Source: an optimization exercise on an open RTL-to-GDS flow (aim: small area, a short achievable clock period and few clock cycles per item). Production flows keep margins and buffers that such runs may drop. Where RTL was checked, it was by simulation tests only, not by an equivalence proof against the original. Some runs may be left out. An edit can pass the tests and still lose a function that they never use. No functional check of the RTL was part of run 2. No activity file was given, so power comes from the tool's default toggle rates.

Fig. 1: run 1, routing view
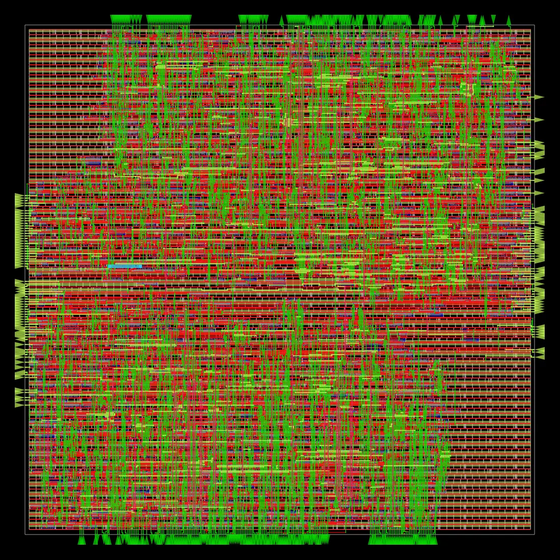
Fig. 2: run 1, sequential cells coloured by instance or generate block
Drawn at 2 px/um. Other cells in grey.
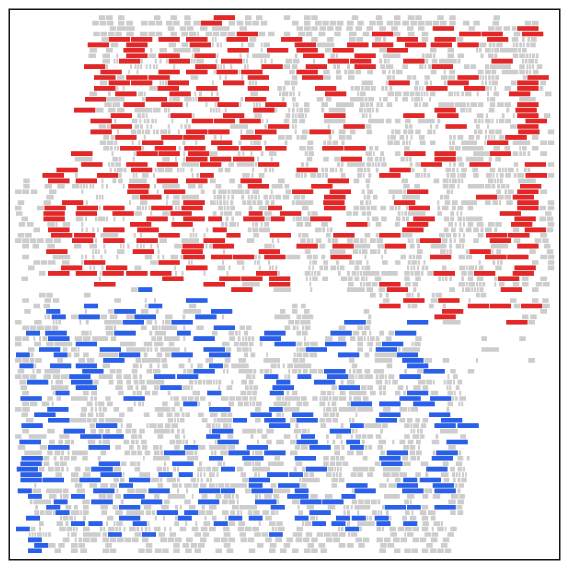
Fig. 3: run 1, local utilization
Drawn at 1.5 px/um. The die is cut into 27 by 27 equal tiles; white is low, dark blue is high, 0 to 100% covered.
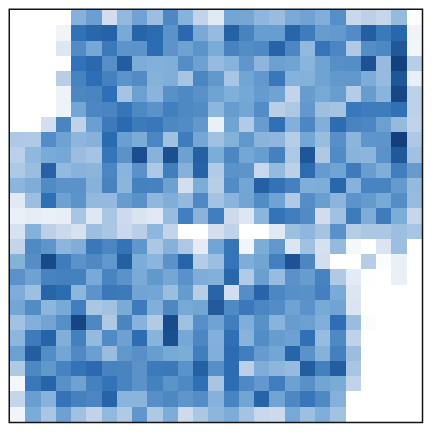
Fig. 4: run 1, nets reached from selected ports
Drawn at 1.5 px/um.
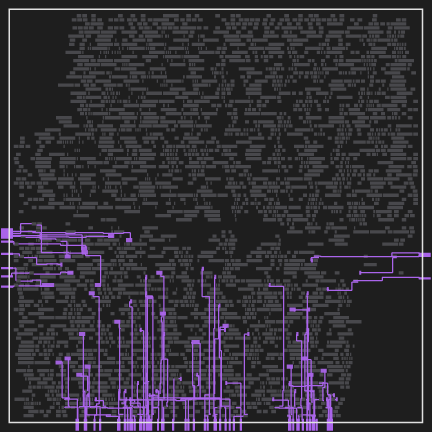
[design.v]
module question1_c(
            input clk,
            input [63:0] plain_text,
            input [79:0] master_key,
            input rst,
            input start,
            output reg [63:0] out,
            output reg done);
reg  [4:0] rcounter;
reg [63:0] plain_text_new;
wire [63:0] new_cipher_text;
reg [79:0] key_in;
wire [79:0] new_key;
reg [63:0] cipher_old;
reg [79:0] key_old;
    KEY_SCHEDULE p7 (.key(key_in),.rcounter(rcounter),.key_out(new_key));
    round_module o7 (.in(plain_text_new),.key_in(key_in),.out(new_cipher_text));
always @(posedge clk) begin
if(rst)
    begin
    done <=0;
    out <=0;
    rcounter <=0;
    plain_text_new<=plain_text;
    key_in<=master_key;
    end
else
    begin
            if(0<=rcounter <= 24 && !done)
            begin
                if(start)
                begin
                key_in<=new_key;
                plain_text_new <= new_cipher_text;
                rcounter <=rcounter+1;
                end
            end
        if(rcounter == 24)
        begin
        key_old <= new_key;
        cipher_old <= new_cipher_text;
        end
        if(rcounter == 24)
        begin
        out <= new_key ^new_cipher_text;
         done<=1;
        end 
    end
end
endmodule
module round_module(input [63:0] in,
                 input [79:0] key_in,
                 output [63:0] out
    );
wire [79:0] key;
wire [63:0] step1;
wire [3:0] S1,S2,S3,S4,S5,S6,S7,S8,S9,S10,S11,S12,S13,S14,S15,S16;
wire [3:0] Block1_1,Block1_2,Block1_3,Block1_4;
wire [3:0] Block2_1,Block2_2,Block2_3,Block2_4;
wire [3:0] Block3_1,Block3_2,Block3_3,Block3_4;
wire [3:0] Block4_1,Block4_2,Block4_3,Block4_4;
wire [15:0] BLOCK1_OUT,BLOCK1_OKAY;
wire [15:0] BLOCK2_OUT,BLOCK2_OKAY;
wire [15:0] BLOCK3_OUT,BLOCK3_OKAY;
wire [15:0] BLOCK4_OUT,BLOCK4_OKAY;
ADD_ROUND_KEY u1(.in(in),.key(key_in),.out(step1));
SBOX_Layer_64to4 u2(.in(step1),.S1(S1),.S2(S2),.S3(S3),.S4(S4),.S5(S5),.S6(S6),.S7(S7),.S8(S8),.S9(S9),.S10(S10),.S11(S11),.S12(S12),.S13(S13),.S14(S14),.S15(S15),.S16(S16)); 
SBOX_LAYER SBOX1_1(.in(S1),.out(Block1_1));
SBOX_LAYER SBOX1_2(.in(S2),.out(Block1_2));
SBOX_LAYER SBOX1_3(.in(S3),.out(Block1_3));
SBOX_LAYER SBOX1_4(.in(S4),.out(Block1_4));
SBOX_LAYER SBOX2_1(.in(S5),.out(Block2_1));
SBOX_LAYER SBOX2_2(.in(S6),.out(Block2_2));
SBOX_LAYER SBOX2_3(.in(S7),.out(Block2_3));
SBOX_LAYER SBOX2_4(.in(S8),.out(Block2_4));
SBOX_LAYER SBOX3_1(.in(S9),.out(Block3_1));
SBOX_LAYER SBOX3_2(.in(S10),.out(Block3_2));
SBOX_LAYER SBOX3_3(.in(S11),.out(Block3_3));
SBOX_LAYER SBOX3_4(.in(S12),.out(Block3_4));
SBOX_LAYER SBOX4_1(.in(S13),.out(Block4_1));
SBOX_LAYER SBOX4_2(.in(S14),.out(Block4_2));
SBOX_LAYER SBOX4_3(.in(S15),.out(Block4_3));
SBOX_LAYER SBOX4_4(.in(S16),.out(Block4_4));
BLOCK_SHUFFLE BLCK1(.in0(Block1_1),.in1(Block1_2),.in2(Block1_3),.in3(Block1_4),.out(BLOCK1_OUT));
BLOCK_SHUFFLE BLCK2(.in0(Block2_1),.in1(Block2_2),.in2(Block2_3),.in3(Block2_4),.out(BLOCK2_OUT));
BLOCK_SHUFFLE BLCK3(.in0(Block3_1),.in1(Block3_2),.in2(Block3_3),.in3(Block3_4),.out(BLOCK3_OUT));
BLOCK_SHUFFLE BLCK4(.in0(Block4_1),.in1(Block4_2),.in2(Block4_3),.in3(Block4_4),.out(BLOCK4_OUT));
ROUND_Permutation1 SHIFT1(.in(BLOCK1_OUT),.out(BLOCK1_OKAY));
ROUND_Permutation4 SHIFT4(.in(BLOCK2_OUT),.out(BLOCK2_OKAY));
ROUND_Permutation7 SHIFT7(.in(BLOCK3_OUT),.out(BLOCK3_OKAY));
ROUND_Permutation9 SHIFT9(.in(BLOCK4_OUT),.out(BLOCK4_OKAY));
XOR_LAYER ENDED(.in1(BLOCK1_OKAY),.in2(BLOCK2_OKAY), .in3(BLOCK3_OKAY), .in4(BLOCK4_OKAY),.out(out));
endmodule
module ADD_ROUND_KEY(input [63:0] in,
                     input [79:0] key,
                     output [63:0] out);
assign out = key[63:0]^in;
endmodule
module SBOX_Layer_64to4(input[63:0] in,
                        output [3:0] S1,S2,S3,S4,S5,S6,S7,S8,S9,S10,S11,S12,S13,S14,S15,S16);             
assign S1 = in[3:0];
assign S2 = in[7:4];
assign S3 = in[11:8];
assign S4 = in[15:12];
assign S5 = in[19:16];
assign S6 = in[23:20];
assign S7 = in[27:24];
assign S8 = in[31:28];
assign S9 = in[35:32];
assign S10 = in[39:36];
assign S11 = in[43:40];
assign S12 = in[47:44];
assign S13 = in[51:48];
assign S14 = in[55:52];
assign S15 = in[59:56];
assign S16  = in[63:60];
endmodule
module SBOX_LAYER(
input [3:0] in,
output [3:0] out
);
assign out[0] = (!in[3]&!in[2]&in[1]) || (!in[2]&in[1]&in[0]) | (!in[3]&in[2]&!in[1]) | (in[2]&!in[1]&in[0]) | (in[3]&!in[2]&!in[1]&!in[0]) | (in[3]&in[2]&in[1]&!in[0]);
assign out[1] = (!in[3]&!in[2]&!in[0]) | (!in[3]&!in[1]&!in[0]) | (in[2]&in[1]&in[0])| (in[3]&!in[2]&in[0]) | (in[3]&in[2]&in[1]);
assign out[2] =(!in[3]&!in[2]&!in[1]) | (!in[2]&!in[1]&!in[0]) | (!in[3]&in[2]&!in[0]) | (in[3]&in[1]&in[0]) | (in[3]&in[2]&in[0]);
assign out[3] =(!in[3]&!in[2]&!in[0]) | (!in[3]&in[1]&!in[0]) | (!in[3]&in[2]&in[0]) | (in[3]&!in[1]&!in[0]) | (in[3]&!in[2]&in[1]&in[0]);
endmodule
module BLOCK_SHUFFLE(
input [3:0] in0,in1,in2,in3,
output [15:0] out);
wire [3:0] P0,P1,P2,P3;
assign P0 = in0[3:0];
assign P1 = in1[3:0];
assign P2 = in2[3:0];
assign P3 = in3[3:0];
assign out[3:0] = P2;
assign out[7:4] = P3;
assign out[11:8] = P0;
assign out[15:12] = P1;
endmodule
module ROUND_Permutation1(input [15:0] in,
                         output [15:0] out);
                         wire [15:0] Block1;
                                    assign Block1 = in[15:0];
                                    assign out[0] = Block1[15];
                                    assign out[15:1] = Block1[14:0];
endmodule
module ROUND_Permutation4(input [15:0] in,
                         output [15:0] out);
wire [15:0] Block2;
assign Block2 = in[15:0];
assign out[3:0] = Block2[15:12];
assign out[15:4] = Block2[11:0];
endmodule
module ROUND_Permutation7(input [15:0] in,
                         output [15:0] out);
wire [15:0] Block3;
assign Block3 = in[15:0];
assign out[6:0] = Block3[15:9];
assign out[15:7] = Block3[8:0];
endmodule
module ROUND_Permutation9(input [15:0] in,
                         output [15:0] out);
wire [15:0] Block4;
assign Block4 = in[15:0];
assign out[8:0] = Block4[15:7];
assign out[15:9] = Block4[6:0];
endmodule
module XOR_LAYER(input [15:0] in1,in2,in3,in4,
                 output [63:0] out);
assign out[15:0] = in4^in2^in1;
assign out[31:16] = in4^in2;
assign out[47:32] = in3^in1;
assign out[63:48] = in4^in3^in1;
                 endmodule
module KEY_SCHEDULE (input[79:0] key,
                    input [4:0] rcounter,
                    output [79:0] key_out);
wire[79:0] key_memory;
assign key_memory[12:0] = key[79:67];
assign key_memory[79:13] = key[66:0];
assign key_out[0] = (!key_memory[3]&!key_memory[2]&key_memory[1]) || (!key_memory[2]&key_memory[1]&key_memory[0]) | (!key_memory[3]&key_memory[2]&!key_memory[1]) | (key_memory[2]&!key_memory[1]&key_memory[0]) | (key_memory[3]&!key_memory[2]&!key_memory[1]&!key_memory[0]) | (key_memory[3]&key_memory[2]&key_memory[1]&!key_memory[0]);
assign key_out[1] = (!key_memory[3]&!key_memory[2]&!key_memory[0]) | (!key_memory[3]&!key_memory[1]&!key_memory[0]) | (key_memory[2]&key_memory[1]&key_memory[0])| (key_memory[3]&!key_memory[2]&key_memory[0]) | (key_memory[3]&key_memory[2]&key_memory[1]);
assign key_out[2] =(!key_memory[3]&!key_memory[2]&!key_memory[1]) | (!key_memory[2]&!key_memory[1]&!key_memory[0]) | (!key_memory[3]&key_memory[2]&!key_memory[0]) | (key_memory[3]&key_memory[1]&key_memory[0]) | (key_memory[3]&key_memory[2]&key_memory[0]);
assign key_out[3] =(!key_memory[3]&!key_memory[2]&!key_memory[0]) | (!key_memory[3]&key_memory[1]&!key_memory[0]) | (!key_memory[3]&key_memory[2]&key_memory[0]) | (key_memory[3]&!key_memory[1]&!key_memory[0]) | (key_memory[3]&!key_memory[2]&key_memory[1]&key_memory[0]);
assign key_out[63:59] = key_memory[63:59]^rcounter;
assign key_out[79:64] = key_memory[79:64];
assign key_out[58:4] = key_memory[58:4];
endmodule
module decryption(input clk,
                  input start,
                  input[63:0] ciphertext,
                  input [79:0] key_in,
                  output reg done,
                  output reg [63:0] message);
reg startdecryption;
reg [4:0] rcounter; 
reg [63:0] ciphertext_new;
reg [63:0] ciphertext_1st;
wire [63:0] plain_text;
wire [79:0] key;
wire [79:0] new_key;
reg [79:0] neededkey;
reg [79:0] schedulekey;
round_d o7 (.ciphertext(ciphertext_new),.key_in(neededkey[63:0]),.out(plain_text));
KEY_SCHEDULE_d p7 (.key(schedulekey),.rcounter(rcounter),.key_out(new_key));
KEY_FINDER_d l7 (.key(neededkey),.rcounter(rcounter),.key_output(key));
always @(posedge clk) begin
if(!start)
    begin
        done <= 0;
        schedulekey <= key_in;
        ciphertext_new <= ciphertext;
        startdecryption <= 0;
        rcounter <=0;
    end
else
    begin
        if(!done)
            begin
                if(0<=rcounter<=24 && !startdecryption)
                    begin
                    schedulekey <= new_key;
                    rcounter <= rcounter+1;
                          if(rcounter == 24)
                            begin
                                neededkey <= new_key;
                                startdecryption<=1;
                                rcounter<=5'd24;
                            end
                    end 
                    if(0<=rcounter<=24 && startdecryption || rcounter==31)
                        begin
                            neededkey<=key;
                        if(rcounter == 24)
                                    begin
                                        ciphertext_new <= neededkey ^ ciphertext;            
                                    end
                         else
                         ciphertext_new <=plain_text;
                          if(rcounter==31)
                        begin
                        message<=plain_text;
                        done <=1;
                        end
                         rcounter<=rcounter-1;
                        end
            end
    end
end
endmodule
module round_d(input[63:0] ciphertext,
             input[63:0] key_in,
             output [63:0] out);
wire [3:0] Block1_1,Block1_2,Block1_3,Block1_4;
wire [3:0] Block2_1,Block2_2,Block2_3,Block2_4;
wire [3:0] Block3_1,Block3_2,Block3_3,Block3_4;
wire [3:0] Block4_1,Block4_2,Block4_3,Block4_4;            
wire [15:0] BLOCK1_OUT,BLOCK1_OKAY;
wire [15:0] BLOCK2_OUT,BLOCK2_OKAY;
wire [15:0] BLOCK3_OUT,BLOCK3_OKAY;
wire [15:0] BLOCK4_OUT,BLOCK4_OKAY;
wire [3:0] S1,S2,S3,S4,S5,S6,S7,S8,S9,S10,S11,S12,S13,S14,S15,S16;
wire [63:0] step1;
NOT_XOR_LAYER s1(.in(ciphertext),.out1(BLOCK1_OUT),.out2(BLOCK2_OUT),.out3(BLOCK3_OUT),.out4(BLOCK4_OUT));
ROUND_Permutation9_d s2_4(.in(BLOCK4_OUT),.out(BLOCK4_OKAY));
ROUND_Permutation7_d s2_3(.in(BLOCK3_OUT),.out(BLOCK3_OKAY));
ROUND_Permutation4_d s2_2(.in(BLOCK2_OUT),.out(BLOCK2_OKAY));
ROUND_Permutation1_d s2_1(.in(BLOCK1_OUT),.out(BLOCK1_OKAY));
BLOCK_SHUFFLE_d s3_4(.in(BLOCK4_OKAY),.out0(Block4_1),.out1(Block4_2),.out2(Block4_3),.out3(Block4_4));
BLOCK_SHUFFLE_d s3_3(.in(BLOCK3_OKAY),.out0(Block3_1),.out1(Block3_2),.out2(Block3_3),.out3(Block3_4));
BLOCK_SHUFFLE_d s3_2(.in(BLOCK2_OKAY),.out0(Block2_1),.out1(Block2_2),.out2(Block2_3),.out3(Block2_4));
BLOCK_SHUFFLE_d s3_1(.in(BLOCK1_OKAY),.out0(Block1_1),.out1(Block1_2),.out2(Block1_3),.out3(Block1_4));
SBOX_LAYER_d SBOX1_1(.in(Block1_1),.out(S1));
SBOX_LAYER_d SBOX1_2(.in(Block1_2),.out(S2));
SBOX_LAYER_d SBOX1_3(.in(Block1_3),.out(S3));
SBOX_LAYER_d SBOX1_4(.in(Block1_4),.out(S4));
SBOX_LAYER_d SBOX2_1(.in(Block2_1),.out(S5));
SBOX_LAYER_d SBOX2_2(.in(Block2_2),.out(S6));
SBOX_LAYER_d SBOX2_3(.in(Block2_3),.out(S7));
SBOX_LAYER_d SBOX2_4(.in(Block2_4),.out(S8));
SBOX_LAYER_d SBOX3_1(.in(Block3_1),.out(S9));
SBOX_LAYER_d SBOX3_2(.in(Block3_2),.out(S10));
SBOX_LAYER_d SBOX3_3(.in(Block3_3),.out(S11));
SBOX_LAYER_d SBOX3_4(.in(Block3_4),.out(S12));
SBOX_LAYER_d SBOX4_1(.in(Block4_1),.out(S13));
SBOX_LAYER_d SBOX4_2(.in(Block4_2),.out(S14));
SBOX_LAYER_d SBOX4_3(.in(Block4_3),.out(S15));
SBOX_LAYER_d SBOX4_4(.in(Block4_4),.out(S16));
SBOX_Layer_4to64 s5(.S1(S1),.S2(S2),.S3(S3),.S4(S4),.S5(S5),.S6(S6),.S7(S7),.S8(S8),.S9(S9),.S10(S10),.S11(S11),.S12(S12),.S13(S13),.S14(S14),.S15(S15),.S16(S16),.out(step1));
ADD_ROUND_KEY_d s6(.in(step1),.key({16'b0,key_in}),.out(out));
endmodule
module NOT_XOR_LAYER(output [15:0] out1,out2,out3,out4,
                 input [63:0] in);
assign out1 = in[31:16]^in[15:0];
assign out2 = in[63:48]^in[47:32]^in[31:16];
assign out3 = in[47:32]^in[31:16]^in[15:0];
assign out4 = in[47:32]^in[63:48];
endmodule                 
module SBOX_LAYER_d(input [3:0] in,
            output [3:0] out);
wire A,B,C,D;
assign A=in[3];
assign B=in[2];
assign C=in[1];
assign D=in[0];
assign out[0] = (!B&!C&D) | (!A&C&!D)|(!B&C&!D) | (!A&B&!C) | (A&B&C&D);
assign out[1] = (!A&!B&!C) | (!A&!B&D) |(A&!B&C) |(A&C&D) | (!A&B&C&!D) | (A&B&!C&!D);
assign out[2] = (!A&C&D) | (!A&B&D) |(!A&B&C)|(A&!B&!C) | (A&!B&!D) | (A&!C&!D);
assign out[3] = (!B&!C&!D) | (!A&!B&C) |(!A&C&!D) | (B&!C&D) | (A&B&D);
endmodule                 
module SBOX_Layer_4to64(output [63:0] out,
                        input [3:0] S1,S2,S3,S4,S5,S6,S7,S8,S9,S10,S11,S12,S13,S14,S15,S16);             
assign out[3:0]=S1;
assign out[7:4]=S2;
assign out[11:8]=S3;
assign out[15:12]=S4;
assign out[19:16]=S5;
assign out[23:20]=S6;
assign out[27:24]=S7;
assign out[31:28]=S8;
assign out[35:32]=S9;
assign out[39:36]=S10;
assign out[43:40]=S11;
assign out[47:44]=S12;
assign out[51:48]=S13;
assign out[55:52]=S14;
assign out[59:56]=S15;
assign out[63:60]=S16;
endmodule
module ROUND_Permutation1_d(input [15:0] in,
                         output [15:0] out);
                         wire [15:0] Block1;
                                    assign Block1 = in[15:0];
                                    assign out[15] = Block1[0];
                                    assign out[14:0] = Block1[15:1];
endmodule
module ROUND_Permutation4_d(input [15:0] in,
                         output [15:0] out);
wire [15:0] Block2;
assign Block2 = in[15:0];
assign out[15:12] = Block2[3:0];
assign out[11:0] = Block2[15:4];
endmodule
module ROUND_Permutation7_d(input [15:0] in,
                         output [15:0] out);
wire [15:0] Block3;
assign Block3 = in[15:0];
assign out[15:9] = Block3[6:0];
assign out[8:0] = Block3[15:7];
endmodule
module ROUND_Permutation9_d(input [15:0] in,
                         output [15:0] out);
wire [15:0] Block4;
assign Block4 = in[15:0];
assign out[15:7] = Block4[8:0];
assign out[6:0] = Block4[15:9];
endmodule
module BLOCK_SHUFFLE_d(
input [15:0] in,
output [3:0] out0,out1,out2,out3);
assign out2 = in[3:0];
assign out3 = in[7:4];
assign out0 = in[11:8];
assign out1 = in[15:12];
endmodule
module ADD_ROUND_KEY_d(input [63:0] in,
                     input [79:0] key,
                     output [63:0] out);
assign out = key[63:0]^in;
endmodule
module KEY_SCHEDULE_d (input[79:0] key,
                    input [4:0] rcounter,
                    output [79:0] key_out);
wire[79:0] key_memory;
assign key_memory[12:0] = key[79:67];
assign key_memory[79:13] = key[66:0];
assign key_out[0] = (!key_memory[3]&!key_memory[2]&key_memory[1]) || (!key_memory[2]&key_memory[1]&key_memory[0]) | (!key_memory[3]&key_memory[2]&!key_memory[1]) | (key_memory[2]&!key_memory[1]&key_memory[0]) | (key_memory[3]&!key_memory[2]&!key_memory[1]&!key_memory[0]) | (key_memory[3]&key_memory[2]&key_memory[1]&!key_memory[0]);
assign key_out[1] = (!key_memory[3]&!key_memory[2]&!key_memory[0]) | (!key_memory[3]&!key_memory[1]&!key_memory[0]) | (key_memory[2]&key_memory[1]&key_memory[0])| (key_memory[3]&!key_memory[2]&key_memory[0]) | (key_memory[3]&key_memory[2]&key_memory[1]);
assign key_out[2] =(!key_memory[3]&!key_memory[2]&!key_memory[1]) | (!key_memory[2]&!key_memory[1]&!key_memory[0]) | (!key_memory[3]&key_memory[2]&!key_memory[0]) | (key_memory[3]&key_memory[1]&key_memory[0]) | (key_memory[3]&key_memory[2]&key_memory[0]);
assign key_out[3] =(!key_memory[3]&!key_memory[2]&!key_memory[0]) | (!key_memory[3]&key_memory[1]&!key_memory[0]) | (!key_memory[3]&key_memory[2]&key_memory[0]) | (key_memory[3]&!key_memory[1]&!key_memory[0]) | (key_memory[3]&!key_memory[2]&key_memory[1]&key_memory[0]);
assign key_out[63:59] = key_memory[63:59]^rcounter;
assign key_out[79:64] = key_memory[79:64];
assign key_out[58:4] = key_memory[58:4];
endmodule
module KEY_FINDER_d (input[79:0] key,
                    input [4:0] rcounter,
                    output [79:0] key_output);
wire[79:0] key_memory;
wire A,B,C,D;
assign A = key[3];
assign B = key[2];
assign C = key[1];
assign D = key[0];
assign key_memory[63:59] = key[63:59]^rcounter;
assign key_memory[0] =(!B&!C&D) | (!A&C&!D)|(!B&C&!D) | (!A&B&!C) | (A&B&C&D);  
assign key_memory[1] = (!A&!B&!C) | (!A&!B&D) |(A&!B&C) |(A&C&D) | (!A&B&C&!D) | (A&B&!C&!D);
assign key_memory[2] = (!A&C&D) | (!A&B&D) |(!A&B&C)|(A&!B&!C) | (A&!B&!D) | (A&!C&!D);
assign key_memory[3] = (!B&!C&!D) | (!A&!B&C) |(!A&C&!D) | (B&!C&D) | (A&B&D);
assign key_memory[58:4] = key[58:4];
assign key_memory[79:64] = key[79:64];
assign key_output[79:67] = key_memory[12:0];
assign key_output[66:0] = key_memory[79:13];
endmodule
module boron_codec(
    input         clk,
    input         rst,
    input         enc_start,
    input  [63:0] enc_plain,
    input  [79:0] enc_key,
    output [63:0] enc_out,
    output        enc_done,
    input         dec_start,
    input  [63:0] dec_cipher,
    input  [79:0] dec_key,
    output [63:0] dec_out,
    output        dec_done
);
question1_c u_enc (.clk(clk),.plain_text(enc_plain),.master_key(enc_key),.rst(rst),.start(enc_start),.out(enc_out),.done(enc_done));
decryption  u_dec (.clk(clk),.start(dec_start),.ciphertext(dec_cipher),.key_in(dec_key),.done(dec_done),.message(dec_out));
endmodule
[run.sh]
#!/bin/bash
# synth_recipe.tcl (not shown) runs the flow's synth.tcl, then flattens the netlist and writes it again
# the make line also repeats each setting of config.mk as NAME=value (left out here)
make -C /OpenROAD-flow-scripts/flow DESIGN_CONFIG=/design/flow/config.mk WORK_HOME=/design/flow/orfs CLKGATE_MAP_FILE= SYNTH_SCRIPT=/design/flow/synth_recipe.tcl finish
[config.mk]
export PLATFORM = sky130hd
export DESIGN_NAME = boron_codec
export DESIGN_NICKNAME = boron_codec
export VERILOG_FILES = /design/flow/design.v
export SDC_FILE = /design/flow/constraint.sdc
export NUM_CORES = 4
export LEC_CHECK = 0
export CAP_MARGIN = 20
export CORE_MARGIN = 2
export CORE_UTILIZATION = 40
export PLACE_DENSITY = 0.6
export SLEW_MARGIN = 20
[constraint.sdc]
create_clock -name core_clock -period 4.0 [get_ports {clk}]
set_input_delay 0.8000 -clock core_clock [delete_from_list [all_inputs] [get_ports {clk}]]
set_output_delay 0.8000 -clock core_clock [all_outputs]
set_load 0.01 [all_outputs]
==> results.toml, run 1 <==
[floorplanning]
core_um2 = 72700
initial_core_util_pct = 40.2
fp.dieH_um = 274

[critical_path]
worst-setup-path-type = "flop to flop"
path_common_cell = "xnor2_1"
ff2ff_path_depth = 6
cp.required_ns = 4.39
cp_num_buf_inv = 0
worst_setup_path_end_kind = "flop"
rr_endpoint = "u_enc.plain_text_new[5]"
worstReg2RegStart = "u_enc.key_in[26]"
r2r_slack_ns = 0.95

[cts]
cts_buffer_depth = 3
post-cts-setup-buffers = 0
numCtsBuffers = 58
cts_tree = "done"
ctsHoldBuffers = 0

[placement]
dp_slack_ns = 0.966
post_dp_cell_area_um2 = 34600
portBuffers = 421
place_congestion = 0.907

[layout]
layout_common_cells = "edfxtp_1, clkdlybuf4s50_1, nand2_1"
antennaDiodeCount = 4
multiInputGateArea_um2 = 14300
num-fill-cells = 6470
nFlopsAndLatches = 509
multi_input_area_share_pct = 39.3
nClkBuffers = 77
reg.largest.list = "u_dec.neededkey: 80 flops, u_dec.schedulekey: 80 flops, u_enc.key_in: 80 flops"

[min_path]
hold_end = "u_enc.out[50]"
hold_path.class = "flop to flop"

[synth]
syn-num-nets = 2949
netlist_area_um2 = 29300
async_reset_ff_share_pct = 0
yosysWarningCount = 2
synth-xor-area-share_pct = 17.1
synth_enable_flop_cells = 432

[power]
ir_worst_vdd_mv = 0.518
power_density_nw_per_um2 = 993

[timing]
relSlewSlack_pct = 28.5
max_freq_mhz = 327
report.final.hold_viol_count = 0

[drt]
met2_length_mm = 44.6
vias_per_cell = 5.57
drt_iter0_drc = 2080
drc = 0
vias = 22600
routed.top_layer = "met5"

[job]
maxCapViolations = 0

[global_route]
gr-total-overflow = 0
grtUsageMet2_pct = 39.2

[run_status]
outcome = "complete, no violations"
Testbench counts for the RTL of run 1, summed over its fixed seeds: cycles 9,992, items 256.
-- Fig. 1 (at the start) --
final WL: 99.5 mm
DR WL met3: 6.53 mm

-- Fig. 2 (at the start) --
colour	scope	placed flops
blue	u_enc	214
red	u_dec	295
Die Area: 75300 um2
final core utilization: 50.0%
non-filler instance count after layout: 4048

-- Fig. 3 (at the start) --
mean over tiles	47%
emptiest ninth of the die	lower right
tiles over 75% full	8.2%
fullest tile	94%
nearly empty tiles	10%

-- Fig. 4 (at the start) --
colour	port	bits	direction	edge	end cells	buffers	wire
purple	enc_plain	64	input	51 bottom, 10 left, 3 right	64	64	3730 um

-- run 1: worst max path at each step --
| stage | endpoint | from | slack [ns] |
|---|---|---|---|
| 3_5_place_dp | u_enc.plain_text_new[5] | u_enc.key_in[26] | 0.97 |
| 5_1_grt | u_enc.plain_text_new[5] | u_enc.key_in[26] | 0.77 |
| 3_3_place_gp | u_enc.plain_text_new[5] | u_enc.key_in[55] | 1.09 |
| 2_1_floorplan | u_dec.neededkey[0] | u_dec.rcounter[0] | 0.01 |
| 6_report | u_enc.plain_text_new[5] | u_enc.key_in[26] | 0.95 |
| 4_1_cts | u_enc.plain_text_new[5] | u_enc.key_in[26] | 0.96 |
-- run 1: synth_stat cells, drive strengths merged, types with 51 or more instances --
library cell / n / share of area [%]
a211oi: 58 / 1.6
a21oi: 107 / 1.8
clkbuf: 119 / 1.5
dfxtp: 77 / 5.3
edfxtp: 432 / 44
mux2: 177 / 6.8
nand2: 393 / 5.0
nand3: 51 / 0.87
nor2: 201 / 2.6
o21ai: 155 / 2.7
xnor2: 271 / 8.3
xor2: 180 / 5.6
-- run 1: power breakdown --
group	switching, mW	internal, mW	total [mW]
Clock	2.30	2.93	5.23
Sequential	0.939	7.73	8.67
Combinational	12.6	9.64	22.2
--- run 2 (changed files replaced; the others as in run 1) ---
==> design.v <==
module question1_c(
            input clk,
            input [63:0] plain_text,
            input [79:0] master_key,
            input rst,
            input start,
            output [63:0] out,
            output reg done);
function [3:0] sbox;
    input [3:0] x;
    case (x)
        4'h0: sbox = 4'hE; 4'h1: sbox = 4'h4; 4'h2: sbox = 4'hB; 4'h3: sbox = 4'h1;
        4'h4: sbox = 4'h7; 4'h5: sbox = 4'h9; 4'h6: sbox = 4'hC; 4'h7: sbox = 4'hA;
        4'h8: sbox = 4'hD; 4'h9: sbox = 4'h2; 4'hA: sbox = 4'h0; 4'hB: sbox = 4'hF;
        4'hC: sbox = 4'h8; 4'hD: sbox = 4'h5; 4'hE: sbox = 4'h3; default: sbox = 4'h6;
    endcase
endfunction
function [79:0] ks;
    input [79:0] k;
    input [4:0] r;
    reg [79:0] m;
    begin
        m = {k[66:0], k[79:67]};
        ks = {m[79:64], m[63:59] ^ r, m[58:4], sbox(m[3:0])};
    end
endfunction
function [15:0] rotl16;
    input [15:0] x;
    input integer n;
    rotl16 = (x << n) | (x >> (16 - n));
endfunction
function [63:0] rnd;
    input [63:0] x;
    reg [63:0] t;
    reg [15:0] b1, b2, b3, b4;
    integer i;
    begin
        for (i = 0; i < 16; i = i + 1)
            t[4*i +: 4] = sbox(x[4*i +: 4]);
        b1 = rotl16(t[15:0], 9);
        b2 = rotl16(t[31:16], 12);
        b3 = rotl16(t[47:32], 15);
        b4 = rotl16(t[63:48], 1);
        rnd = {b4 ^ b3 ^ b1, b3 ^ b1, b4 ^ b2, b4 ^ b2 ^ b1};
    end
endfunction
reg [63:0] state;
reg [79:0] key;
reg [4:0]  rcounter;
reg        fin, seen;
wire [79:0] next_key = ks(key, rcounter);
assign out = state;
always @(posedge clk) begin
    if (rst) begin
        state    <= plain_text ^ master_key[63:0];
        key      <= master_key;
        rcounter <= 5'd0;
        fin      <= 1'b0;
        seen     <= 1'b0;
        done     <= 1'b0;
    end else begin
        key      <= next_key;
        rcounter <= rcounter + 5'd1;
        if (!fin)
            state <= rnd(state) ^ next_key[63:0];
        if (rcounter == 5'd24)
            fin <= 1'b1;
        seen <= seen | start;
        done <= (fin | (rcounter == 5'd24)) & (seen | start);
    end
end
endmodule
module decryption(input clk,
                  input start,
                  input [63:0] ciphertext,
                  input [79:0] key_in,
                  output reg done,
                  output [63:0] message);
function [3:0] sbox;
    input [3:0] x;
    case (x)
        4'h0: sbox = 4'hE; 4'h1: sbox = 4'h4; 4'h2: sbox = 4'hB; 4'h3: sbox = 4'h1;
        4'h4: sbox = 4'h7; 4'h5: sbox = 4'h9; 4'h6: sbox = 4'hC; 4'h7: sbox = 4'hA;
        4'h8: sbox = 4'hD; 4'h9: sbox = 4'h2; 4'hA: sbox = 4'h0; 4'hB: sbox = 4'hF;
        4'hC: sbox = 4'h8; 4'hD: sbox = 4'h5; 4'hE: sbox = 4'h3; default: sbox = 4'h6;
    endcase
endfunction
function [3:0] isbox;
    input [3:0] x;
    case (x)
        4'hE: isbox = 4'h0; 4'h4: isbox = 4'h1; 4'hB: isbox = 4'h2; 4'h1: isbox = 4'h3;
        4'h7: isbox = 4'h4; 4'h9: isbox = 4'h5; 4'hC: isbox = 4'h6; 4'hA: isbox = 4'h7;
        4'hD: isbox = 4'h8; 4'h2: isbox = 4'h9; 4'h0: isbox = 4'hA; 4'hF: isbox = 4'hB;
        4'h8: isbox = 4'hC; 4'h5: isbox = 4'hD; 4'h3: isbox = 4'hE; default: isbox = 4'hF;
    endcase
endfunction
function [79:0] ks;
    input [79:0] k;
    input [4:0] r;
    reg [79:0] m;
    begin
        m = {k[66:0], k[79:67]};
        ks = {m[79:64], m[63:59] ^ r, m[58:4], sbox(m[3:0])};
    end
endfunction
function [79:0] kf;
    input [79:0] k;
    input [4:0] r;
    reg [79:0] m;
    begin
        m = {k[79:64], k[63:59] ^ r, k[58:4], isbox(k[3:0])};
        kf = {m[12:0], m[79:13]};
    end
endfunction
function [79:0] ks12;
    input [79:0] k;
    input hi;
    integer i;
    reg [79:0] t;
    begin
        t = k;
        for (i = 0; i < 12; i = i + 1)
            t = ks(t, hi ? 5'd13 + i : 5'd1 + i);
        ks12 = t;
    end
endfunction
function [15:0] rotr16;
    input [15:0] x;
    input integer n;
    rotr16 = (x >> n) | (x << (16 - n));
endfunction
function [63:0] irnd;
    input [63:0] x;
    reg [15:0] b1, b2, b3, b4;
    reg [63:0] t;
    integer i;
    begin
        b1 = rotr16(x[31:16] ^ x[15:0], 9);
        b2 = rotr16(x[63:48] ^ x[47:32] ^ x[31:16], 12);
        b3 = rotr16(x[47:32] ^ x[31:16] ^ x[15:0], 15);
        b4 = rotr16(x[47:32] ^ x[63:48], 1);
        t = {b4, b3, b2, b1};
        for (i = 0; i < 16; i = i + 1)
            irnd[4*i +: 4] = isbox(t[4*i +: 4]);
    end
endfunction
reg [63:0] state;
reg [79:0] key;
reg [4:0]  rcounter;
reg        sched1, sched2, run;
wire [79:0] key_s = ks12(key, sched2);
wire [79:0] key_f = kf(key, rcounter);
assign message = state;
always @(posedge clk) begin
    if (!start) begin
        key      <= ks(key_in, 5'd0);
        sched1   <= 1'b1;
        sched2   <= 1'b0;
        run      <= 1'b0;
        done     <= 1'b0;
        rcounter <= 5'd24;
    end else begin
        sched1 <= 1'b0;
        sched2 <= sched1;
        key <= (sched1 | sched2) ? key_s : key_f;
        if (sched2) begin
            state <= ciphertext ^ key_s[63:0];
            run   <= 1'b1;
        end
        if (run & !done) begin
            state    <= irnd(state) ^ key_f[63:0];
            rcounter <= rcounter - 5'd1;
            if (rcounter == 5'd0)
                done <= 1'b1;
        end
    end
end
endmodule
module boron_codec(
    input         clk,
    input         rst,
    input         enc_start,
    input  [63:0] enc_plain,
    input  [79:0] enc_key,
    output [63:0] enc_out,
    output        enc_done,
    input         dec_start,
    input  [63:0] dec_cipher,
    input  [79:0] dec_key,
    output [63:0] dec_out,
    output        dec_done
);
question1_c u_enc (.clk(clk),.plain_text(enc_plain),.master_key(enc_key),.rst(rst),.start(enc_start),.out(enc_out),.done(enc_done));
decryption  u_dec (.clk(clk),.start(dec_start),.ciphertext(dec_cipher),.key_in(dec_key),.done(dec_done),.message(dec_out));
endmodule
Fig. 5: run 2, sequential cells coloured by instance or generate block
Drawn at 2 px/um. Other sequential cells in the stronger grey, the rest of the logic in the fainter grey.
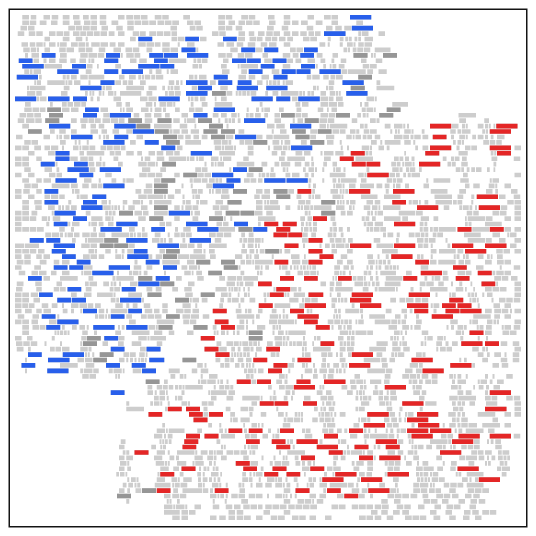
colour	scope	placed flops
blue	u_enc	152
red	u_dec	166
final core utilization: 50.5%
non-filler instance count after layout: 3937
Die Area: 66500 um2

Fig. 6: run 2, routing view
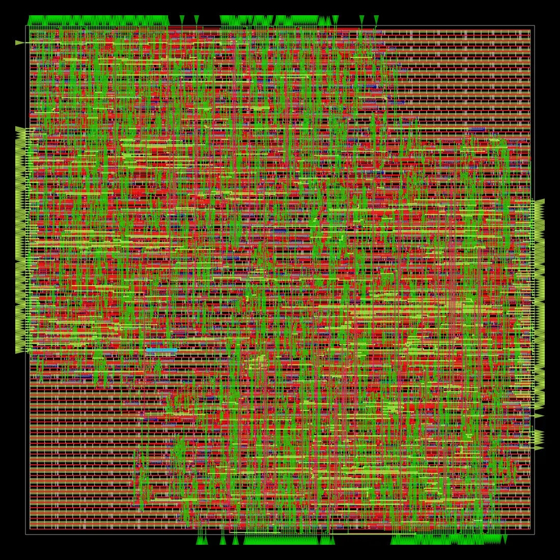
final WL: 95.5 mm
GRT Overall Usage: 27.7%
WL per Instance: 24.2 um
Highest Signal Layer: met5

Fig. 7: run 2, drive-strength map
Drawn at 2 px/um.
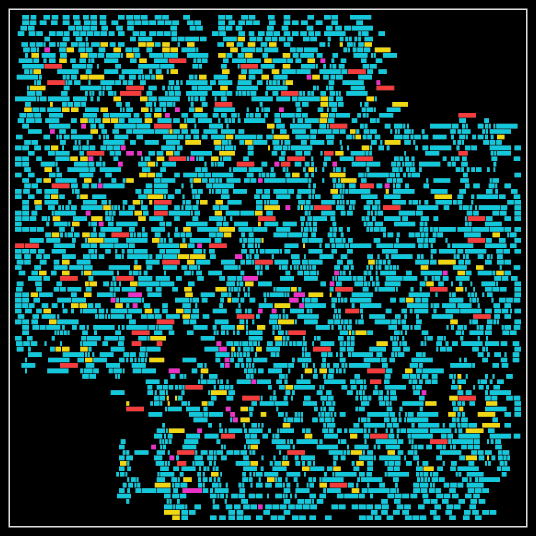
colour	size	cells	share	most used
yellow	x2	233	7.6%	mux2_2
magenta	x3 and x4	52	1.7%	buf_4
cyan	x1 and smaller	2731	89%	clkdlybuf4s50_1
red	x6 and larger	63	2.0%	clkbuf_16

==> results.toml, run 2 <==
[global_route]
gr-total-overflow = 0
grt_util_met3_pct = 5.07

[floorplanning]
fp.dieH_um = 258
die_x_um = 258
core_um2 = 64100

[critical_path]
ff2ff_path_depth = 8
rr_endpoint = "u_dec.key_s[64]"
crit_start = "dec_key[67]"
worst_setup_path_end_kind = "flop"
cp.arrival_ns = 3.41
cp.required_ns = 4.47
worst-setup-path-type = "input port to flop"
setup.worst_path.end = "u_dec.key_f[68]"
path_common_cell = "inv_1"
r2r_slack_ns = 1.16
worstReg2RegStart = "u_dec.sched1"
cp_num_buf_inv = 4

[synth]
yosysMostFrequentCell = "xnor2_1"
netlist_area_um2 = 25800
synth.area.mux_share_pct = 13.5
synth_common_cells = "xnor2_1, dfxtp_1, nor2_1"
synth_top_area_share_pct = 20.7
synth_top_cell_by_area = "dfxtp_1"
yosys.area_share.simple_pct = 9.75
synth_enable_flop_cells = 128
synth-xor-area-share_pct = 18.9
async_reset_ff_share_pct = 0
syn-num-nets = 3021
yosysWarningCount = 2

[power]
power_density_nw_per_um2 = 712

[min_path]
hold_end = "u_enc.seen"
hold_path.class = "flop to flop"

[layout]
drive_gt1_share_pct = 11.3
multiInputGateArea_um2 = 15600
num-fill-cells = 5867
layout_common_cells = "clkdlybuf4s50_1, xnor2_1, dfxtp_1"

[drt]
met2_length_mm = 43.8
drc = 0
wl_met3_mm = 7.14
vias = 21600
drt_iter0_drc = 1859

[cts]
cts_buffer_depth = 3
numCtsBuffers = 48
ctsHoldBuffers = 0
post-cts-setup-buffers = 0

[timing]
max_freq_mhz = 340
report.final.hold_viol_count = 0

[placement]
place_congestion = 0.909
post_dp_cell_area_um2 = 30900
portBuffers = 421

[run_status]
outcome = "complete, no violations"

[job]
maxCapViolations = 0
-- run 2: final cells by class --
cell class	instances	share of cell area, %
flip-flops and latches	395	28.4
inverters	109	1.26
clock inverters	20	0.483
multi-input cells	2022	48.2
well taps	855	3.30
diodes	3	0.0232
repair buffers	464	14.2
clock buffers	69	4.17
-- run 2: through the flow --
| stage | hold slack, ns | setup slack (ns) | cells | util (%) |
|---|---|---|---|---|
| 2_1_floorplan | 0.421 | 0.284 | 2653 | - |
| 3_3_place_gp | 0.435 | 0.529 | 3845 | 48.2 |
| 3_5_place_dp | 0.447 | 0.430 | 3845 | 48.2 |
| 4_1_cts | 0.458 | 1.06 | 3934 | 50.5 |
| 5_1_grt | 0.485 | 0.855 | 3936 | 50.5 |
| 6_report | 0.462 | 1.06 | 3937 | 50.5 |
-- run 2: power by group --
| part | switching, mW | internal (mW) | total, mW | leakage (nW) |
|---|---|---|---|---|
| Clock | 1.84 | 2.42 | 4.26 | 0.741 |
| Combinational | 6.06 | 5.76 | 11.8 | 8.58 |
| Sequential | 1.41 | 5.56 | 6.97 | 3.50 |
==> run 3, diff against run 2 <==
--- a/design.v
+++ b/design.v
@@ -9,10 +9,9 @@
 function [3:0] sbox;
     input [3:0] x;
-    case (x)
-        4'h0: sbox = 4'hE; 4'h1: sbox = 4'h4; 4'h2: sbox = 4'hB; 4'h3: sbox = 4'h1;
-        4'h4: sbox = 4'h7; 4'h5: sbox = 4'h9; 4'h6: sbox = 4'hC; 4'h7: sbox = 4'hA;
-        4'h8: sbox = 4'hD; 4'h9: sbox = 4'h2; 4'hA: sbox = 4'h0; 4'hB: sbox = 4'hF;
-        4'hC: sbox = 4'h8; 4'hD: sbox = 4'h5; 4'hE: sbox = 4'h3; default: sbox = 4'h6;
-    endcase
+    reg [63:0] tbl;
+    begin
+        tbl = 64'h6358F02DAC971B4E;
+        sbox = tbl[4*x +: 4];
+    end
 endfunction
 function [79:0] ks;
@@ -50,4 +49,5 @@
 reg        fin, seen;
 wire [79:0] next_key = ks(key, rcounter);
+wire [63:0] next_state = rnd(state) ^ next_key[63:0];
 assign out = state;
 always @(posedge clk) begin
@@ -63,5 +63,5 @@
         rcounter <= rcounter + 5'd1;
         if (!fin)
-            state <= rnd(state) ^ next_key[63:0];
+            state <= next_state;
         if (rcounter == 5'd24)
             fin <= 1'b1;
@@ -79,19 +79,17 @@
 function [3:0] sbox;
     input [3:0] x;
-    case (x)
-        4'h0: sbox = 4'hE; 4'h1: sbox = 4'h4; 4'h2: sbox = 4'hB; 4'h3: sbox = 4'h1;
-        4'h4: sbox = 4'h7; 4'h5: sbox = 4'h9; 4'h6: sbox = 4'hC; 4'h7: sbox = 4'hA;
-        4'h8: sbox = 4'hD; 4'h9: sbox = 4'h2; 4'hA: sbox = 4'h0; 4'hB: sbox = 4'hF;
-        4'hC: sbox = 4'h8; 4'hD: sbox = 4'h5; 4'hE: sbox = 4'h3; default: sbox = 4'h6;
-    endcase
+    reg [63:0] tbl;
+    begin
+        tbl = 64'h6358F02DAC971B4E;
+        sbox = tbl[4*x +: 4];
+    end
 endfunction
 function [3:0] isbox;
     input [3:0] x;
-    case (x)
-        4'hE: isbox = 4'h0; 4'h4: isbox = 4'h1; 4'hB: isbox = 4'h2; 4'h1: isbox = 4'h3;
-        4'h7: isbox = 4'h4; 4'h9: isbox = 4'h5; 4'hC: isbox = 4'h6; 4'hA: isbox = 4'h7;
-        4'hD: isbox = 4'h8; 4'h2: isbox = 4'h9; 4'h0: isbox = 4'hA; 4'hF: isbox = 4'hB;
-        4'h8: isbox = 4'hC; 4'h5: isbox = 4'hD; 4'h3: isbox = 4'hE; default: isbox = 4'hF;
-    endcase
+    reg [63:0] tbl;
+    begin
+        tbl = 64'hB086275C4FD1E93A;
+        isbox = tbl[4*x +: 4];
+    end
 endfunction
 function [79:0] ks;
@@ -151,8 +149,11 @@
 wire [79:0] key_s = ks12(key, sched2);
 wire [79:0] key_f = kf(key, rcounter);
+wire [79:0] key_l = ks(key_in, 5'd0);
+wire [63:0] state_w = ciphertext ^ key_s[63:0];
+wire [63:0] state_r = irnd(state) ^ key_f[63:0];
 assign message = state;
 always @(posedge clk) begin
     if (!start) begin
-        key      <= ks(key_in, 5'd0);
+        key      <= key_l;
         sched1   <= 1'b1;
         sched2   <= 1'b0;
@@ -165,9 +166,9 @@
         key <= (sched1 | sched2) ? key_s : key_f;
         if (sched2) begin
-            state <= ciphertext ^ key_s[63:0];
+            state <= state_w;
             run   <= 1'b1;
         end
         if (run & !done) begin
-            state    <= irnd(state) ^ key_f[63:0];
+            state    <= state_r;
             rcounter <= rcounter - 5'd1;
             if (rcounter == 5'd0)
--- a/config.mk
+++ b/config.mk
@@ -6,7 +6,9 @@
 export NUM_CORES = 4
 export LEC_CHECK = 0
+export ABC_CLOCK_PERIOD_IN_PS = 1500
 export CAP_MARGIN = 20
 export CORE_MARGIN = 2
 export CORE_UTILIZATION = 40
 export PLACE_DENSITY = 0.6
+export SETUP_SLACK_MARGIN = 2.2
 export SLEW_MARGIN = 20
Fig. 8: run 3, local utilization
Drawn at 1.5 px/um. The die is cut into 25 by 25 equal tiles; white is low, dark blue is high, 0 to 100% covered.
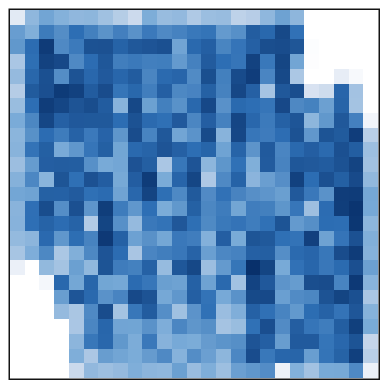
tiles over 75% full	36%
emptiest ninth of the die	lower left
mean over tiles	61%
nearly empty tiles	8.0%
fullest tile	100%

Fig. 9: run 3, nets reached from selected ports
Drawn at 1.5 px/um.
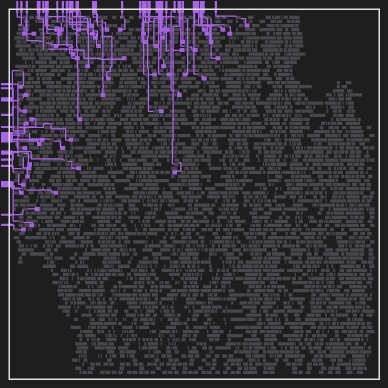
colour	port	bits	direction	edge	end cells	buffers	wire
purple	enc_plain	64	input	44 top, 20 left	64	64	2150 um
Buffers on Ports: 421
Ports: 422

Fig. 10: run 3, sequential cells coloured by instance or generate block
Drawn at 2 px/um. Other cells in grey.
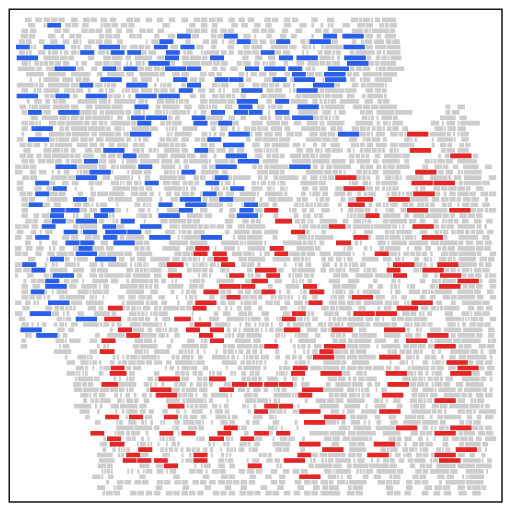
colour	scope	placed flops
blue	u_enc	152
red	u_dec	153

==> results.toml, run 3 <==
[global_route]
gr-total-overflow = 0
grt_pass1_vias = 21700
grt_usage_pct = 30.9

[power]
switchingPower_mw = 13.2
p_int_mw = 18.4
pwr-share-seq_pct = 16.4
power_density_nw_per_um2 = 836
seq-power_mw = 5.19
p_comb_share_pct = 71.8
p_comb_mw = 22.7
ir_worst_vdd_mv = 0.589
maxPowerGroup = "combinational logic"
p_clk_share_pct = 11.8
netSwitchingFraction_pct = 41.9

[drt]
drt_iter0_drc = 1548
vias_per_cell = 5.40
avgRoutedWirePerCell_um = 24.1

[layout]
final_cells = 4061
drive_gt1_share_pct = 43.1
final_util_pct = 65.5
num-fill-cells = 4463
layout_common_cells = "buf_6, clkdlybuf4s50_1, buf_4"
reg.largest.list = "u_dec.key: 80 flops, u_enc.key: 80 flops"
antennaDiodeCount = 0

[job]
maxCapViolations = 0

[cts]
numCtsBuffers = 40
ctsHoldBuffers = 0
cts_buffer_depth = 3

[critical_path]
worst_setup_path_end_kind = "flop"
cp.arrival_ns = 2.96
cp.required_ns = 4.39
worstReg2RegStart = "u_dec.key[28]"
path_max_fanout = 4
worst-setup-path-type = "flop to flop"
r2r_slack_ns = 1.43
crit_start = "u_dec.key[28]"
setup.worst_path.end = "u_dec.state[29]"
ff2ff_path_depth = 12
rr_endpoint = "u_dec.state[29]"

[floorplanning]
fp.dieH_um = 246
core_um2 = 57700
dieArea_um2 = 60300

[synth]
syn-num-nets = 2882
yosysWarningCount = 2
synth.area.top_cells = "edfxtp_1, dfxtp_1, xnor2_1"
synth_enable_flop_cells = 128
yosysMostFrequentCell = "xnor2_1"
synth_common_cells = "xnor2_1, nand2_1, xor2_1"
synthFlopType = "dfxtp_1"
synth_top_area_share_pct = 16.5

[placement]
place_congestion = 0.929
placed_cells = 3508
post_dp_cell_area_um2 = 29400

[run_status]
outcome = "complete, no violations"

[timing]
max_freq_mhz = 389
holdWs_ns = 0.460
report.final.hold_viol_count = 0
worst_slack_ns = 1.43

[min_path]
hold_path.class = "flop to flop"
Testbench counts for the RTL of run 3, summed over its fixed seeds: cycles 6,920, items 256.
[run 3: critical path: stages, from the launching register on]
cell	delay, ns
dfxtp_2	0.35
inv_4	0.04
ha_4	0.24
nor2_4	0.13
a21oi_2	0.06
nand2_1	0.09
o21a_1	0.18
inv_2	0.07
ha_4	0.27
inv_4	0.04
mux4_2	0.52
xnor2_2	0.15
mux2i_1	0.24
[run 3: area by class of cell]
class	instances	area, um2	area share (%)
Inverter	140	627	1.66
Timing Repair Buffer	906	8670	23.0
Clock buffer	53	1120	2.97
Multi-Input combinational cell	1871	18700	49.6
Tap cell	765	957	2.53
Sequential cell	305	7460	19.7
Clock inverter	21	211	0.560
[run 3: logic make-up (layout without fill, tap and decap cells)]
family          count (synthesis)  in the layout  share of synthesized area, %
simple gates                  533            536                          9.88
xor+xnor                      468            470                          20.1
compound gates                466            466                          11.5
flops                         305            305                          31.6
buf+inv                       266           1120                          4.54
mux                           237            238                          13.7
fa+ha+maj                     161            161                          8.56
[run 3: routing by layer]
layer  part of all wire, %  global-route usage [%]
met5                 0.010                       0
met4                   4.2                    11.9
met3                   6.7                    4.61
met2                    48                    51.7
met1                    41                    40.0
==> run 4, diff against run 3 <==
--- a/config.mk
+++ b/config.mk
@@ -6,9 +6,7 @@
 export NUM_CORES = 4
 export LEC_CHECK = 0
-export ABC_CLOCK_PERIOD_IN_PS = 1500
 export CAP_MARGIN = 20
 export CORE_MARGIN = 2
 export CORE_UTILIZATION = 40
 export PLACE_DENSITY = 0.6
-export SETUP_SLACK_MARGIN = 2.2
 export SLEW_MARGIN = 20
Fig. 11: run 4, local utilization
Drawn at 1.5 px/um. The die is cut into 25 by 25 equal tiles; white is low, dark blue is high, 0 to 100% covered.
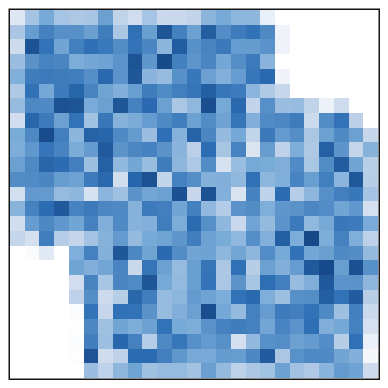
emptiest ninth of the die	upper right
tiles over 75% full	9.3%
nearly empty tiles	13%
fullest tile	90%
core area: 57700 um2
final core utilization: 51.3%
initial cell density of the core: 40.5%

Fig. 12: run 4, drive-strength map
Drawn at 2 px/um.
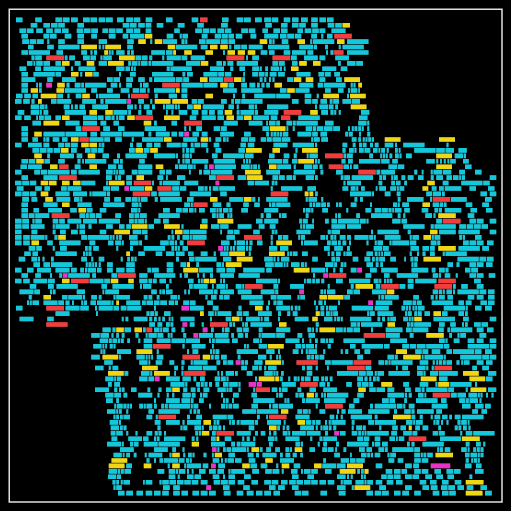
colour	size	cells	share	most used
yellow	x2	204	7.2%	mux2_2
cyan	x1 and smaller	2532	90%	clkdlybuf4s50_1
red	x6 and larger	58	2.1%	clkbuf_16
magenta	x3 and x4	25	0.89%	buf_4
setup ws final: 0.670 ns
fin area: 29600 um2
P&R area growth vs syn: 26.7%
bufs w/o clock: 439

Fig. 13: run 4, routing view
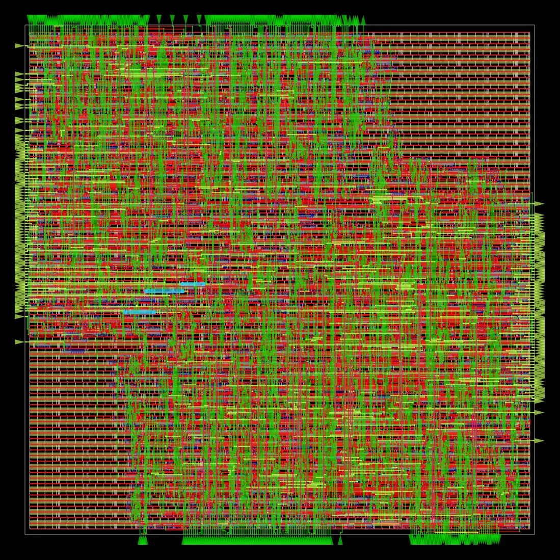
WL per Instance: 23.8 um
via count: 19500

==> results.toml, run 4 <==
[layout]
num-multi-input-gates = 1865
nFlopsAndLatches = 305
reg.largest.list = "u_dec.key: 80 flops, u_enc.key: 80 flops"
final_cells = 3591
layout_common_cells = "clkdlybuf4s50_1, xnor2_1, nand2_1"
nClkBuffers = 51
drive_gt1_share_pct = 10.2

[floorplanning]
fp.dieH_um = 246
dieArea_um2 = 60300
taps = 765

[min_path]
hold_path.class = "flop to flop"

[synth]
yosysMostFrequentCell = "xnor2_1"
synth_top_area_share_pct = 16.5
synth-adder-area-share_pct = 8.56

[cts]
post-cts-setup-buffers = 0
numCtsBuffers = 38
cts_buffer_depth = 3

[critical_path]
worst-setup-path-type = "flop to flop"
worstReg2RegStart = "u_dec.key[42]"
crit_slowest_cell = "a221oi_1"
cp_num_buf_inv = 2
critPathTopFamily = "compound AO/OA/AOI/OAI gates"
worst_setup_path_end_kind = "flop"
path_max_fanout = 7
cp.required_ns = 4.30

[job]
maxCapViolations = 0

[global_route]
gr-total-overflow = 0
grt_usage_pct = 27.5
grt_util_met3_pct = 3.99
busiest_layer = "met2"

[placement]
placed_cells = 3514
portBuffers = 421

[timing]
holdWs_ns = 0.458
report.final.hold_viol_count = 0

[run_status]
outcome = "complete, no violations"

[drt]
wl_met1_mm = 36.4
routed.top_layer = "met5"
vias_per_cell = 5.44
drt_iter0_drc = 1526
met2_length_mm = 40.1

[power]
seq-power_mw = 5.61
switchingPower_mw = 9.44
==> run 4: changes by cell type in the layout (fill, tap and decap cells not counted), moves of 41 or more <==
cell,delta
xnor2_2,-50
buf_4,-260
xnor2_1,+78
a21oi_1,+53
a21oi_2,-43
ha_1,+83
o21ai_1,-64
xor2_1,+41
ha_4,-71
clkdlybuf4s50_1,+130
buf_6,-291
o21ai_0,+97
inv_1,+71
==> run 4: how the worst max path moves through the flow <==
stage                              from              end  slack [ns]  cells after the start
final                     u_dec.key[42]  u_dec.state[41]        0.67                     11
after global routing      u_dec.key[42]  u_dec.state[41]        0.30                     11
after detailed placement  u_dec.key[42]  u_dec.state[41]        0.67                     11
after floorplan                     rst   u_enc.state[0]        0.16                      4
after CTS                 u_dec.key[42]  u_dec.state[41]        0.67                     11
after global placement    u_dec.key[42]  u_dec.state[41]        0.75                     11
==> run 4: stage by stage <==
stage / setup slack, ns / power (mW)
2_1_floorplan: 0.160 / 14.2
5_1_grt: 0.297 / 23.7
4_1_cts: 0.665 / 22.3
3_3_place_gp: 0.747 / 18.1
3_5_place_dp: 0.669 / 18.4
6_report: 0.670 / 22.3
==> run 5: a larger rewrite; changed files in full <==
removed: run.sh
==> design.v <==
module question1_c(
            input clk,
            input [63:0] plain_text,
            input [79:0] master_key,
            input rst,
            input start,
            output [63:0] out,
            output reg done);
reg  [63:0] state;
reg  [79:0] key;
reg  [4:0]  rcounter;
reg         fin, seen;
wire [79:0] next_key;
wire [63:0] next_state;
boron_ks    u_ks  (.k(key), .r(rcounter), .o(next_key));
boron_round u_rnd (.x(state), .k(next_key[63:0]), .o(next_state));
assign out = state;
always @(posedge clk) begin
    if (rst) begin
        state    <= plain_text ^ master_key[63:0];
        key      <= master_key;
        rcounter <= 5'd0;
        fin      <= 1'b0;
        seen     <= 1'b0;
        done     <= 1'b0;
    end else begin
        key      <= next_key;
        rcounter <= rcounter + 5'd1;
        if (!fin)
            state <= next_state;
        if (rcounter == 5'd24)
            fin <= 1'b1;
        seen <= seen | start;
        done <= (fin | (rcounter == 5'd24)) & (seen | start);
    end
end
endmodule
module boron_sbox(input [3:0] a, output [3:0] y);
wire [63:0] tbl = 64'h6358F02DAC971B4E;
assign y = tbl[4*a +: 4];
endmodule
module boron_isbox(input [3:0] a, output [3:0] y);
wire [63:0] tbl = 64'hB086275C4FD1E93A;
assign y = tbl[4*a +: 4];
endmodule
module boron_ks(input [79:0] k, input [4:0] r, output [79:0] o);
wire [79:0] m = {k[66:0], k[79:67]};
wire [3:0] s;
boron_sbox u_s (.a(m[3:0]), .y(s));
assign o = {m[79:64], m[63:59] ^ r, m[58:4], s};
endmodule
module boron_kf(input [79:0] k, input [4:0] r, output [79:0] o);
wire [3:0] s;
boron_isbox u_s (.a(k[3:0]), .y(s));
wire [79:0] m = {k[79:64], k[63:59] ^ r, k[58:4], s};
assign o = {m[12:0], m[79:13]};
endmodule
module boron_round(input [63:0] x, input [63:0] k, output [63:0] o);
wire [63:0] t;
genvar i;
generate for (i = 0; i < 16; i = i + 1) begin : g_s
    boron_sbox u_s (.a(x[4*i +: 4]), .y(t[4*i +: 4]));
end endgenerate
boron_mix u_mix (.t(t), .k(k), .o(o));
endmodule
module boron_mix(input [63:0] t, input [63:0] k, output [63:0] o);
wire [15:0] b1 = {t[6:0],   t[15:7]};     
wire [15:0] b2 = {t[19:16], t[31:20]};    
wire [15:0] b3 = {t[32],    t[47:33]};    
wire [15:0] b4 = {t[62:48], t[63]};       
assign o = {b4 ^ b3 ^ b1, b3 ^ b1, b4 ^ b2, b4 ^ b2 ^ b1} ^ k;
endmodule
module decryption(input clk,
                  input start,
                  input [63:0] ciphertext,
                  input [79:0] key_in,
                  output reg done,
                  output [63:0] message);
reg  [63:0] state;
reg  [79:0] key;
reg  [4:0]  rcounter;
reg         sched1, sched2, run;
wire [79:0] key_l, key_f;
wire [79:0] key_c [0:12];
wire [63:0] state_r;
boron_ks u_kl (.k(key_in), .r(5'd0), .o(key_l));
assign key_c[0] = key;
genvar i;
generate for (i = 0; i < 12; i = i + 1) begin : g_ks
    localparam [4:0] RA = 1 + i, RB = 13 + i;
    boron_ks u_k (.k(key_c[i]), .r(sched2 ? RB : RA), .o(key_c[i+1]));
end endgenerate
boron_kf     u_kf  (.k(key), .r(rcounter), .o(key_f));
boron_iround u_rnd (.x(state), .k(key_f[63:0]), .o(state_r));
assign message = state;
always @(posedge clk) begin
    if (!start) begin
        key      <= key_l;
        sched1   <= 1'b1;
        sched2   <= 1'b0;
        run      <= 1'b0;
        done     <= 1'b0;
        rcounter <= 5'd24;
    end else begin
        sched1 <= 1'b0;
        sched2 <= sched1;
        key <= (sched1 | sched2) ? key_c[12] : key_f;
        if (sched2) begin
            state <= ciphertext ^ key_c[12][63:0];
            run   <= 1'b1;
        end
        if (run & !done) begin
            state    <= state_r;
            rcounter <= rcounter - 5'd1;
            if (rcounter == 5'd0)
                done <= 1'b1;
        end
    end
end
endmodule
module boron_iround(input [63:0] x, input [63:0] k, output [63:0] o);
wire [63:0] t, s;
boron_imix u_mix (.x(x), .t(t));
genvar i;
generate for (i = 0; i < 16; i = i + 1) begin : g_s
    boron_isbox u_s (.a(t[4*i +: 4]), .y(s[4*i +: 4]));
end endgenerate
assign o = s ^ k;
endmodule
module boron_imix(input [63:0] x, output [63:0] t);
wire [15:0] a1 = x[31:16] ^ x[15:0];
wire [15:0] a2 = x[63:48] ^ x[47:32] ^ x[31:16];
wire [15:0] a3 = x[47:32] ^ x[31:16] ^ x[15:0];
wire [15:0] a4 = x[47:32] ^ x[63:48];
assign t = {{a4[0],    a4[15:1]},      
            {a3[14:0], a3[15]},        
            {a2[11:0], a2[15:12]},     
            {a1[8:0],  a1[15:9]}};     
endmodule
module boron_codec(
    input         clk,
    input         rst,
    input         enc_start,
    input  [63:0] enc_plain,
    input  [79:0] enc_key,
    output [63:0] enc_out,
    output        enc_done,
    input         dec_start,
    input  [63:0] dec_cipher,
    input  [79:0] dec_key,
    output [63:0] dec_out,
    output        dec_done
);
question1_c u_enc (.clk(clk),.plain_text(enc_plain),.master_key(enc_key),.rst(rst),.start(enc_start),.out(enc_out),.done(enc_done));
decryption  u_dec (.clk(clk),.start(dec_start),.ciphertext(dec_cipher),.key_in(dec_key),.done(dec_done),.message(dec_out));
endmodule
==> flow/run.sh <==
#!/bin/bash
# The standard layout, with every port buffered by the smallest buffer
# (sky130_fd_sc_hd__buf_1) instead of the clock-delay buffer buffer_ports
# picks by default. ORFS writes each step's log under orfs/logs/; make's own
# output goes to standard.log.
set -euo pipefail
export BUFFER_PORTS_ARGS="-buffer_cell sky130_fd_sc_hd__buf_1"
bash standard.sh > standard.log 2>&1
==> standard.sh <==
#!/bin/bash
# synth_recipe.tcl (not shown) runs the flow's synth.tcl, then flattens the netlist and writes it again
# the make line also repeats each setting of config.mk as NAME=value (left out here)
make -C /OpenROAD-flow-scripts/flow DESIGN_CONFIG=/design/flow/config.mk WORK_HOME=/design/flow/orfs CLKGATE_MAP_FILE= SYNTH_SCRIPT=/design/flow/synth_recipe.tcl "${@:-finish}"
==> config.mk <==
export PLATFORM = sky130hd
export DESIGN_NAME = boron_codec
export DESIGN_NICKNAME = boron_codec
export VERILOG_FILES = /design/flow/design.v
export SDC_FILE = /design/flow/constraint.sdc
export NUM_CORES = 4
export LEC_CHECK = 0
export ABC_AREA = 1
export CAP_MARGIN = 20
export CORE_MARGIN = 2
export CORE_UTILIZATION = 40
export PLACE_DENSITY = 0.6
export SETUP_SLACK_MARGIN = 1.9
export SLEW_MARGIN = 20
Fig. 14: run 5, drive-strength map
Drawn at 2 px/um.
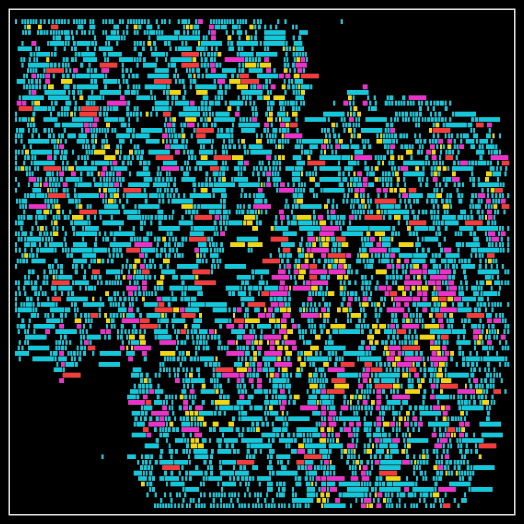
colour	size	cells	share	most used
magenta	x3 and x4	353	7.9%	buf_4
red	x6 and larger	91	2.0%	clkbuf_16
cyan	x1 and smaller	3637	81%	nand2_1
yellow	x2	391	8.7%	nand2_2
P&R area growth vs syn: 30.0%
setup ws final: 1.81 ns
fin area: 32000 um2
bufs w/o clock: 674

Fig. 15: run 5, routing view
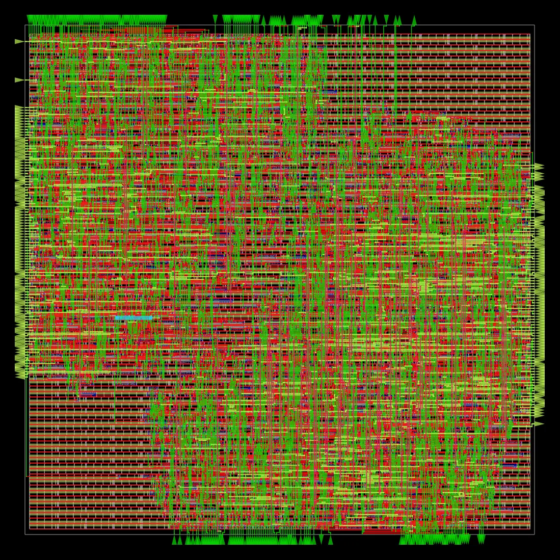
WL per Instance: 19.7 um
DR WL met3: 8.05 mm

Fig. 16: run 5, nets reached from selected ports
Drawn at 1.5 px/um.
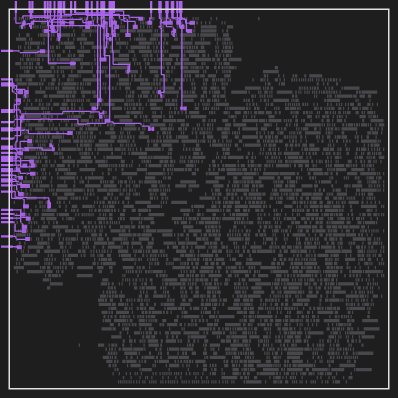
colour	port	bits	direction	edge	end cells	buffers	wire
purple	enc_plain	64	input	34 top, 30 left	93	64	1780 um

==> results.toml, run 5 <==
[placement]
post_dp_cell_area_um2 = 26900

[critical_path]
cp_num_cells = 14
crit_start = "u_dec.key[15]"
worst_setup_path_end_kind = "flop"
crit_path_cell_trace = "inv_4 > ha_4 > nand2_4 > o211ai_1 > nand2_2 > inv_2 > ha_4 > nor2_4 > a21oi_2 > or2_4 > nand2_4 > nand2_2 > nand3_2 > nand2_2"
crit_slowest_cell = "dfxtp_4"
r2r_slack_ns = 1.81
worstReg2RegStart = "u_dec.key[15]"
cp_num_buf_inv = 2
path_common_cell = "nand2_2"

[synth]
syn-num-nets = 4278
synth_top_cell_by_area = "nand2_1"
synth_common_cells = "nand2_1, nand3_1, inv_1"
synth_enable_flop_cells = 128
yosysWarningCount = 2
yosysMostFrequentCell = "nand2_1"
synthFlopType = "dfxtp_1"

[layout]
final_util_pct = 52.8
final_cells = 5259
num-multi-input-gates = 3009
drive_gt1_share_pct = 18.7
nFlopsAndLatches = 305
final-nonclk-buf-share_pct = 11.6
regArea_um2 = 7440

[floorplanning]
taps = 782
dieArea_um2 = 63500

[cts]
cts_tree = "done"
numCtsBuffers = 39

[global_route]
grt_pass1_vias = 24600
gr-total-overflow = 0
grt_util_met3_pct = 4.63
grtUsageMet2_pct = 49.3

[timing]
max_freq_mhz = 456

[power]
switchingPower_mw = 10.3
power_density_nw_per_um2 = 669
powerClk_mw = 3.74
seq-power_mw = 4.96
netSwitchingFraction_pct = 48.2

[drt]
routed.top_layer = "met5"
wl_met1_mm = 42.7
met2_length_mm = 47.1

[run_status]
outcome = "complete, no violations"

[min_path]
hold_path.class = "input port to flop"
Testbench counts for the RTL of run 5, summed over its fixed seeds: cycles 6,920, items 256.
run 5: cell types whose count changed after synthesis, sizes merged, moves of 38 or more:
cell	previous run	this run
o21ai	164	287
mux2	114	0
a211oi	39	1
mux4	55	0
xnor2	236	59
nand3	10	395
nand2	214	1486
mux2i	68	0
xor2	194	108
clkbuf	95	53
inv	140	412
run 5: how the worst min path moves through the flow:
stage / to / slack (ns) / depth (start not counted)
3_5_place_dp: u_enc.key[79] / 0.40 / 2
5_1_grt: u_dec.key[65] / 0.42 / 3
6_report: u_enc.key[66] / 0.41 / 3
3_3_place_gp: u_enc.key[79] / 0.40 / 2
2_1_floorplan: u_enc.key[64] / 0.40 / 2
4_1_cts: u_enc.key[65] / 0.39 / 3
run 5: tightest hold or removal path: cells and delay by family:
kind	cells	cell delay (ns)
simple gates	2	0.10
buf+inv	1	0.07
run 5: cell families after synthesis:
logic type,Yosys count,share of synthesized area (%)
xor+xnor,167,5.98
flops,305,30.0
simple gates,2144,35.9
compound gates,548,12.1
buf+inv,522,8.38
fa+ha+maj,150,7.63
==> run 6: a larger rewrite; changed files in full <==
==> design.v <==
module question1_c(
            input clk,
            input [63:0] plain_text,
            input [79:0] master_key,
            input rst,
            input start,
            output [63:0] out,
            output reg done);
reg  [63:0] state;
reg  [79:0] key;
reg  [4:0]  rcounter;
reg         fin, seen;
wire [79:0] key_m = {key[66:0], key[79:67]};     
wire [3:0]  key_s;
wire [79:0] next_key = {key_m[79:64], key_m[63:59] ^ rcounter, key_m[58:4], key_s};
wire [63:0] sb;
wire [63:0] next_state;
boron_sbox u_ks (.a(key_m[3:0]), .y(key_s));
genvar i;
generate for (i = 0; i < 16; i = i + 1) begin : g_s
    boron_sbox u_s (.a(state[4*i +: 4]), .y(sb[4*i +: 4]));
end endgenerate
boron_mix u_mix (.t(sb), .k(next_key[63:0]), .o(next_state));
assign out = state;
always @(posedge clk) begin
    if (rst) begin
        state    <= plain_text ^ master_key[63:0];
        key      <= master_key;
        rcounter <= 5'd0;
        fin      <= 1'b0;
        seen     <= 1'b0;
        done     <= 1'b0;
    end else begin
        key      <= next_key;
        rcounter <= rcounter + 5'd1;
        if (!fin)
            state <= next_state;
        if (rcounter == 5'd24)
            fin <= 1'b1;
        seen <= seen | start;
        done <= (fin | (rcounter == 5'd24)) & (seen | start);
    end
end
endmodule
module boron_sbox(input [3:0] a, output [3:0] y);
wire [63:0] tbl = 64'h6358F02DAC971B4E;
assign y = tbl[4*a +: 4];
endmodule
module boron_isbox(input [3:0] a, output [3:0] y);
wire [63:0] tbl = 64'hB086275C4FD1E93A;
assign y = tbl[4*a +: 4];
endmodule
module boron_mix(input [63:0] t, input [63:0] k, output [63:0] o);
wire [15:0] b1 = {t[6:0],   t[15:7]};     
wire [15:0] b2 = {t[19:16], t[31:20]};    
wire [15:0] b3 = {t[32],    t[47:33]};    
wire [15:0] b4 = {t[62:48], t[63]};       
assign o = {b4 ^ b3 ^ b1, b3 ^ b1, b4 ^ b2, b4 ^ b2 ^ b1} ^ k;
endmodule
module decryption(input clk,
                  input start,
                  input [63:0] ciphertext,
                  input [79:0] key_in,
                  output reg done,
                  output [63:0] message);
reg  [63:0] state;
reg  [79:0] key;
reg  [4:0]  rcounter;
reg         sched1, sched2, run;
wire [79:0] kl_m = {key_in[66:0], key_in[79:67]};
wire [3:0]  kl_s;
boron_sbox u_kl (.a(kl_m[3:0]), .y(kl_s));
wire [79:0] key_l = {kl_m[79:64], kl_m[63:59], kl_m[58:4], kl_s};
wire [79:0] key_c [0:12];
assign key_c[0] = key;
genvar i;
generate for (i = 0; i < 12; i = i + 1) begin : g_ks
    localparam [4:0] RA = 1 + i, RB = 13 + i;
    wire [79:0] m = {key_c[i][66:0], key_c[i][79:67]};
    wire [3:0]  s;
    boron_sbox u_s (.a(m[3:0]), .y(s));
    assign key_c[i+1] = {m[79:64], m[63:59] ^ (sched2 ? RB : RA), m[58:4], s};
end endgenerate
wire [3:0]  kf_s;
boron_isbox u_kf (.a(key[3:0]), .y(kf_s));
wire [79:0] kf_m = {key[79:64], key[63:59] ^ rcounter, key[58:4], kf_s};
wire [79:0] key_f = {kf_m[12:0], kf_m[79:13]};
wire [63:0] t, sb;
boron_imix u_mix (.x(state), .t(t));
generate for (i = 0; i < 16; i = i + 1) begin : g_s
    boron_isbox u_s (.a(t[4*i +: 4]), .y(sb[4*i +: 4]));
end endgenerate
wire [63:0] state_r = sb ^ key_f[63:0];
assign message = state;
always @(posedge clk) begin
    if (!start) begin
        key      <= key_l;
        sched1   <= 1'b1;
        sched2   <= 1'b0;
        run      <= 1'b0;
        done     <= 1'b0;
        rcounter <= 5'd24;
    end else begin
        sched1 <= 1'b0;
        sched2 <= sched1;
        key <= (sched1 | sched2) ? key_c[12] : key_f;
        if (sched2) begin
            state <= ciphertext ^ key_c[12][63:0];
            run   <= 1'b1;
        end
        if (run & !done) begin
            state    <= state_r;
            rcounter <= rcounter - 5'd1;
            if (rcounter == 5'd0)
                done <= 1'b1;
        end
    end
end
endmodule
module boron_imix(input [63:0] x, output [63:0] t);
wire [15:0] a1 = x[31:16] ^ x[15:0];
wire [15:0] a2 = x[63:48] ^ x[47:32] ^ x[31:16];
wire [15:0] a3 = x[47:32] ^ x[31:16] ^ x[15:0];
wire [15:0] a4 = x[47:32] ^ x[63:48];
assign t = {{a4[0],    a4[15:1]},      
            {a3[14:0], a3[15]},        
            {a2[11:0], a2[15:12]},     
            {a1[8:0],  a1[15:9]}};     
endmodule
module boron_codec(
    input         clk,
    input         rst,
    input         enc_start,
    input  [63:0] enc_plain,
    input  [79:0] enc_key,
    output [63:0] enc_out,
    output        enc_done,
    input         dec_start,
    input  [63:0] dec_cipher,
    input  [79:0] dec_key,
    output [63:0] dec_out,
    output        dec_done
);
question1_c u_enc (.clk(clk),.plain_text(enc_plain),.master_key(enc_key),.rst(rst),.start(enc_start),.out(enc_out),.done(enc_done));
decryption  u_dec (.clk(clk),.start(dec_start),.ciphertext(dec_cipher),.key_in(dec_key),.done(dec_done),.message(dec_out));
endmodule
==> flow/run.sh <==
#!/bin/bash
# The standard layout (standard.sh) with two changes:
#  - synthesis maps with ABC's &nf mapper (nf.script) instead of the ORFS
#    speed script, without 4-input muxes and without half-adder extraction
#    (synth.tcl, otherwise the standard flow's own synth_recipe.tcl);
#  - every port is buffered by sky130_fd_sc_hd__buf_1 instead of the
#    clock-delay buffer buffer_ports picks by default.
# ORFS writes each step's log under orfs/logs/; make's output goes to
# standard.log.
set -euo pipefail
here=$(cd "$(dirname "${BASH_SOURCE[0]}")" && pwd)
export BUFFER_PORTS_ARGS="-buffer_cell sky130_fd_sc_hd__buf_1"
export MY_ABC_SCRIPT="$here/nf.script"
grep -q 'SYNTH_SCRIPT=' standard.sh
sed "s#SYNTH_SCRIPT=[^ ]*#SYNTH_SCRIPT=$here/synth.tcl#" standard.sh > my_standard.sh
grep -q "SYNTH_SCRIPT=$here/synth.tcl" my_standard.sh
bash my_standard.sh > standard.log 2>&1
==> flow/nf.script <==
&get -n
&st
&dch
&nf
&put
topo
stime -c
==> flow/synth.tcl <==
proc synth {args} { yosys synth -nofsm -noshare {*}$args }
# Technology mapping: ABC's &nf mapper (area recovery, no buffering) in place
# of the ORFS scripts, without the 4-input muxes, and no half-adder
# extraction; OpenROAD's repair sizes and buffers the critical paths.
proc abc {args} {
  set i [lsearch -exact $args -script]
  if {$i >= 0} { lset args [expr {$i + 1}] $::env(MY_ABC_SCRIPT) }
  foreach c {mux4_1 mux4_2 mux4_4} { lappend args -dont_use sky130_fd_sc_hd__$c }
  yosys abc {*}$args
}
proc extract_fa {args} {}
source $::env(SCRIPTS_DIR)/synth.tcl
# left out here: clear keep_hierarchy, flatten, clean up, hide names made inside functions, write 1_2_yosys.v
==> config.mk <==
export PLATFORM = sky130hd
export DESIGN_NAME = boron_codec
export DESIGN_NICKNAME = boron_codec
export VERILOG_FILES = /design/flow/design.v
export SDC_FILE = /design/flow/constraint.sdc
export NUM_CORES = 4
export LEC_CHECK = 0
export CAP_MARGIN = 20
export CORE_MARGIN = 2
export CORE_UTILIZATION = 40
export PLACE_DENSITY = 0.6
export SETUP_SLACK_MARGIN = 1.9
export SLEW_MARGIN = 20
export SYNTH_HIERARCHICAL = 1
Fig. 17: run 6, drive-strength map
Drawn at 2 px/um.
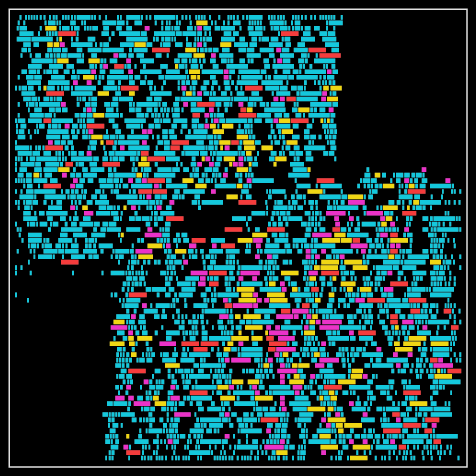
colour	size	cells	share	most used
yellow	x2	164	5.6%	o21ai_2
red	x6 and larger	82	2.8%	clkbuf_16
magenta	x3 and x4	191	6.6%	buf_4
cyan	x1 and smaller	2466	85%	buf_1

Fig. 18: run 6, nets reached from selected ports
Drawn at 1.5 px/um.
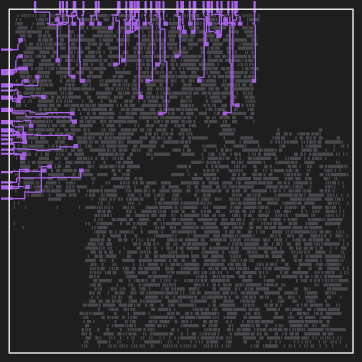
colour	port	bits	direction	edge	end cells	buffers	wire
purple	enc_plain	64	input	39 top, 25 left	64	64	1650 um

Fig. 19: run 6, local utilization
Drawn at 1.5 px/um. The die is cut into 23 by 23 equal tiles; white is low, dark blue is high, 0 to 100% covered.
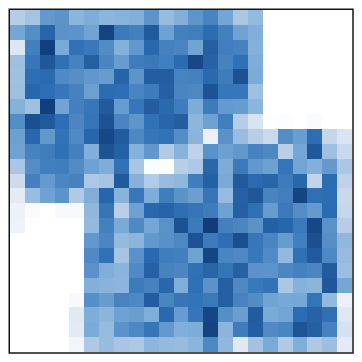
nearly empty tiles	17%
tiles over 75% full	16%
mean over tiles	49%
fullest tile	95%
emptiest ninth of the die	upper right

==> results.toml, run 6 <==
[run_status]
outcome = "complete, no violations"

[timing]
worst_slack_ns = 1.79
holdWs_ns = 0.440

[critical_path]
rr_endpoint = "u_dec.state[43]"
crit_path_cell_trace = "buf_6 > buf_6"
critPathTopFamily = "flip-flops"
worst_setup_path_end_kind = "primary output"
worst-setup-path-type = "flop to primary output"

[power]
ir_worst_vdd_mv = 0.451
netSwitchingFraction_pct = 43.7
p_comb_share_pct = 59.9
p_int_mw = 12.6

[synth]
synth_top_area_share_pct = 19.1
synth_enable_flop_cells = 128
yosysWarningCount = 8

[global_route]
busiest_layer = "met2"
grt_util_met3_pct = 5.15
grt_pass1_vias = 17500

[drt]
vias_per_cell = 5.31
routed.top_layer = "met5"
avgRoutedWirePerCell_um = 20.7
vias = 19000

[placement]
dp_slack_ns = 1.26

[layout]
finalInstanceArea_um2 = 26300
layout_common_cells = "buf_1, xnor2_1, nand2_1"
final_cells = 3577

[min_path]
hold_depth = 1

[floorplanning]
num_io_pins = 422
Testbench counts for the RTL of run 6, summed over its fixed seeds: cycles 6,920, items 256.
[run 6: cell types whose count changed after synthesis, moves of 38 or more]
cell / before / now
buf_2: 43 / 0
clkbuf_1: 52 / 0
ha_1: 150 / 0
inv_1: 389 / 0
mux2_1: 0 / 110
nand2_1: 1467 / 273
nand3_1: 393 / 31
nor2_1: 177 / 263
nor2b_1: 0 / 48
o211ai_1: 49 / 0
o21a_1: 1 / 39
xnor2_1: 58 / 324
xor2_1: 108 / 233
[run 6: final cells by class]
cell class / instances / area (um2) / area share (%)
diodes: 2 / 5.00 / 0.0190
clock buffers: 57 / 1150 / 4.35
clock inverters: 12 / 113 / 0.428
inverters: 20 / 76.3 / 0.290
multi-input cells: 1919 / 13600 / 51.6
flip-flops and latches: 305 / 7450 / 28.3
well taps: 672 / 841 / 3.19
repair buffers: 590 / 3100 / 11.8
[run 6: cells by family (layout without fill, tap and decap cells)]
logic type | count (synthesis) | in the layout | synth area share [%]
and+or+nand+nor | 696 | 697 | 14.7
xor gates and xnor gates | 589 | 589 | 28.1
AOI/OAI and AO/OA | 522 | 522 | 13.9
DFF | 305 | 305 | 36.8
muxes | 111 | 111 | 6.22
buffers and inverters | 20 | 679 | 0.374
other | 0 | 2 | 0
==> run 7, diff against run 6 <==
--- a/config.mk
+++ b/config.mk
@@ -8,7 +8,7 @@
 export CAP_MARGIN = 20
 export CORE_MARGIN = 2
-export CORE_UTILIZATION = 40
-export PLACE_DENSITY = 0.6
-export SETUP_SLACK_MARGIN = 1.9
+export CORE_UTILIZATION = 60
+export PLACE_DENSITY = 0.72
+export SETUP_SLACK_MARGIN = 1.8
 export SLEW_MARGIN = 20
 export SYNTH_HIERARCHICAL = 1
Fig. 20: run 7, routing view
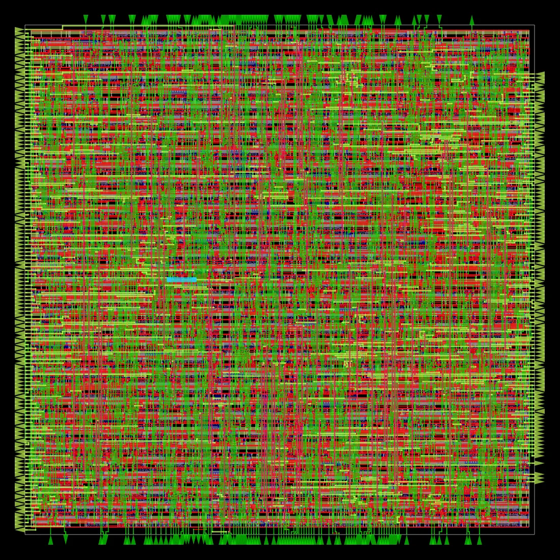
GRT Overall Usage: 36.7%
via count: 18600
final WL: 67.4 mm
WL per Instance: 20.9 um
DR WL met3: 5.41 mm

Fig. 21: run 7, sequential cells coloured by instance or generate block
Drawn at 3 px/um. Other cells in grey.
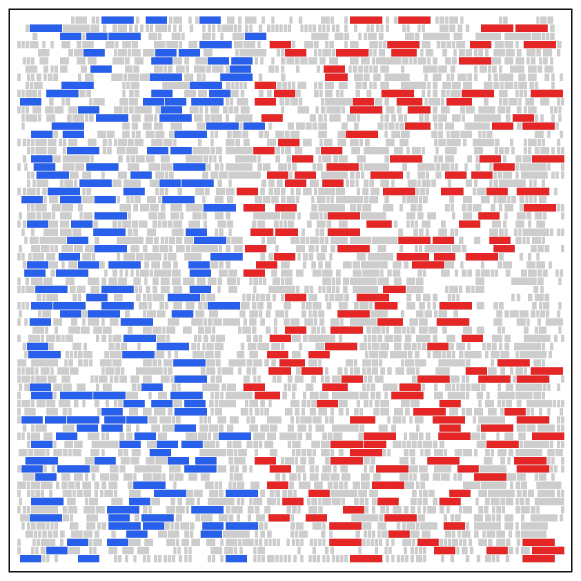
colour	scope	placed flops
red	u_dec	153
blue	u_enc	152

Fig. 22: run 7, local utilization
Drawn at 2 px/um. The die is cut into 19 by 19 equal tiles; white is low, dark blue is high, 0 to 100% covered.
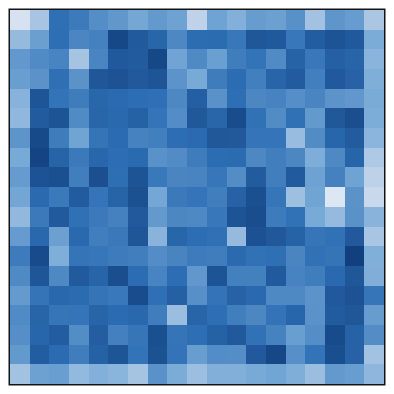
fullest tile	94%
mean over tiles	68%
tiles over 75% full	36%
initial cell density of the core: 60.4%
core area: 33300 um2
final core utilization: 72.9%

==> results.toml, run 7 <==
[run_status]
outcome = "complete, no violations"

[critical_path]
r2r_slack_ns = 1.69
ff2ff_path_depth = 5
worstReg2RegStart = "u_dec.key[55]"

[cts]
post-cts-setup-buffers = 3
cts_buffer_depth = 3

[synth]
synth_top_cell_by_area = "edfxtp_1"
yosysMostFrequentCell = "xnor2_1"
synth_common_cells = "xnor2_1, nand2_1, o21ai_0"
synth_top_area_share_pct = 19.1

[power]
pwr-share-seq_pct = 27.3
p_clk_share_pct = 15.8
netSwitchingFraction_pct = 44.7
p_total_mw = 20.4
ir_worst_vdd_mv = 0.635

[timing]
report.final.hold_viol_count = 0
worst_slack_ns = 1.69
holdWs_ns = 0.443

[layout]
largest_class = "multi-input gates"
sh_seq_area_pct = 30.7
regArea_um2 = 7440
multiInputGateArea_um2 = 13000

[global_route]
gr-total-overflow = 0

[floorplanning]
num_io_pins = 422
dieArea_um2 = 35000

[drt]
drt_iter0_drc = 1507
drc = 0

[placement]
post_dp_cell_area_um2 = 22400

[min_path]
hold_depth = 1

[job]
maxCapViolations = 0
[run 7: changes by cell type in the layout (fill, tap and decap cells not counted), moves of 14 or more]
cell	before	now
xor2_1	201	215
buf_1	395	417
buf_6	24	0
buf_4	144	46
o21ai_1	58	28
o21ai_0	170	224
o21ai_2	37	13
xnor2_2	34	15
xnor2_1	290	309
[run 7: metal layers]
layer | vias to the layer above | part of all wire [%] | track usage, %
li1 | 8702 | - | -
met1 | 8720 | 37 | 42.5
met2 | 948 | 50 | 65.9
met3 | 197 | 8.0 | 5.76
met4 | 2 | 5.6 | 17.9
met5 | - | 0.013 | 0
[run 7: per-module statistics from Yosys (local to each module, per instance), excerpt]
module	times used	cells	cell area, um2
boron_imix	1	64	1040
boron_sbox	30	18	110
boron_mix	1	128	1120
question1_c	1	447	5850
boron_isbox	17	17	92.6
decryption	1	775	7200
[run 7: kinds of logic after synthesis]
logic type | after synthesis | synth area share [%]
AOI/OAI and AO/OA | 522 | 13.9
DFF | 305 | 36.8
xor gates and xnor gates | 589 | 28.1
muxes | 111 | 6.22
buffers and inverters | 20 | 0.374
and+or+nand+nor | 696 | 14.7
==> run 8, diff against run 7 <==
--- a/design.v
+++ b/design.v
@@ -68,4 +68,5 @@
 reg  [4:0]  rcounter;
 reg         sched1, sched2, run;
+reg         hi, ksched;
 wire [79:0] kl_m = {key_in[66:0], key_in[79:67]};
 wire [3:0]  kl_s;
@@ -80,5 +81,5 @@
     wire [3:0]  s;
     boron_sbox u_s (.a(m[3:0]), .y(s));
-    assign key_c[i+1] = {m[79:64], m[63:59] ^ (sched2 ? RB : RA), m[58:4], s};
+    assign key_c[i+1] = {m[79:64], m[63:59] ^ (hi ? RB : RA), m[58:4], s};
 end endgenerate
 wire [3:0]  kf_s;
@@ -98,4 +99,6 @@
         sched1   <= 1'b1;
         sched2   <= 1'b0;
+        hi       <= 1'b0;
+        ksched   <= 1'b1;
         run      <= 1'b0;
         done     <= 1'b0;
@@ -104,5 +107,7 @@
         sched1 <= 1'b0;
         sched2 <= sched1;
-        key <= (sched1 | sched2) ? key_c[12] : key_f;
+        hi     <= hi | sched1;
+        ksched <= sched1;
+        key <= ksched ? key_c[12] : key_f;
         if (sched2) begin
             state <= ciphertext ^ key_c[12][63:0];
Fig. 23: run 8, nets reached from selected ports
Drawn at 2 px/um.
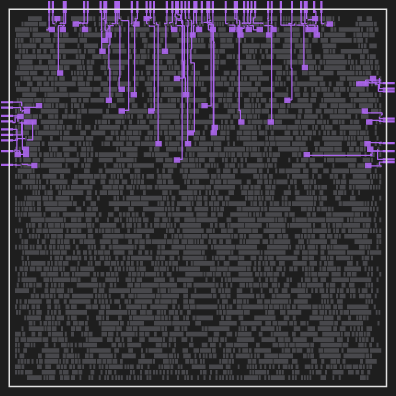
colour	port	bits	direction	edge	end cells	buffers	wire
purple	enc_plain	64	input	46 top, 9 left, 9 right	64	64	1640 um

Fig. 24: run 8, local utilization
Drawn at 2 px/um. The die is cut into 19 by 19 equal tiles; white is low, dark blue is high, 0 to 100% covered.
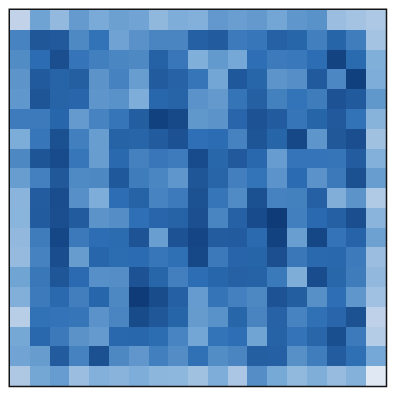
densest ninth of the die	centre
tiles over 75% full	39%
fullest tile	95%
mean over tiles	68%

Fig. 25: run 8, drive-strength map
Drawn at 3 px/um.
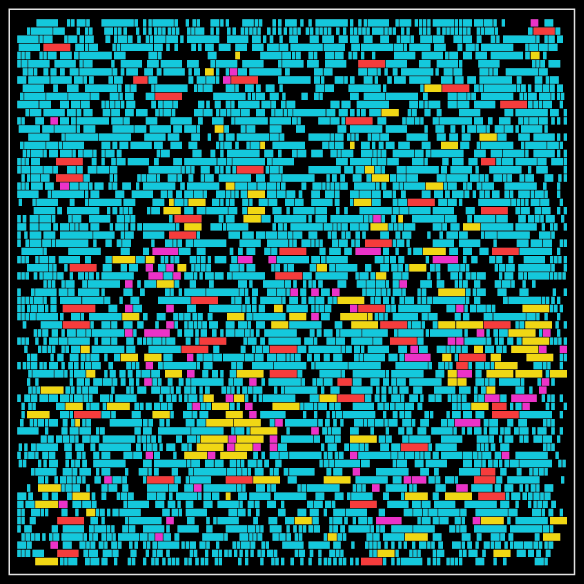
colour	size	cells	share	most used
red	x6 and larger	50	1.8%	clkbuf_16
yellow	x2	109	3.9%	xor3_2
cyan	x1 and smaller	2559	92%	buf_1
magenta	x3 and x4	76	2.7%	buf_4
P&R area growth vs syn: 21.4%
bufs w/o clock: 484
setup ws final: 1.77 ns
fin area: 24600 um2

==> results.toml, run 8 <==
[floorplanning]
fp.dieH_um = 188

[drt]
vias_per_cell = 5.70
met2_length_mm = 29.0
drc = 0
wl_met3_mm = 5.87
wl_mm = 65.7

[run_status]
outcome = "complete, no violations"

[synth]
yosys.area_share.simple_pct = 16.0
synth_common_cells = "xnor2_1, o21ai_0, nor2_1"
synth_top_area_share_pct = 18.9
synth_enable_flop_cells = 128
synth_top_cell_by_area = "edfxtp_1"
synth-adder-area-share_pct = 0
async_reset_ff_share_pct = 0

[critical_path]
critPathTopFamily = "XOR/XNOR gates"
worst-setup-path-type = "flop to flop"
worst_setup_path_end_kind = "flop"
crit_slowest_cell = "xor3_2"
crit_start = "u_dec.state[26]"
cp.required_ns = 4.24
r2r_slack_ns = 1.77
cp_num_buf_inv = 1

[power]
pwr-share-seq_pct = 27.0
p_comb_share_pct = 57.5

[global_route]
grt_util_met3_pct = 4.90
grt_pass1_vias = 16900

[layout]
reg.largest.list = "u_dec.key: 80 flops, u_enc.key: 80 flops"
final_cells = 3245

[placement]
place_congestion = 0.956

[timing]
relSlewSlack_pct = 42.5

[cts]
cts_tree = "done"
Testbench counts for the RTL of run 8, summed over its fixed seeds: cycles 6,920, items 256.
-- run 8: power by group through the flow --
stage / sequential [mW] / clock [mW] / combinational [mW]
6_report: 5.68 / 3.27 / 12.1
3_3_place_gp: 5.63 / 0 / 10.8
5_1_grt: 5.79 / 3.39 / 13.2
3_5_place_dp: 5.69 / 0 / 11.1
2_1_floorplan: 5.48 / 0 / 8.33
4_1_cts: 5.64 / 3.28 / 11.3
-- run 8: stage by stage --
stage               hold slack (ns)  power [mW]  instance area [um2]  util (%)
CTS                           0.439        20.2                23900      71.4
global route                  0.448        22.4                24600      73.7
finish                        0.435        21.0                24600      73.7
detailed placement            0.419        16.8                22600      67.6
global placement              0.413        16.5                22600      67.6
floorplan                     0.410        13.8                20300         -
-- run 8: cell type report --
type	instances	area share, %
Multi-Input combinational cell	1912	53.7
Clock inverter	11	0.360
Sequential cell	307	30.3
Antenna cell	3	0.0305
Clock buffer	52	4.36
Inverter	28	0.426
Tap cell	448	2.27
Timing Repair Buffer	484	8.57
-- run 8: Yosys stat by module (local to each module, per instance), a selection --
module	copies in the design	area, um2
boron_imix	1	1040
boron_isbox	17	92.6
boron_mix	1	1120
boron_sbox	30	110
decryption	1	7410
question1_c	1	5850
==> run 9, diff against run 8 <==
--- a/config.mk
+++ b/config.mk
@@ -9,4 +9,5 @@
 export CORE_MARGIN = 2
 export CORE_UTILIZATION = 60
+export GPL_ROUTABILITY_DRIVEN = 0
 export PLACE_DENSITY = 0.72
 export SETUP_SLACK_MARGIN = 1.8
Fig. 26: run 9, sequential cells coloured by instance or generate block
Drawn at 3 px/um. Other cells in grey.
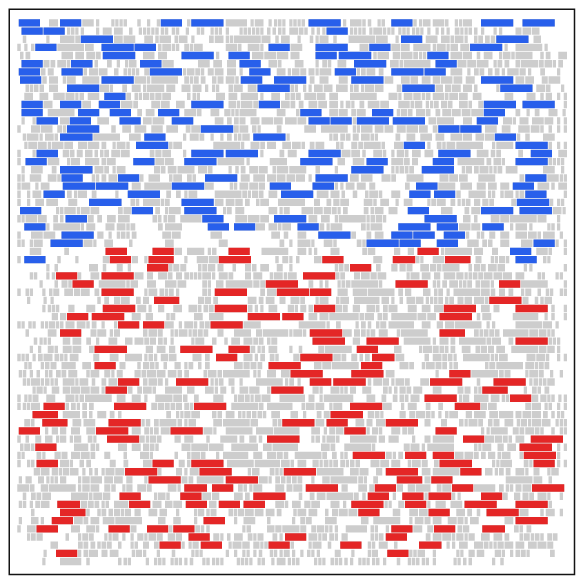
colour	scope	placed flops
blue	u_enc	152
red	u_dec	155

Fig. 27: run 9, local utilization
Drawn at 2 px/um. The die is cut into 19 by 19 equal tiles; white is low, dark blue is high, 0 to 100% covered.
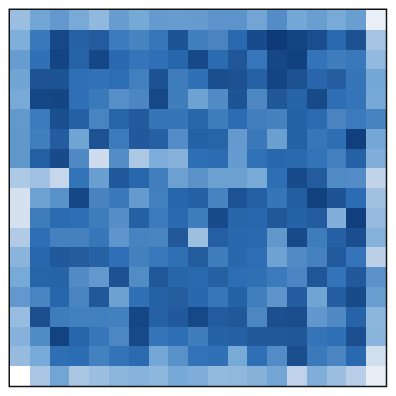
fullest tile	96%
tiles over 75% full	40%
mean over tiles	68%
nearly empty tiles	0.30%

Fig. 28: run 9, routing view
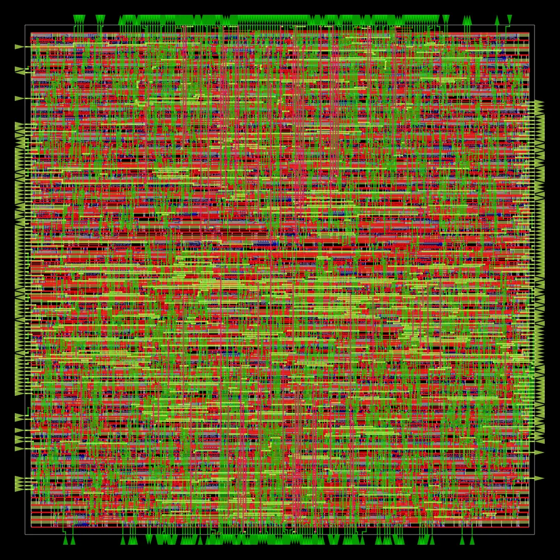
via count: 18400
WL per Instance: 20.1 um
final WL: 64.9 mm
GRT Overall Usage: 35.2%
Highest Signal Layer: met4

==> results.toml, run 9 <==
[run_status]
outcome = "complete, no violations"

[drt]
drt_iter0_drc = 1903
wl_met3_mm = 6.42

[timing]
relSlewSlack_pct = 46.6
report.final.hold_viol_count = 0
max_freq_mhz = 453

[global_route]
grt_util_met3_pct = 6.29
grtUsageMet2_pct = 52.6
busiest_layer = "met2"
gr-total-overflow = 0

[critical_path]
critPathTopFamily = "flip-flops"
worstReg2RegStart = "u_dec.state[29]"
worst-setup-path-type = "flop to primary output"
cp_num_cells = 2
r2r_slack_ns = 1.83
crit_slowest_cell = "edfxtp_1"
crit_start = "u_dec.state[24]"
cp_num_buf_inv = 2
path_max_fanout = 4
ff2ff_path_depth = 7

[power]
p_int_mw = 11.8
switchingPower_mw = 9.35
seq-power_mw = 5.64
p_comb_share_pct = 57.4
ir_worst_vdd_mv = 0.464

[layout]
num-fill-cells = 2597
final_util_pct = 73.5

[cts]
cts_buffer_depth = 3
cts_tree = "done"

[min_path]
hold_end = "u_enc.key[75]"
hold_depth = 1
hold_path.class = "flop to flop"

[floorplanning]
fp.dieH_um = 188
initial_core_util_pct = 60.7

[synth]
async_reset_ff_share_pct = 0
synth_common_cells = "xnor2_1, o21ai_0, nor2_1"
synthFlopType = "dfxtp_1"
synth_top_cell_by_area = "edfxtp_1"
netlist_area_um2 = 20300
synth_top_area_share_pct = 18.9
## run 9: cell count changes in the layout (fill, tap and decap cells not counted), moves of 8 or more
cell,delta
o21ai_2,-8
o21ai_1,-10
o21ai_0,+18
buf_4,-11
xor2_2,-8
## run 9: cell type report
class,instances,area [um2],share of cell area (%)
multi-input combinational,1912,13200,53.6
sequential,307,7470,30.4
timing repair buffer,473,2050,8.35
clock buffer,54,1140,4.66
tap,448,561,2.28
inverter,28,105,0.427
clock inverter,10,60.1,0.244
antenna,5,12.5,0.0509
## run 9: kinds of logic (layout without fill, tap and decap cells)
| logic type | Yosys count | after routing | synth area share (%) |
|---|---|---|---|
| simple gates | 730 | 730 | 16.0 |
| other cells | 0 | 5 | 0 |
| compound gates | 481 | 481 | 12.9 |
| buf+inv | 28 | 565 | 0.518 |
| mux | 111 | 111 | 6.15 |
| xor+xnor | 590 | 590 | 27.8 |
| flops | 307 | 307 | 36.6 |
## run 9: what timing repair did
action                                 in CTS  in global routing
endpoints found under the hold margin       0                  0
resized for setup                          23                107
setup buffers                               0                 41
setup endpoints to repair                  36                 95
pin swaps                                   0                 16
==> run 10, diff against run 9 <==
--- a/config.mk
+++ b/config.mk
@@ -11,5 +11,5 @@
 export GPL_ROUTABILITY_DRIVEN = 0
 export PLACE_DENSITY = 0.72
-export SETUP_SLACK_MARGIN = 1.8
+export SETUP_SLACK_MARGIN = 1.75
 export SLEW_MARGIN = 20
 export SYNTH_HIERARCHICAL = 1
Fig. 29: run 10, drive-strength map
Drawn at 3 px/um.
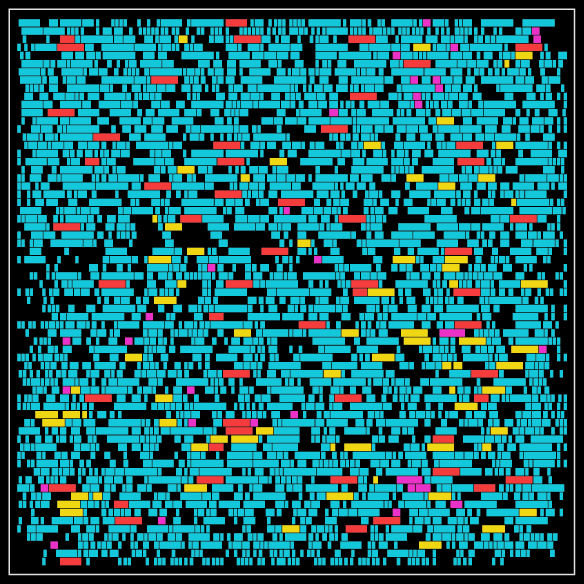
colour	size	cells	share
cyan	x1 and smaller	2604	94%
red	x6 and larger	54	2.0%
yellow	x2	70	2.5%
magenta	x3 and x4	32	1.2%
setup ws final: 1.77 ns
fin area: 24200 um2
bufs w/o clock: 449

Fig. 30: run 10, sequential cells coloured by instance or generate block
Drawn at 3 px/um. Other cells in grey.
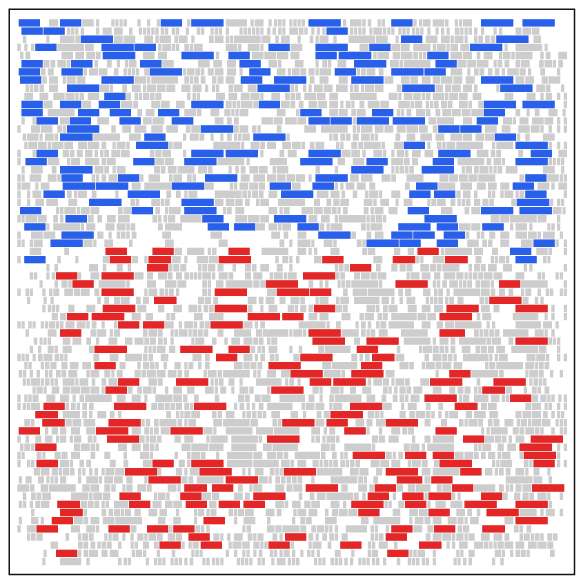
colour	scope	placed flops
blue	u_enc	152
red	u_dec	155
final core utilization: 72.5%
non-filler instance count after layout: 3213
Die Area: 35300 um2

Fig. 31: run 10, nets reached from selected ports
Drawn at 2 px/um.
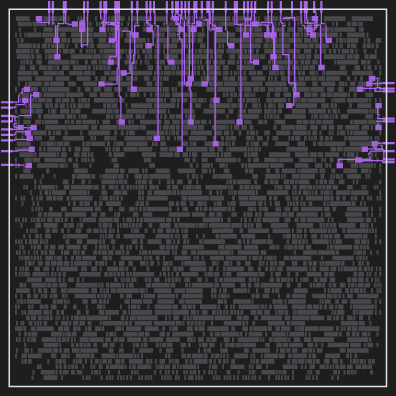
colour	port	bits	direction	edge	end cells	buffers	wire
purple	enc_plain	64	input	46 top, 9 left, 9 right	64	64	1600 um

==> results.toml, run 10 <==
[run_status]
outcome = "complete, no violations"

[synth]
yosys.area_share.simple_pct = 16.0
async_reset_ff_share_pct = 0
netlist_area_um2 = 20300
synth-compound-area-share_pct = 12.9
synth-xor-area-share_pct = 27.8
yosysMostFrequentCell = "xnor2_1"
synth_top_family_by_area = "XOR/XNOR gates"
synth_common_cells = "xnor2_1, o21ai_0, nor2_1"
synth-adder-area-share_pct = 0

[global_route]
grt_pass1_vias = 16900
grt_usage_pct = 35.2

[drt]
vias = 18300
drc = 0

[critical_path]
path_common_cell = "o21ai_0"
ff2ff_path_depth = 6
rr_endpoint = "u_dec.state[29]"
slowest_delay_ns = 0.59
crit_path_cell_trace = "xor3_2 > o21ai_0 > xnor2_1 > xor2_1 > nand2_1 > o21ai_0"
r2r_slack_ns = 1.77
worstReg2RegStart = "u_dec.state[24]"
worst-setup-path-type = "flop to flop"
path_max_fanout = 6

[floorplanning]
taps = 448
initial_core_util_pct = 60.7

[layout]
reg.largest.list = "u_dec.key: 80 flops, u_enc.key: 80 flops"
final-nonclk-buf-share_pct = 7.73
nFlopsAndLatches = 307
multi_input_area_share_pct = 53.8
clk_share_pct = 4.97
num-fill-cells = 2647
drive_gt1_share_pct = 5.65
antennaDiodeCount = 5
multiInputGateArea_um2 = 13000
num-multi-input-gates = 1912

[placement]
placed_cells = 3127
dp_slack_ns = 1.52
portBuffers = 421

[power]
power_density_nw_per_um2 = 858
ir_worst_vdd_mv = 0.463
p_total_mw = 20.8

[min_path]
hold_depth = 1
hold_path.class = "flop to flop"

[cts]
numCtsBuffers = 36
cts_buffer_depth = 3

[timing]
holdWs_ns = 0.437
max_freq_mhz = 448
==> run 10: cell count changes in the layout (fill, tap and decap cells not counted), sizes merged <==
cell  delta
buf     -24
==> run 10: routing by layer <==
layer | routed length [um] | track usage, % | part of all wire [%]
met4 | 2560 | 13.9 | 4.0
met1 | 27400 | 50.6 | 42
met2 | 28100 | 52.6 | 43
met3 | 6540 | 6.20 | 10
met5 | 0 | 0 | 0
==> run 10: worst max path at each step <==
stage	slack (ns)	end
finish	1.77	u_dec.state[29]
global route	1.68	u_enc.state[8]
CTS	1.73	u_dec.state[27]
detailed placement	1.52	u_dec.state[27]
global placement	1.73	u_dec.state[15]
floorplan	0.88	u_dec.state[0]
==> run 10: timing repair <==
| item | in CTS | in global routing |
|---|---|---|
| pin swaps | 0 | 8 |
| resized for setup | 10 | 78 |
| setup buffers | 0 | 17 |
| endpoints found under the setup margin | 24 | 73 |
==> run 10: power by group <==
part / internal (mW) / switching [mW]
Combinational: 5.24 / 6.56
Sequential: 4.34 / 1.30
Clock: 1.98 / 1.36
Total: 11.6 / 9.22
==> run 10: worst max-delay path: cells and delay by family, from the launching register on <==
family          cells  cell delay [ns]
simple gates        1             0.15
flops               1             0.56
compound gates      2             0.35
xor+xnor            3             0.89
==> run 11, diff against run 10 <==
--- a/config.mk
+++ b/config.mk
@@ -11,5 +11,5 @@
 export GPL_ROUTABILITY_DRIVEN = 0
 export PLACE_DENSITY = 0.72
-export SETUP_SLACK_MARGIN = 1.75
+export SETUP_SLACK_MARGIN = 1.9
 export SLEW_MARGIN = 20
 export SYNTH_HIERARCHICAL = 1
Fig. 32: run 11, sequential cells coloured by instance or generate block
Drawn at 3 px/um. Other cells in grey.
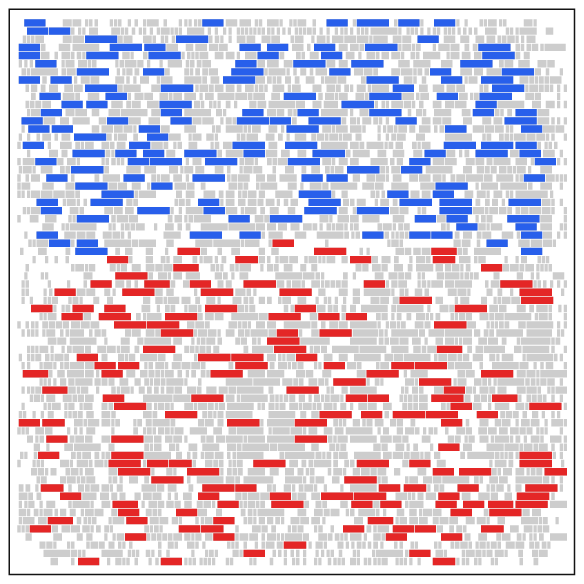
colour	scope	placed flops
blue	u_enc	152
red	u_dec	155

Fig. 33: run 11, routing view
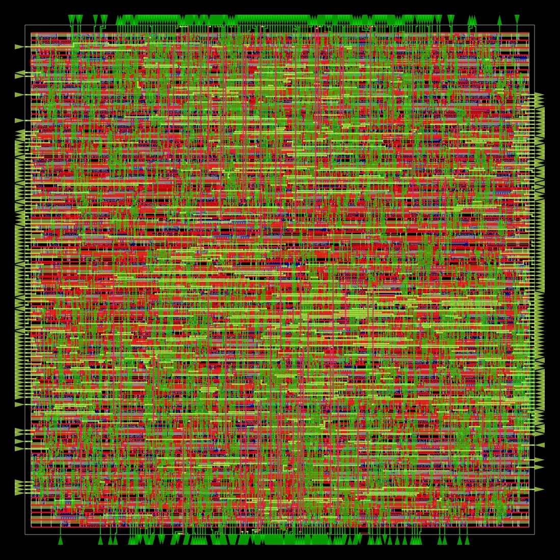
final WL: 65.9 mm
DR WL met3: 6.64 mm

Fig. 34: run 11, nets reached from selected ports
Drawn at 2 px/um.
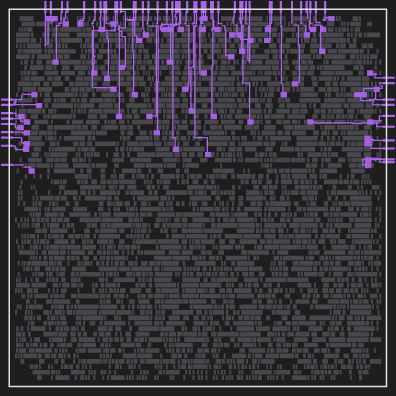
colour	port	bits	direction	edge	end cells	buffers	wire
purple	enc_plain	64	input	45 top, 10 right, 9 left	64	64	1600 um

==> results.toml, run 11 <==
[layout]
syn_to_final_growth_pct = 25.2
nNonClkBuffers = 511
num-multi-input-gates = 1912
regArea_um2 = 7480
layout_common_cells = "buf_1, xnor2_1, nor2_1"
final_cells = 3281
final-nonclk-buf-share_pct = 9.37
finalInstanceArea_um2 = 25400
reg.largest.list = "u_dec.key: 80 flops, u_enc.key: 80 flops"
clk_share_pct = 5.06

[synth]
yosysMostFrequentCell = "xnor2_1"
syn-num-nets = 2539
synth_common_cells = "xnor2_1, o21ai_0, nor2_1"
synth_top_area_share_pct = 18.9

[timing]
report.final.hold_viol_count = 0
relSlewSlack_pct = 32.3

[power]
power_density_nw_per_um2 = 866
p_comb_mw = 12.8
netSwitchingFraction_pct = 43.9
seq-power_mw = 5.65
pwr-share-seq_pct = 25.7

[run_status]
outcome = "complete, no violations"

[drt]
routed.top_layer = "met4"
drc = 0
met2_length_mm = 28.7
vias = 18700

[global_route]
grt_pass1_vias = 16800
busiest_layer = "met2"
grt_use_met1_pct = 50.0
grt_util_met3_pct = 7.75

[critical_path]
worst_setup_path_end_kind = "flop"
crit_start = "u_dec.state[26]"
worstReg2RegStart = "u_dec.state[26]"

[cts]
ctsHoldBuffers = 0
cts_buffer_depth = 3

[placement]
post_dp_cell_area_um2 = 22600
placed_cells = 3128

[floorplanning]
fp.dieH_um = 188

[min_path]
hold_path.class = "flop to flop"
## run 11: path summary, 6_finish.rpt
path                      to  slack, ns  cells past startpoint
max          u_dec.state[29]       1.79                      8
min            u_enc.key[66]       0.43                      1
max reg2reg  u_dec.state[29]       1.79                      8
min reg2reg    u_enc.key[66]       0.43                      1
## run 11: critical path, cell delays in order, from the launching register on
cell      delay [ns]
edfxtp_1        0.40
buf_4           0.18
xor3_2          0.47
or2_0           0.25
o21ai_1         0.10
xnor2_1         0.10
xor2_1          0.16
nand2_1         0.17
o21ai_1         0.11
## run 11: modules after synthesis (local to each module, per instance), excerpt
| module | times used | area (um2) | flip-flops and latches | cells inside |
|---|---|---|---|---|
| question1_c | 1 | 5850 | 152 | 447 |
| boron_mix | 1 | 1120 | 0 | 128 |
| boron_sbox | 30 | 110 | 0 | 18 |
| boron_isbox | 17 | 92.6 | 0 | 17 |
| decryption | 1 | 7410 | 155 | 779 |
| boron_imix | 1 | 1040 | 0 | 64 |
## run 11: kinds of logic after synthesis
kind of cell	synth area share (%)
DFF	36.6
xor gates and xnor gates	27.8
buffers and inverters	0.518
AOI/OAI and AO/OA	12.9
muxes	6.15
and+or+nand+nor	16.0
==> run 12, diff against run 11 <==
--- a/config.mk
+++ b/config.mk
@@ -8,8 +8,7 @@
 export CAP_MARGIN = 20
 export CORE_MARGIN = 2
-export CORE_UTILIZATION = 60
-export GPL_ROUTABILITY_DRIVEN = 0
-export PLACE_DENSITY = 0.72
-export SETUP_SLACK_MARGIN = 1.9
+export CORE_UTILIZATION = 55
+export PLACE_DENSITY = 0.68
+export SETUP_SLACK_MARGIN = 1.85
 export SLEW_MARGIN = 20
 export SYNTH_HIERARCHICAL = 1
Fig. 35: run 12, routing view
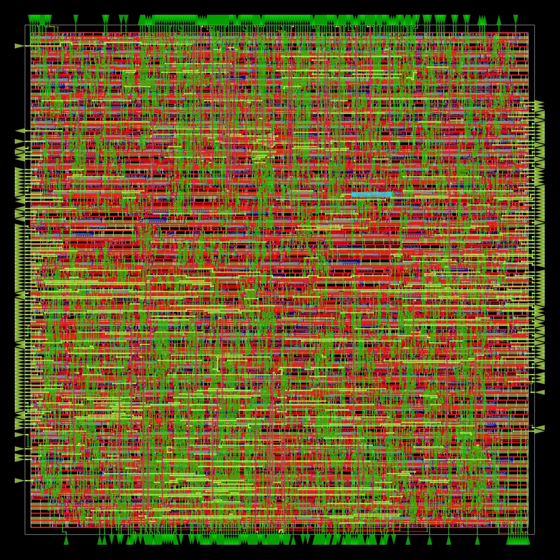
DR WL met3: 5.81 mm
GRT Overall Usage: 32.4%
WL met1: 29.8 mm
Highest Signal Layer: met5

Fig. 36: run 12, nets reached from selected ports
Drawn at 2 px/um.
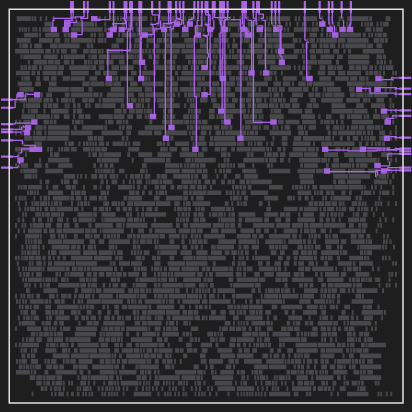
colour	port	bits	direction	edge	end cells	buffers	wire
purple	enc_plain	64	input	45 top, 11 right, 8 left	64	64	1590 um

Fig. 37: run 12, drive-strength map
Drawn at 3 px/um.
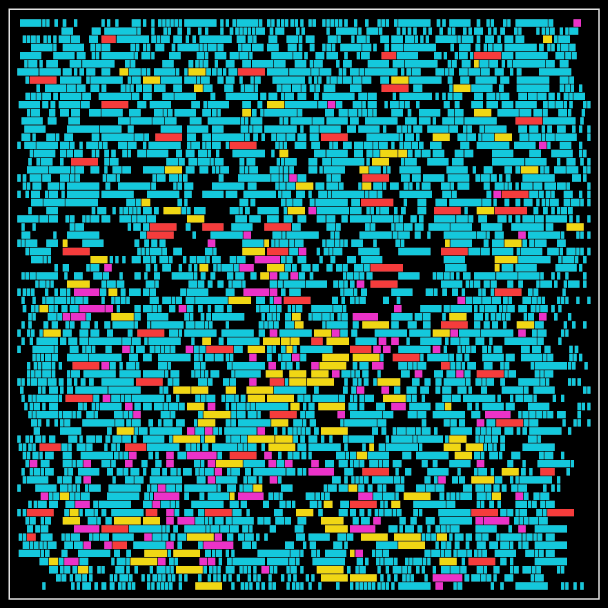
colour	size	cells	share	most used
cyan	x1 and smaller	2533	89%	buf_1
red	x6 and larger	57	2.0%	clkbuf_16
magenta	x3 and x4	113	4.0%	buf_4
yellow	x2	130	4.6%	xor3_2
setup ws final: 1.82 ns
bufs w/o clock: 515

==> results.toml, run 12 <==
[floorplanning]
taps = 468
initial_core_util_pct = 55.7
core_um2 = 36400

[synth]
yosysMostFrequentCell = "xnor2_1"
synth_top_area_share_pct = 18.9
async_reset_ff_share_pct = 0
synth_enable_flop_cells = 128
synth.area.top_cells = "edfxtp_1, dfxtp_1, xnor2_1"

[run_status]
outcome = "complete, no violations"

[placement]
placed_cells = 3147

[power]
ir_worst_vdd_mv = 0.576

[global_route]
grt_util_met3_pct = 6.22

[cts]
numCtsBuffers = 38
ctsResizeCount = 58

[timing]
max_freq_mhz = 459
report.final.hold_viol_count = 0
relSlewSlack_pct = 33.8

[layout]
layout_common_cells = "buf_1, xnor2_1, nor2_1"
regArea_um2 = 7490
final_cells = 3302
multi_input_area_share_pct = 53.2
num-fill-cells = 3034
nFlopsAndLatches = 307

[critical_path]
crit_path_cell_trace = "buf_4 > buf_1"
crit_slowest_cell = "edfxtp_1"
critPathTopFamily = "flip-flops"
worst_setup_path_end_kind = "primary output"
cp.arrival_ns = 1.38

[min_path]
hold_path.class = "flop to flop"
run 12: cell counts after synthesis:
No cell type changed its count.
run 12: where the power goes:
| part | switching (mW) | internal (mW) | leakage (nW) |
|---|---|---|---|
| logic | 6.84 | 5.66 | 6.03 |
| registers | 1.30 | 4.35 | 2.77 |
| clock network | 1.39 | 2.12 | 0.624 |
| total | 9.53 | 12.1 | 9.42 |
run 12: stage by stage:
step | power (mW) | instance area, um2 | hold slack (ns) | utilization [%] | setup slack (ns)
finish | 21.7 | 25200 | 0.434 | 69.2 | 1.82
global placement | 16.5 | 22600 | 0.416 | 62.1 | 1.11
detailed placement | 16.8 | 22600 | 0.422 | 62.1 | 1.12
CTS | 20.6 | 24100 | 0.437 | 66.3 | 1.78
global route | 23.0 | 25200 | 0.455 | 69.2 | 1.65
floorplan | 13.8 | 20300 | 0.410 | - | 0.878
run 12: logic make-up (layout without fill, tap and decap cells):
logic type	after synthesis	in the layout	synth area share [%]
and+or+nand+nor	730	732	16.0
xor gates and xnor gates	590	590	27.8
AOI/OAI and AO/OA	481	481	12.9
DFF	307	307	36.6
muxes	111	111	6.15
buffers and inverters	28	612	0.518
other	0	1	0
==> run 13, diff against run 12 <==
--- a/config.mk
+++ b/config.mk
@@ -8,7 +8,8 @@
 export CAP_MARGIN = 20
 export CORE_MARGIN = 2
-export CORE_UTILIZATION = 55
-export PLACE_DENSITY = 0.68
-export SETUP_SLACK_MARGIN = 1.85
+export CORE_UTILIZATION = 65
+export GPL_ROUTABILITY_DRIVEN = 0
+export PLACE_DENSITY = 0.75
+export SETUP_SLACK_MARGIN = 1.8
 export SLEW_MARGIN = 20
 export SYNTH_HIERARCHICAL = 1
Fig. 38: run 13, drive-strength map
Drawn at 3 px/um.
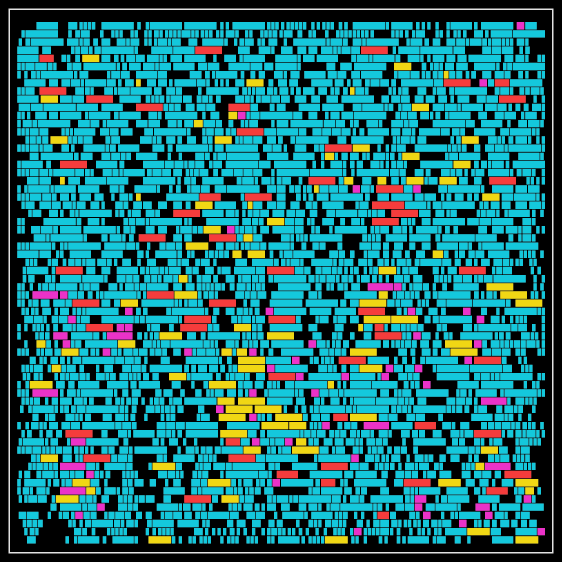
colour	size	cells	share
yellow	x2	94	3.4%
magenta	x3 and x4	64	2.3%
red	x6 and larger	55	2.0%
cyan	x1 and smaller	2577	92%
setup ws final: 1.80 ns
fin area: 24500 um2
P&R area growth vs syn: 20.8%
bufs w/o clock: 474

Fig. 39: run 13, nets reached from selected ports
Drawn at 2 px/um.
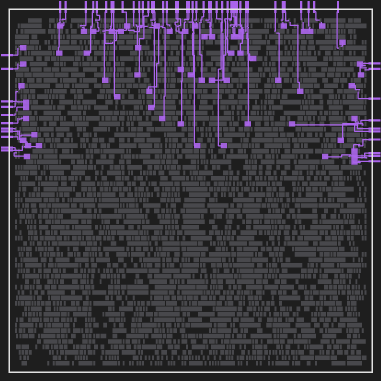
colour	port	bits	direction	edge	end cells	buffers	wire
purple	enc_plain	64	input	43 top, 11 left, 10 right	64	64	1570 um

Fig. 40: run 13, sequential cells coloured by instance or generate block
Drawn at 3 px/um. Other cells in grey.
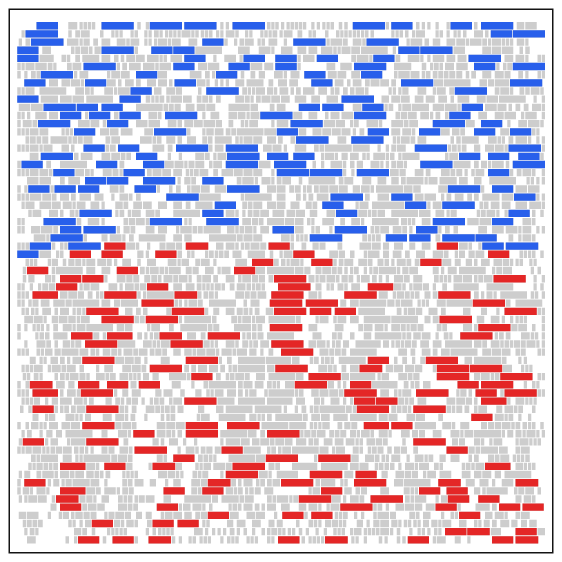
colour	scope	placed flops
red	u_dec	155
blue	u_enc	152

==> results.toml, run 13 <==
[drt]
vias_per_cell = 5.95
met2_length_mm = 29.6
vias = 19000
wl_met3_mm = 7.31
wl_met1_mm = 26.4
drc = 0
avgRoutedWirePerCell_um = 20.6
wl_mm = 65.5
drt_iter0_drc = 2028

[run_status]
outcome = "complete, no violations"

[synth]
synth_top_family_by_area = "XOR/XNOR gates"
syn-num-nets = 2539
netlist_area_um2 = 20300
synth_enable_flop_cells = 128
synth.area.mux_share_pct = 6.15
synth_common_cells = "xnor2_1, o21ai_0, nor2_1"
synthFlopType = "dfxtp_1"
yosysMostFrequentCell = "xnor2_1"
synth_top_area_share_pct = 18.9
synth.area.top_cells = "edfxtp_1, dfxtp_1, xnor2_1"
yosysWarningCount = 8
synth_top_cell_by_area = "edfxtp_1"

[critical_path]
slowest_delay_ns = 0.53
path_common_cell = "xnor2_1"
ff2ff_path_depth = 6
cp.arrival_ns = 2.45
rr_endpoint = "u_enc.state[51]"
crit_path_cell_trace = "xor2_1 > xnor2_1 > xor2_2 > xnor2_1 > nor2_1 > a21oi_1"
worstReg2RegStart = "u_enc.state[37]"

[floorplanning]
die_x_um = 181
dieArea_um2 = 32600
num_io_pins = 422
initial_core_util_pct = 66.2

[power]
p_total_mw = 21.3
power_density_nw_per_um2 = 868

[min_path]
hold_end = "u_enc.key[64]"
hold_depth = 1

[global_route]
gr-total-overflow = 0
grt_util_met3_pct = 6.19
grt_usage_pct = 37.8
grt_pass1_vias = 17100
grtUsageMet2_pct = 58.6
busiest_layer = "met2"
grt_use_met1_pct = 53.8

[placement]
portBuffers = 421
dp_slack_ns = 1.23
placed_cells = 3076

[cts]
ctsHoldBuffers = 0
ctsResizeCount = 40

[layout]
multiInputGateArea_um2 = 13100
layout_common_cells = "buf_1, xnor2_1, nor2_1"
drive_gt1_share_pct = 7.63
reg.largest.list = "u_dec.key: 80 flops, u_enc.key: 80 flops"
final_cells = 3189

[timing]
relSlewSlack_pct = 39.6
max_freq_mhz = 454
## run 13: how the worst max path moves through the flow
stage / startpoint / to / slack (ns) / cells past startpoint
final: u_enc.state[37] / u_enc.state[51] / 1.80 / 6
after global routing: u_dec.key[42] / u_dec.state[40] / 1.68 / 8
after CTS: u_dec.key[44] / u_dec.state[40] / 1.76 / 7
after detailed placement: dec_start / u_dec.state[37] / 1.23 / 5
after global placement: dec_start / u_dec.state[36] / 1.25 / 5
after floorplan: u_dec.run / u_dec.state[0] / 0.88 / 3
## run 13: critical path: cells and delay by family (launching register included)
family | cells | cell delay, ns
AO/OA/AOI/OAI | 1 | 0.05
flip-flops | 1 | 0.53
XOR/XNOR | 4 | 1.21
AND/OR/NAND/NOR | 1 | 0.13
## run 13: area by class of cell
class | instances | area share [%]
multi-input combinational | 1913 | 53.6
sequential | 307 | 30.5
timing repair buffer | 474 | 8.37
clock buffer | 56 | 4.72
tap | 396 | 2.02
inverter | 28 | 0.429
clock inverter | 12 | 0.367
antenna | 3 | 0.0306
## run 13: power by group
group	leakage [nW]	internal, mW	switching, mW
registers	2.77	4.35	1.34
clock network	0.619	2.07	1.38
logic	5.75	5.36	6.78
total	9.14	11.8	9.51

static timing again, ports no longer ideal:
The results above use ideal ports. As a check the final layouts listed here were re-extracted and re-timed, cells and wires unchanged.
Step 1 sets driving cells, clkbuf_16 on the clock port and buf_2 on the other inputs (assumed; they add their load-dependent delay and slew).
Step 2 moves the port delays by t, midway between the first and last clock arrival at a register: inputs arrive t later, outputs are due t later. That takes back most of the time a late clock gives input paths.
Slacks: ideal / step 1 / step 2; pairs: ideal / step 1.
run	shift t [ns]	slack for setup (ns)	hold WS [ns]	slew at the worst register clock pin (ns)
run 1	0.697	0.946 / 0.946 / 0.946	0.449 / 0.449 / 0.449	0.07 / 0.07
run 2	0.665	1.056 / 1.095 / 0.431	0.462 / 0.462 / 0.462	0.06 / 0.06
run 3	0.641	1.429 / 1.429 / 1.429	0.460 / 0.460 / 0.460	0.07 / 0.07
run 4	0.623	0.670 / 0.670 / 0.670	0.458 / 0.458 / 0.458	0.06 / 0.06
run 5	0.643	1.809 / 1.743 / 1.459	0.411 / 0.369 / 0.420	0.06 / 0.06
run 6	0.618	1.786 / 1.726 / 1.397	0.440 / 0.409 / 0.440	0.06 / 0.06
run 7	0.572	1.690 / 1.690 / 1.402	0.443 / 0.443 / 0.443	0.06 / 0.06
run 8	0.562	1.767 / 1.752 / 1.487	0.435 / 0.435 / 0.435	0.07 / 0.07
run 9	0.571	1.791 / 1.739 / 1.690	0.434 / 0.434 / 0.434	0.06 / 0.06
run 10	0.573	1.767 / 1.719 / 1.691	0.437 / 0.437 / 0.437	0.06 / 0.06
run 11	0.572	1.791 / 1.763 / 1.473	0.434 / 0.434 / 0.434	0.06 / 0.06
run 12	0.579	1.824 / 1.768 / 1.433	0.434 / 0.434 / 0.434	0.06 / 0.06
run 13	0.577	1.796 / 1.757 / 1.568	0.433 / 0.433 / 0.433	0.06 / 0.06
After both steps setup and hold are still met in every run listed. For run 2, which loses most, drivers alone change the setup slack by +0.039 ns; drivers and shift together by -0.625 ns.
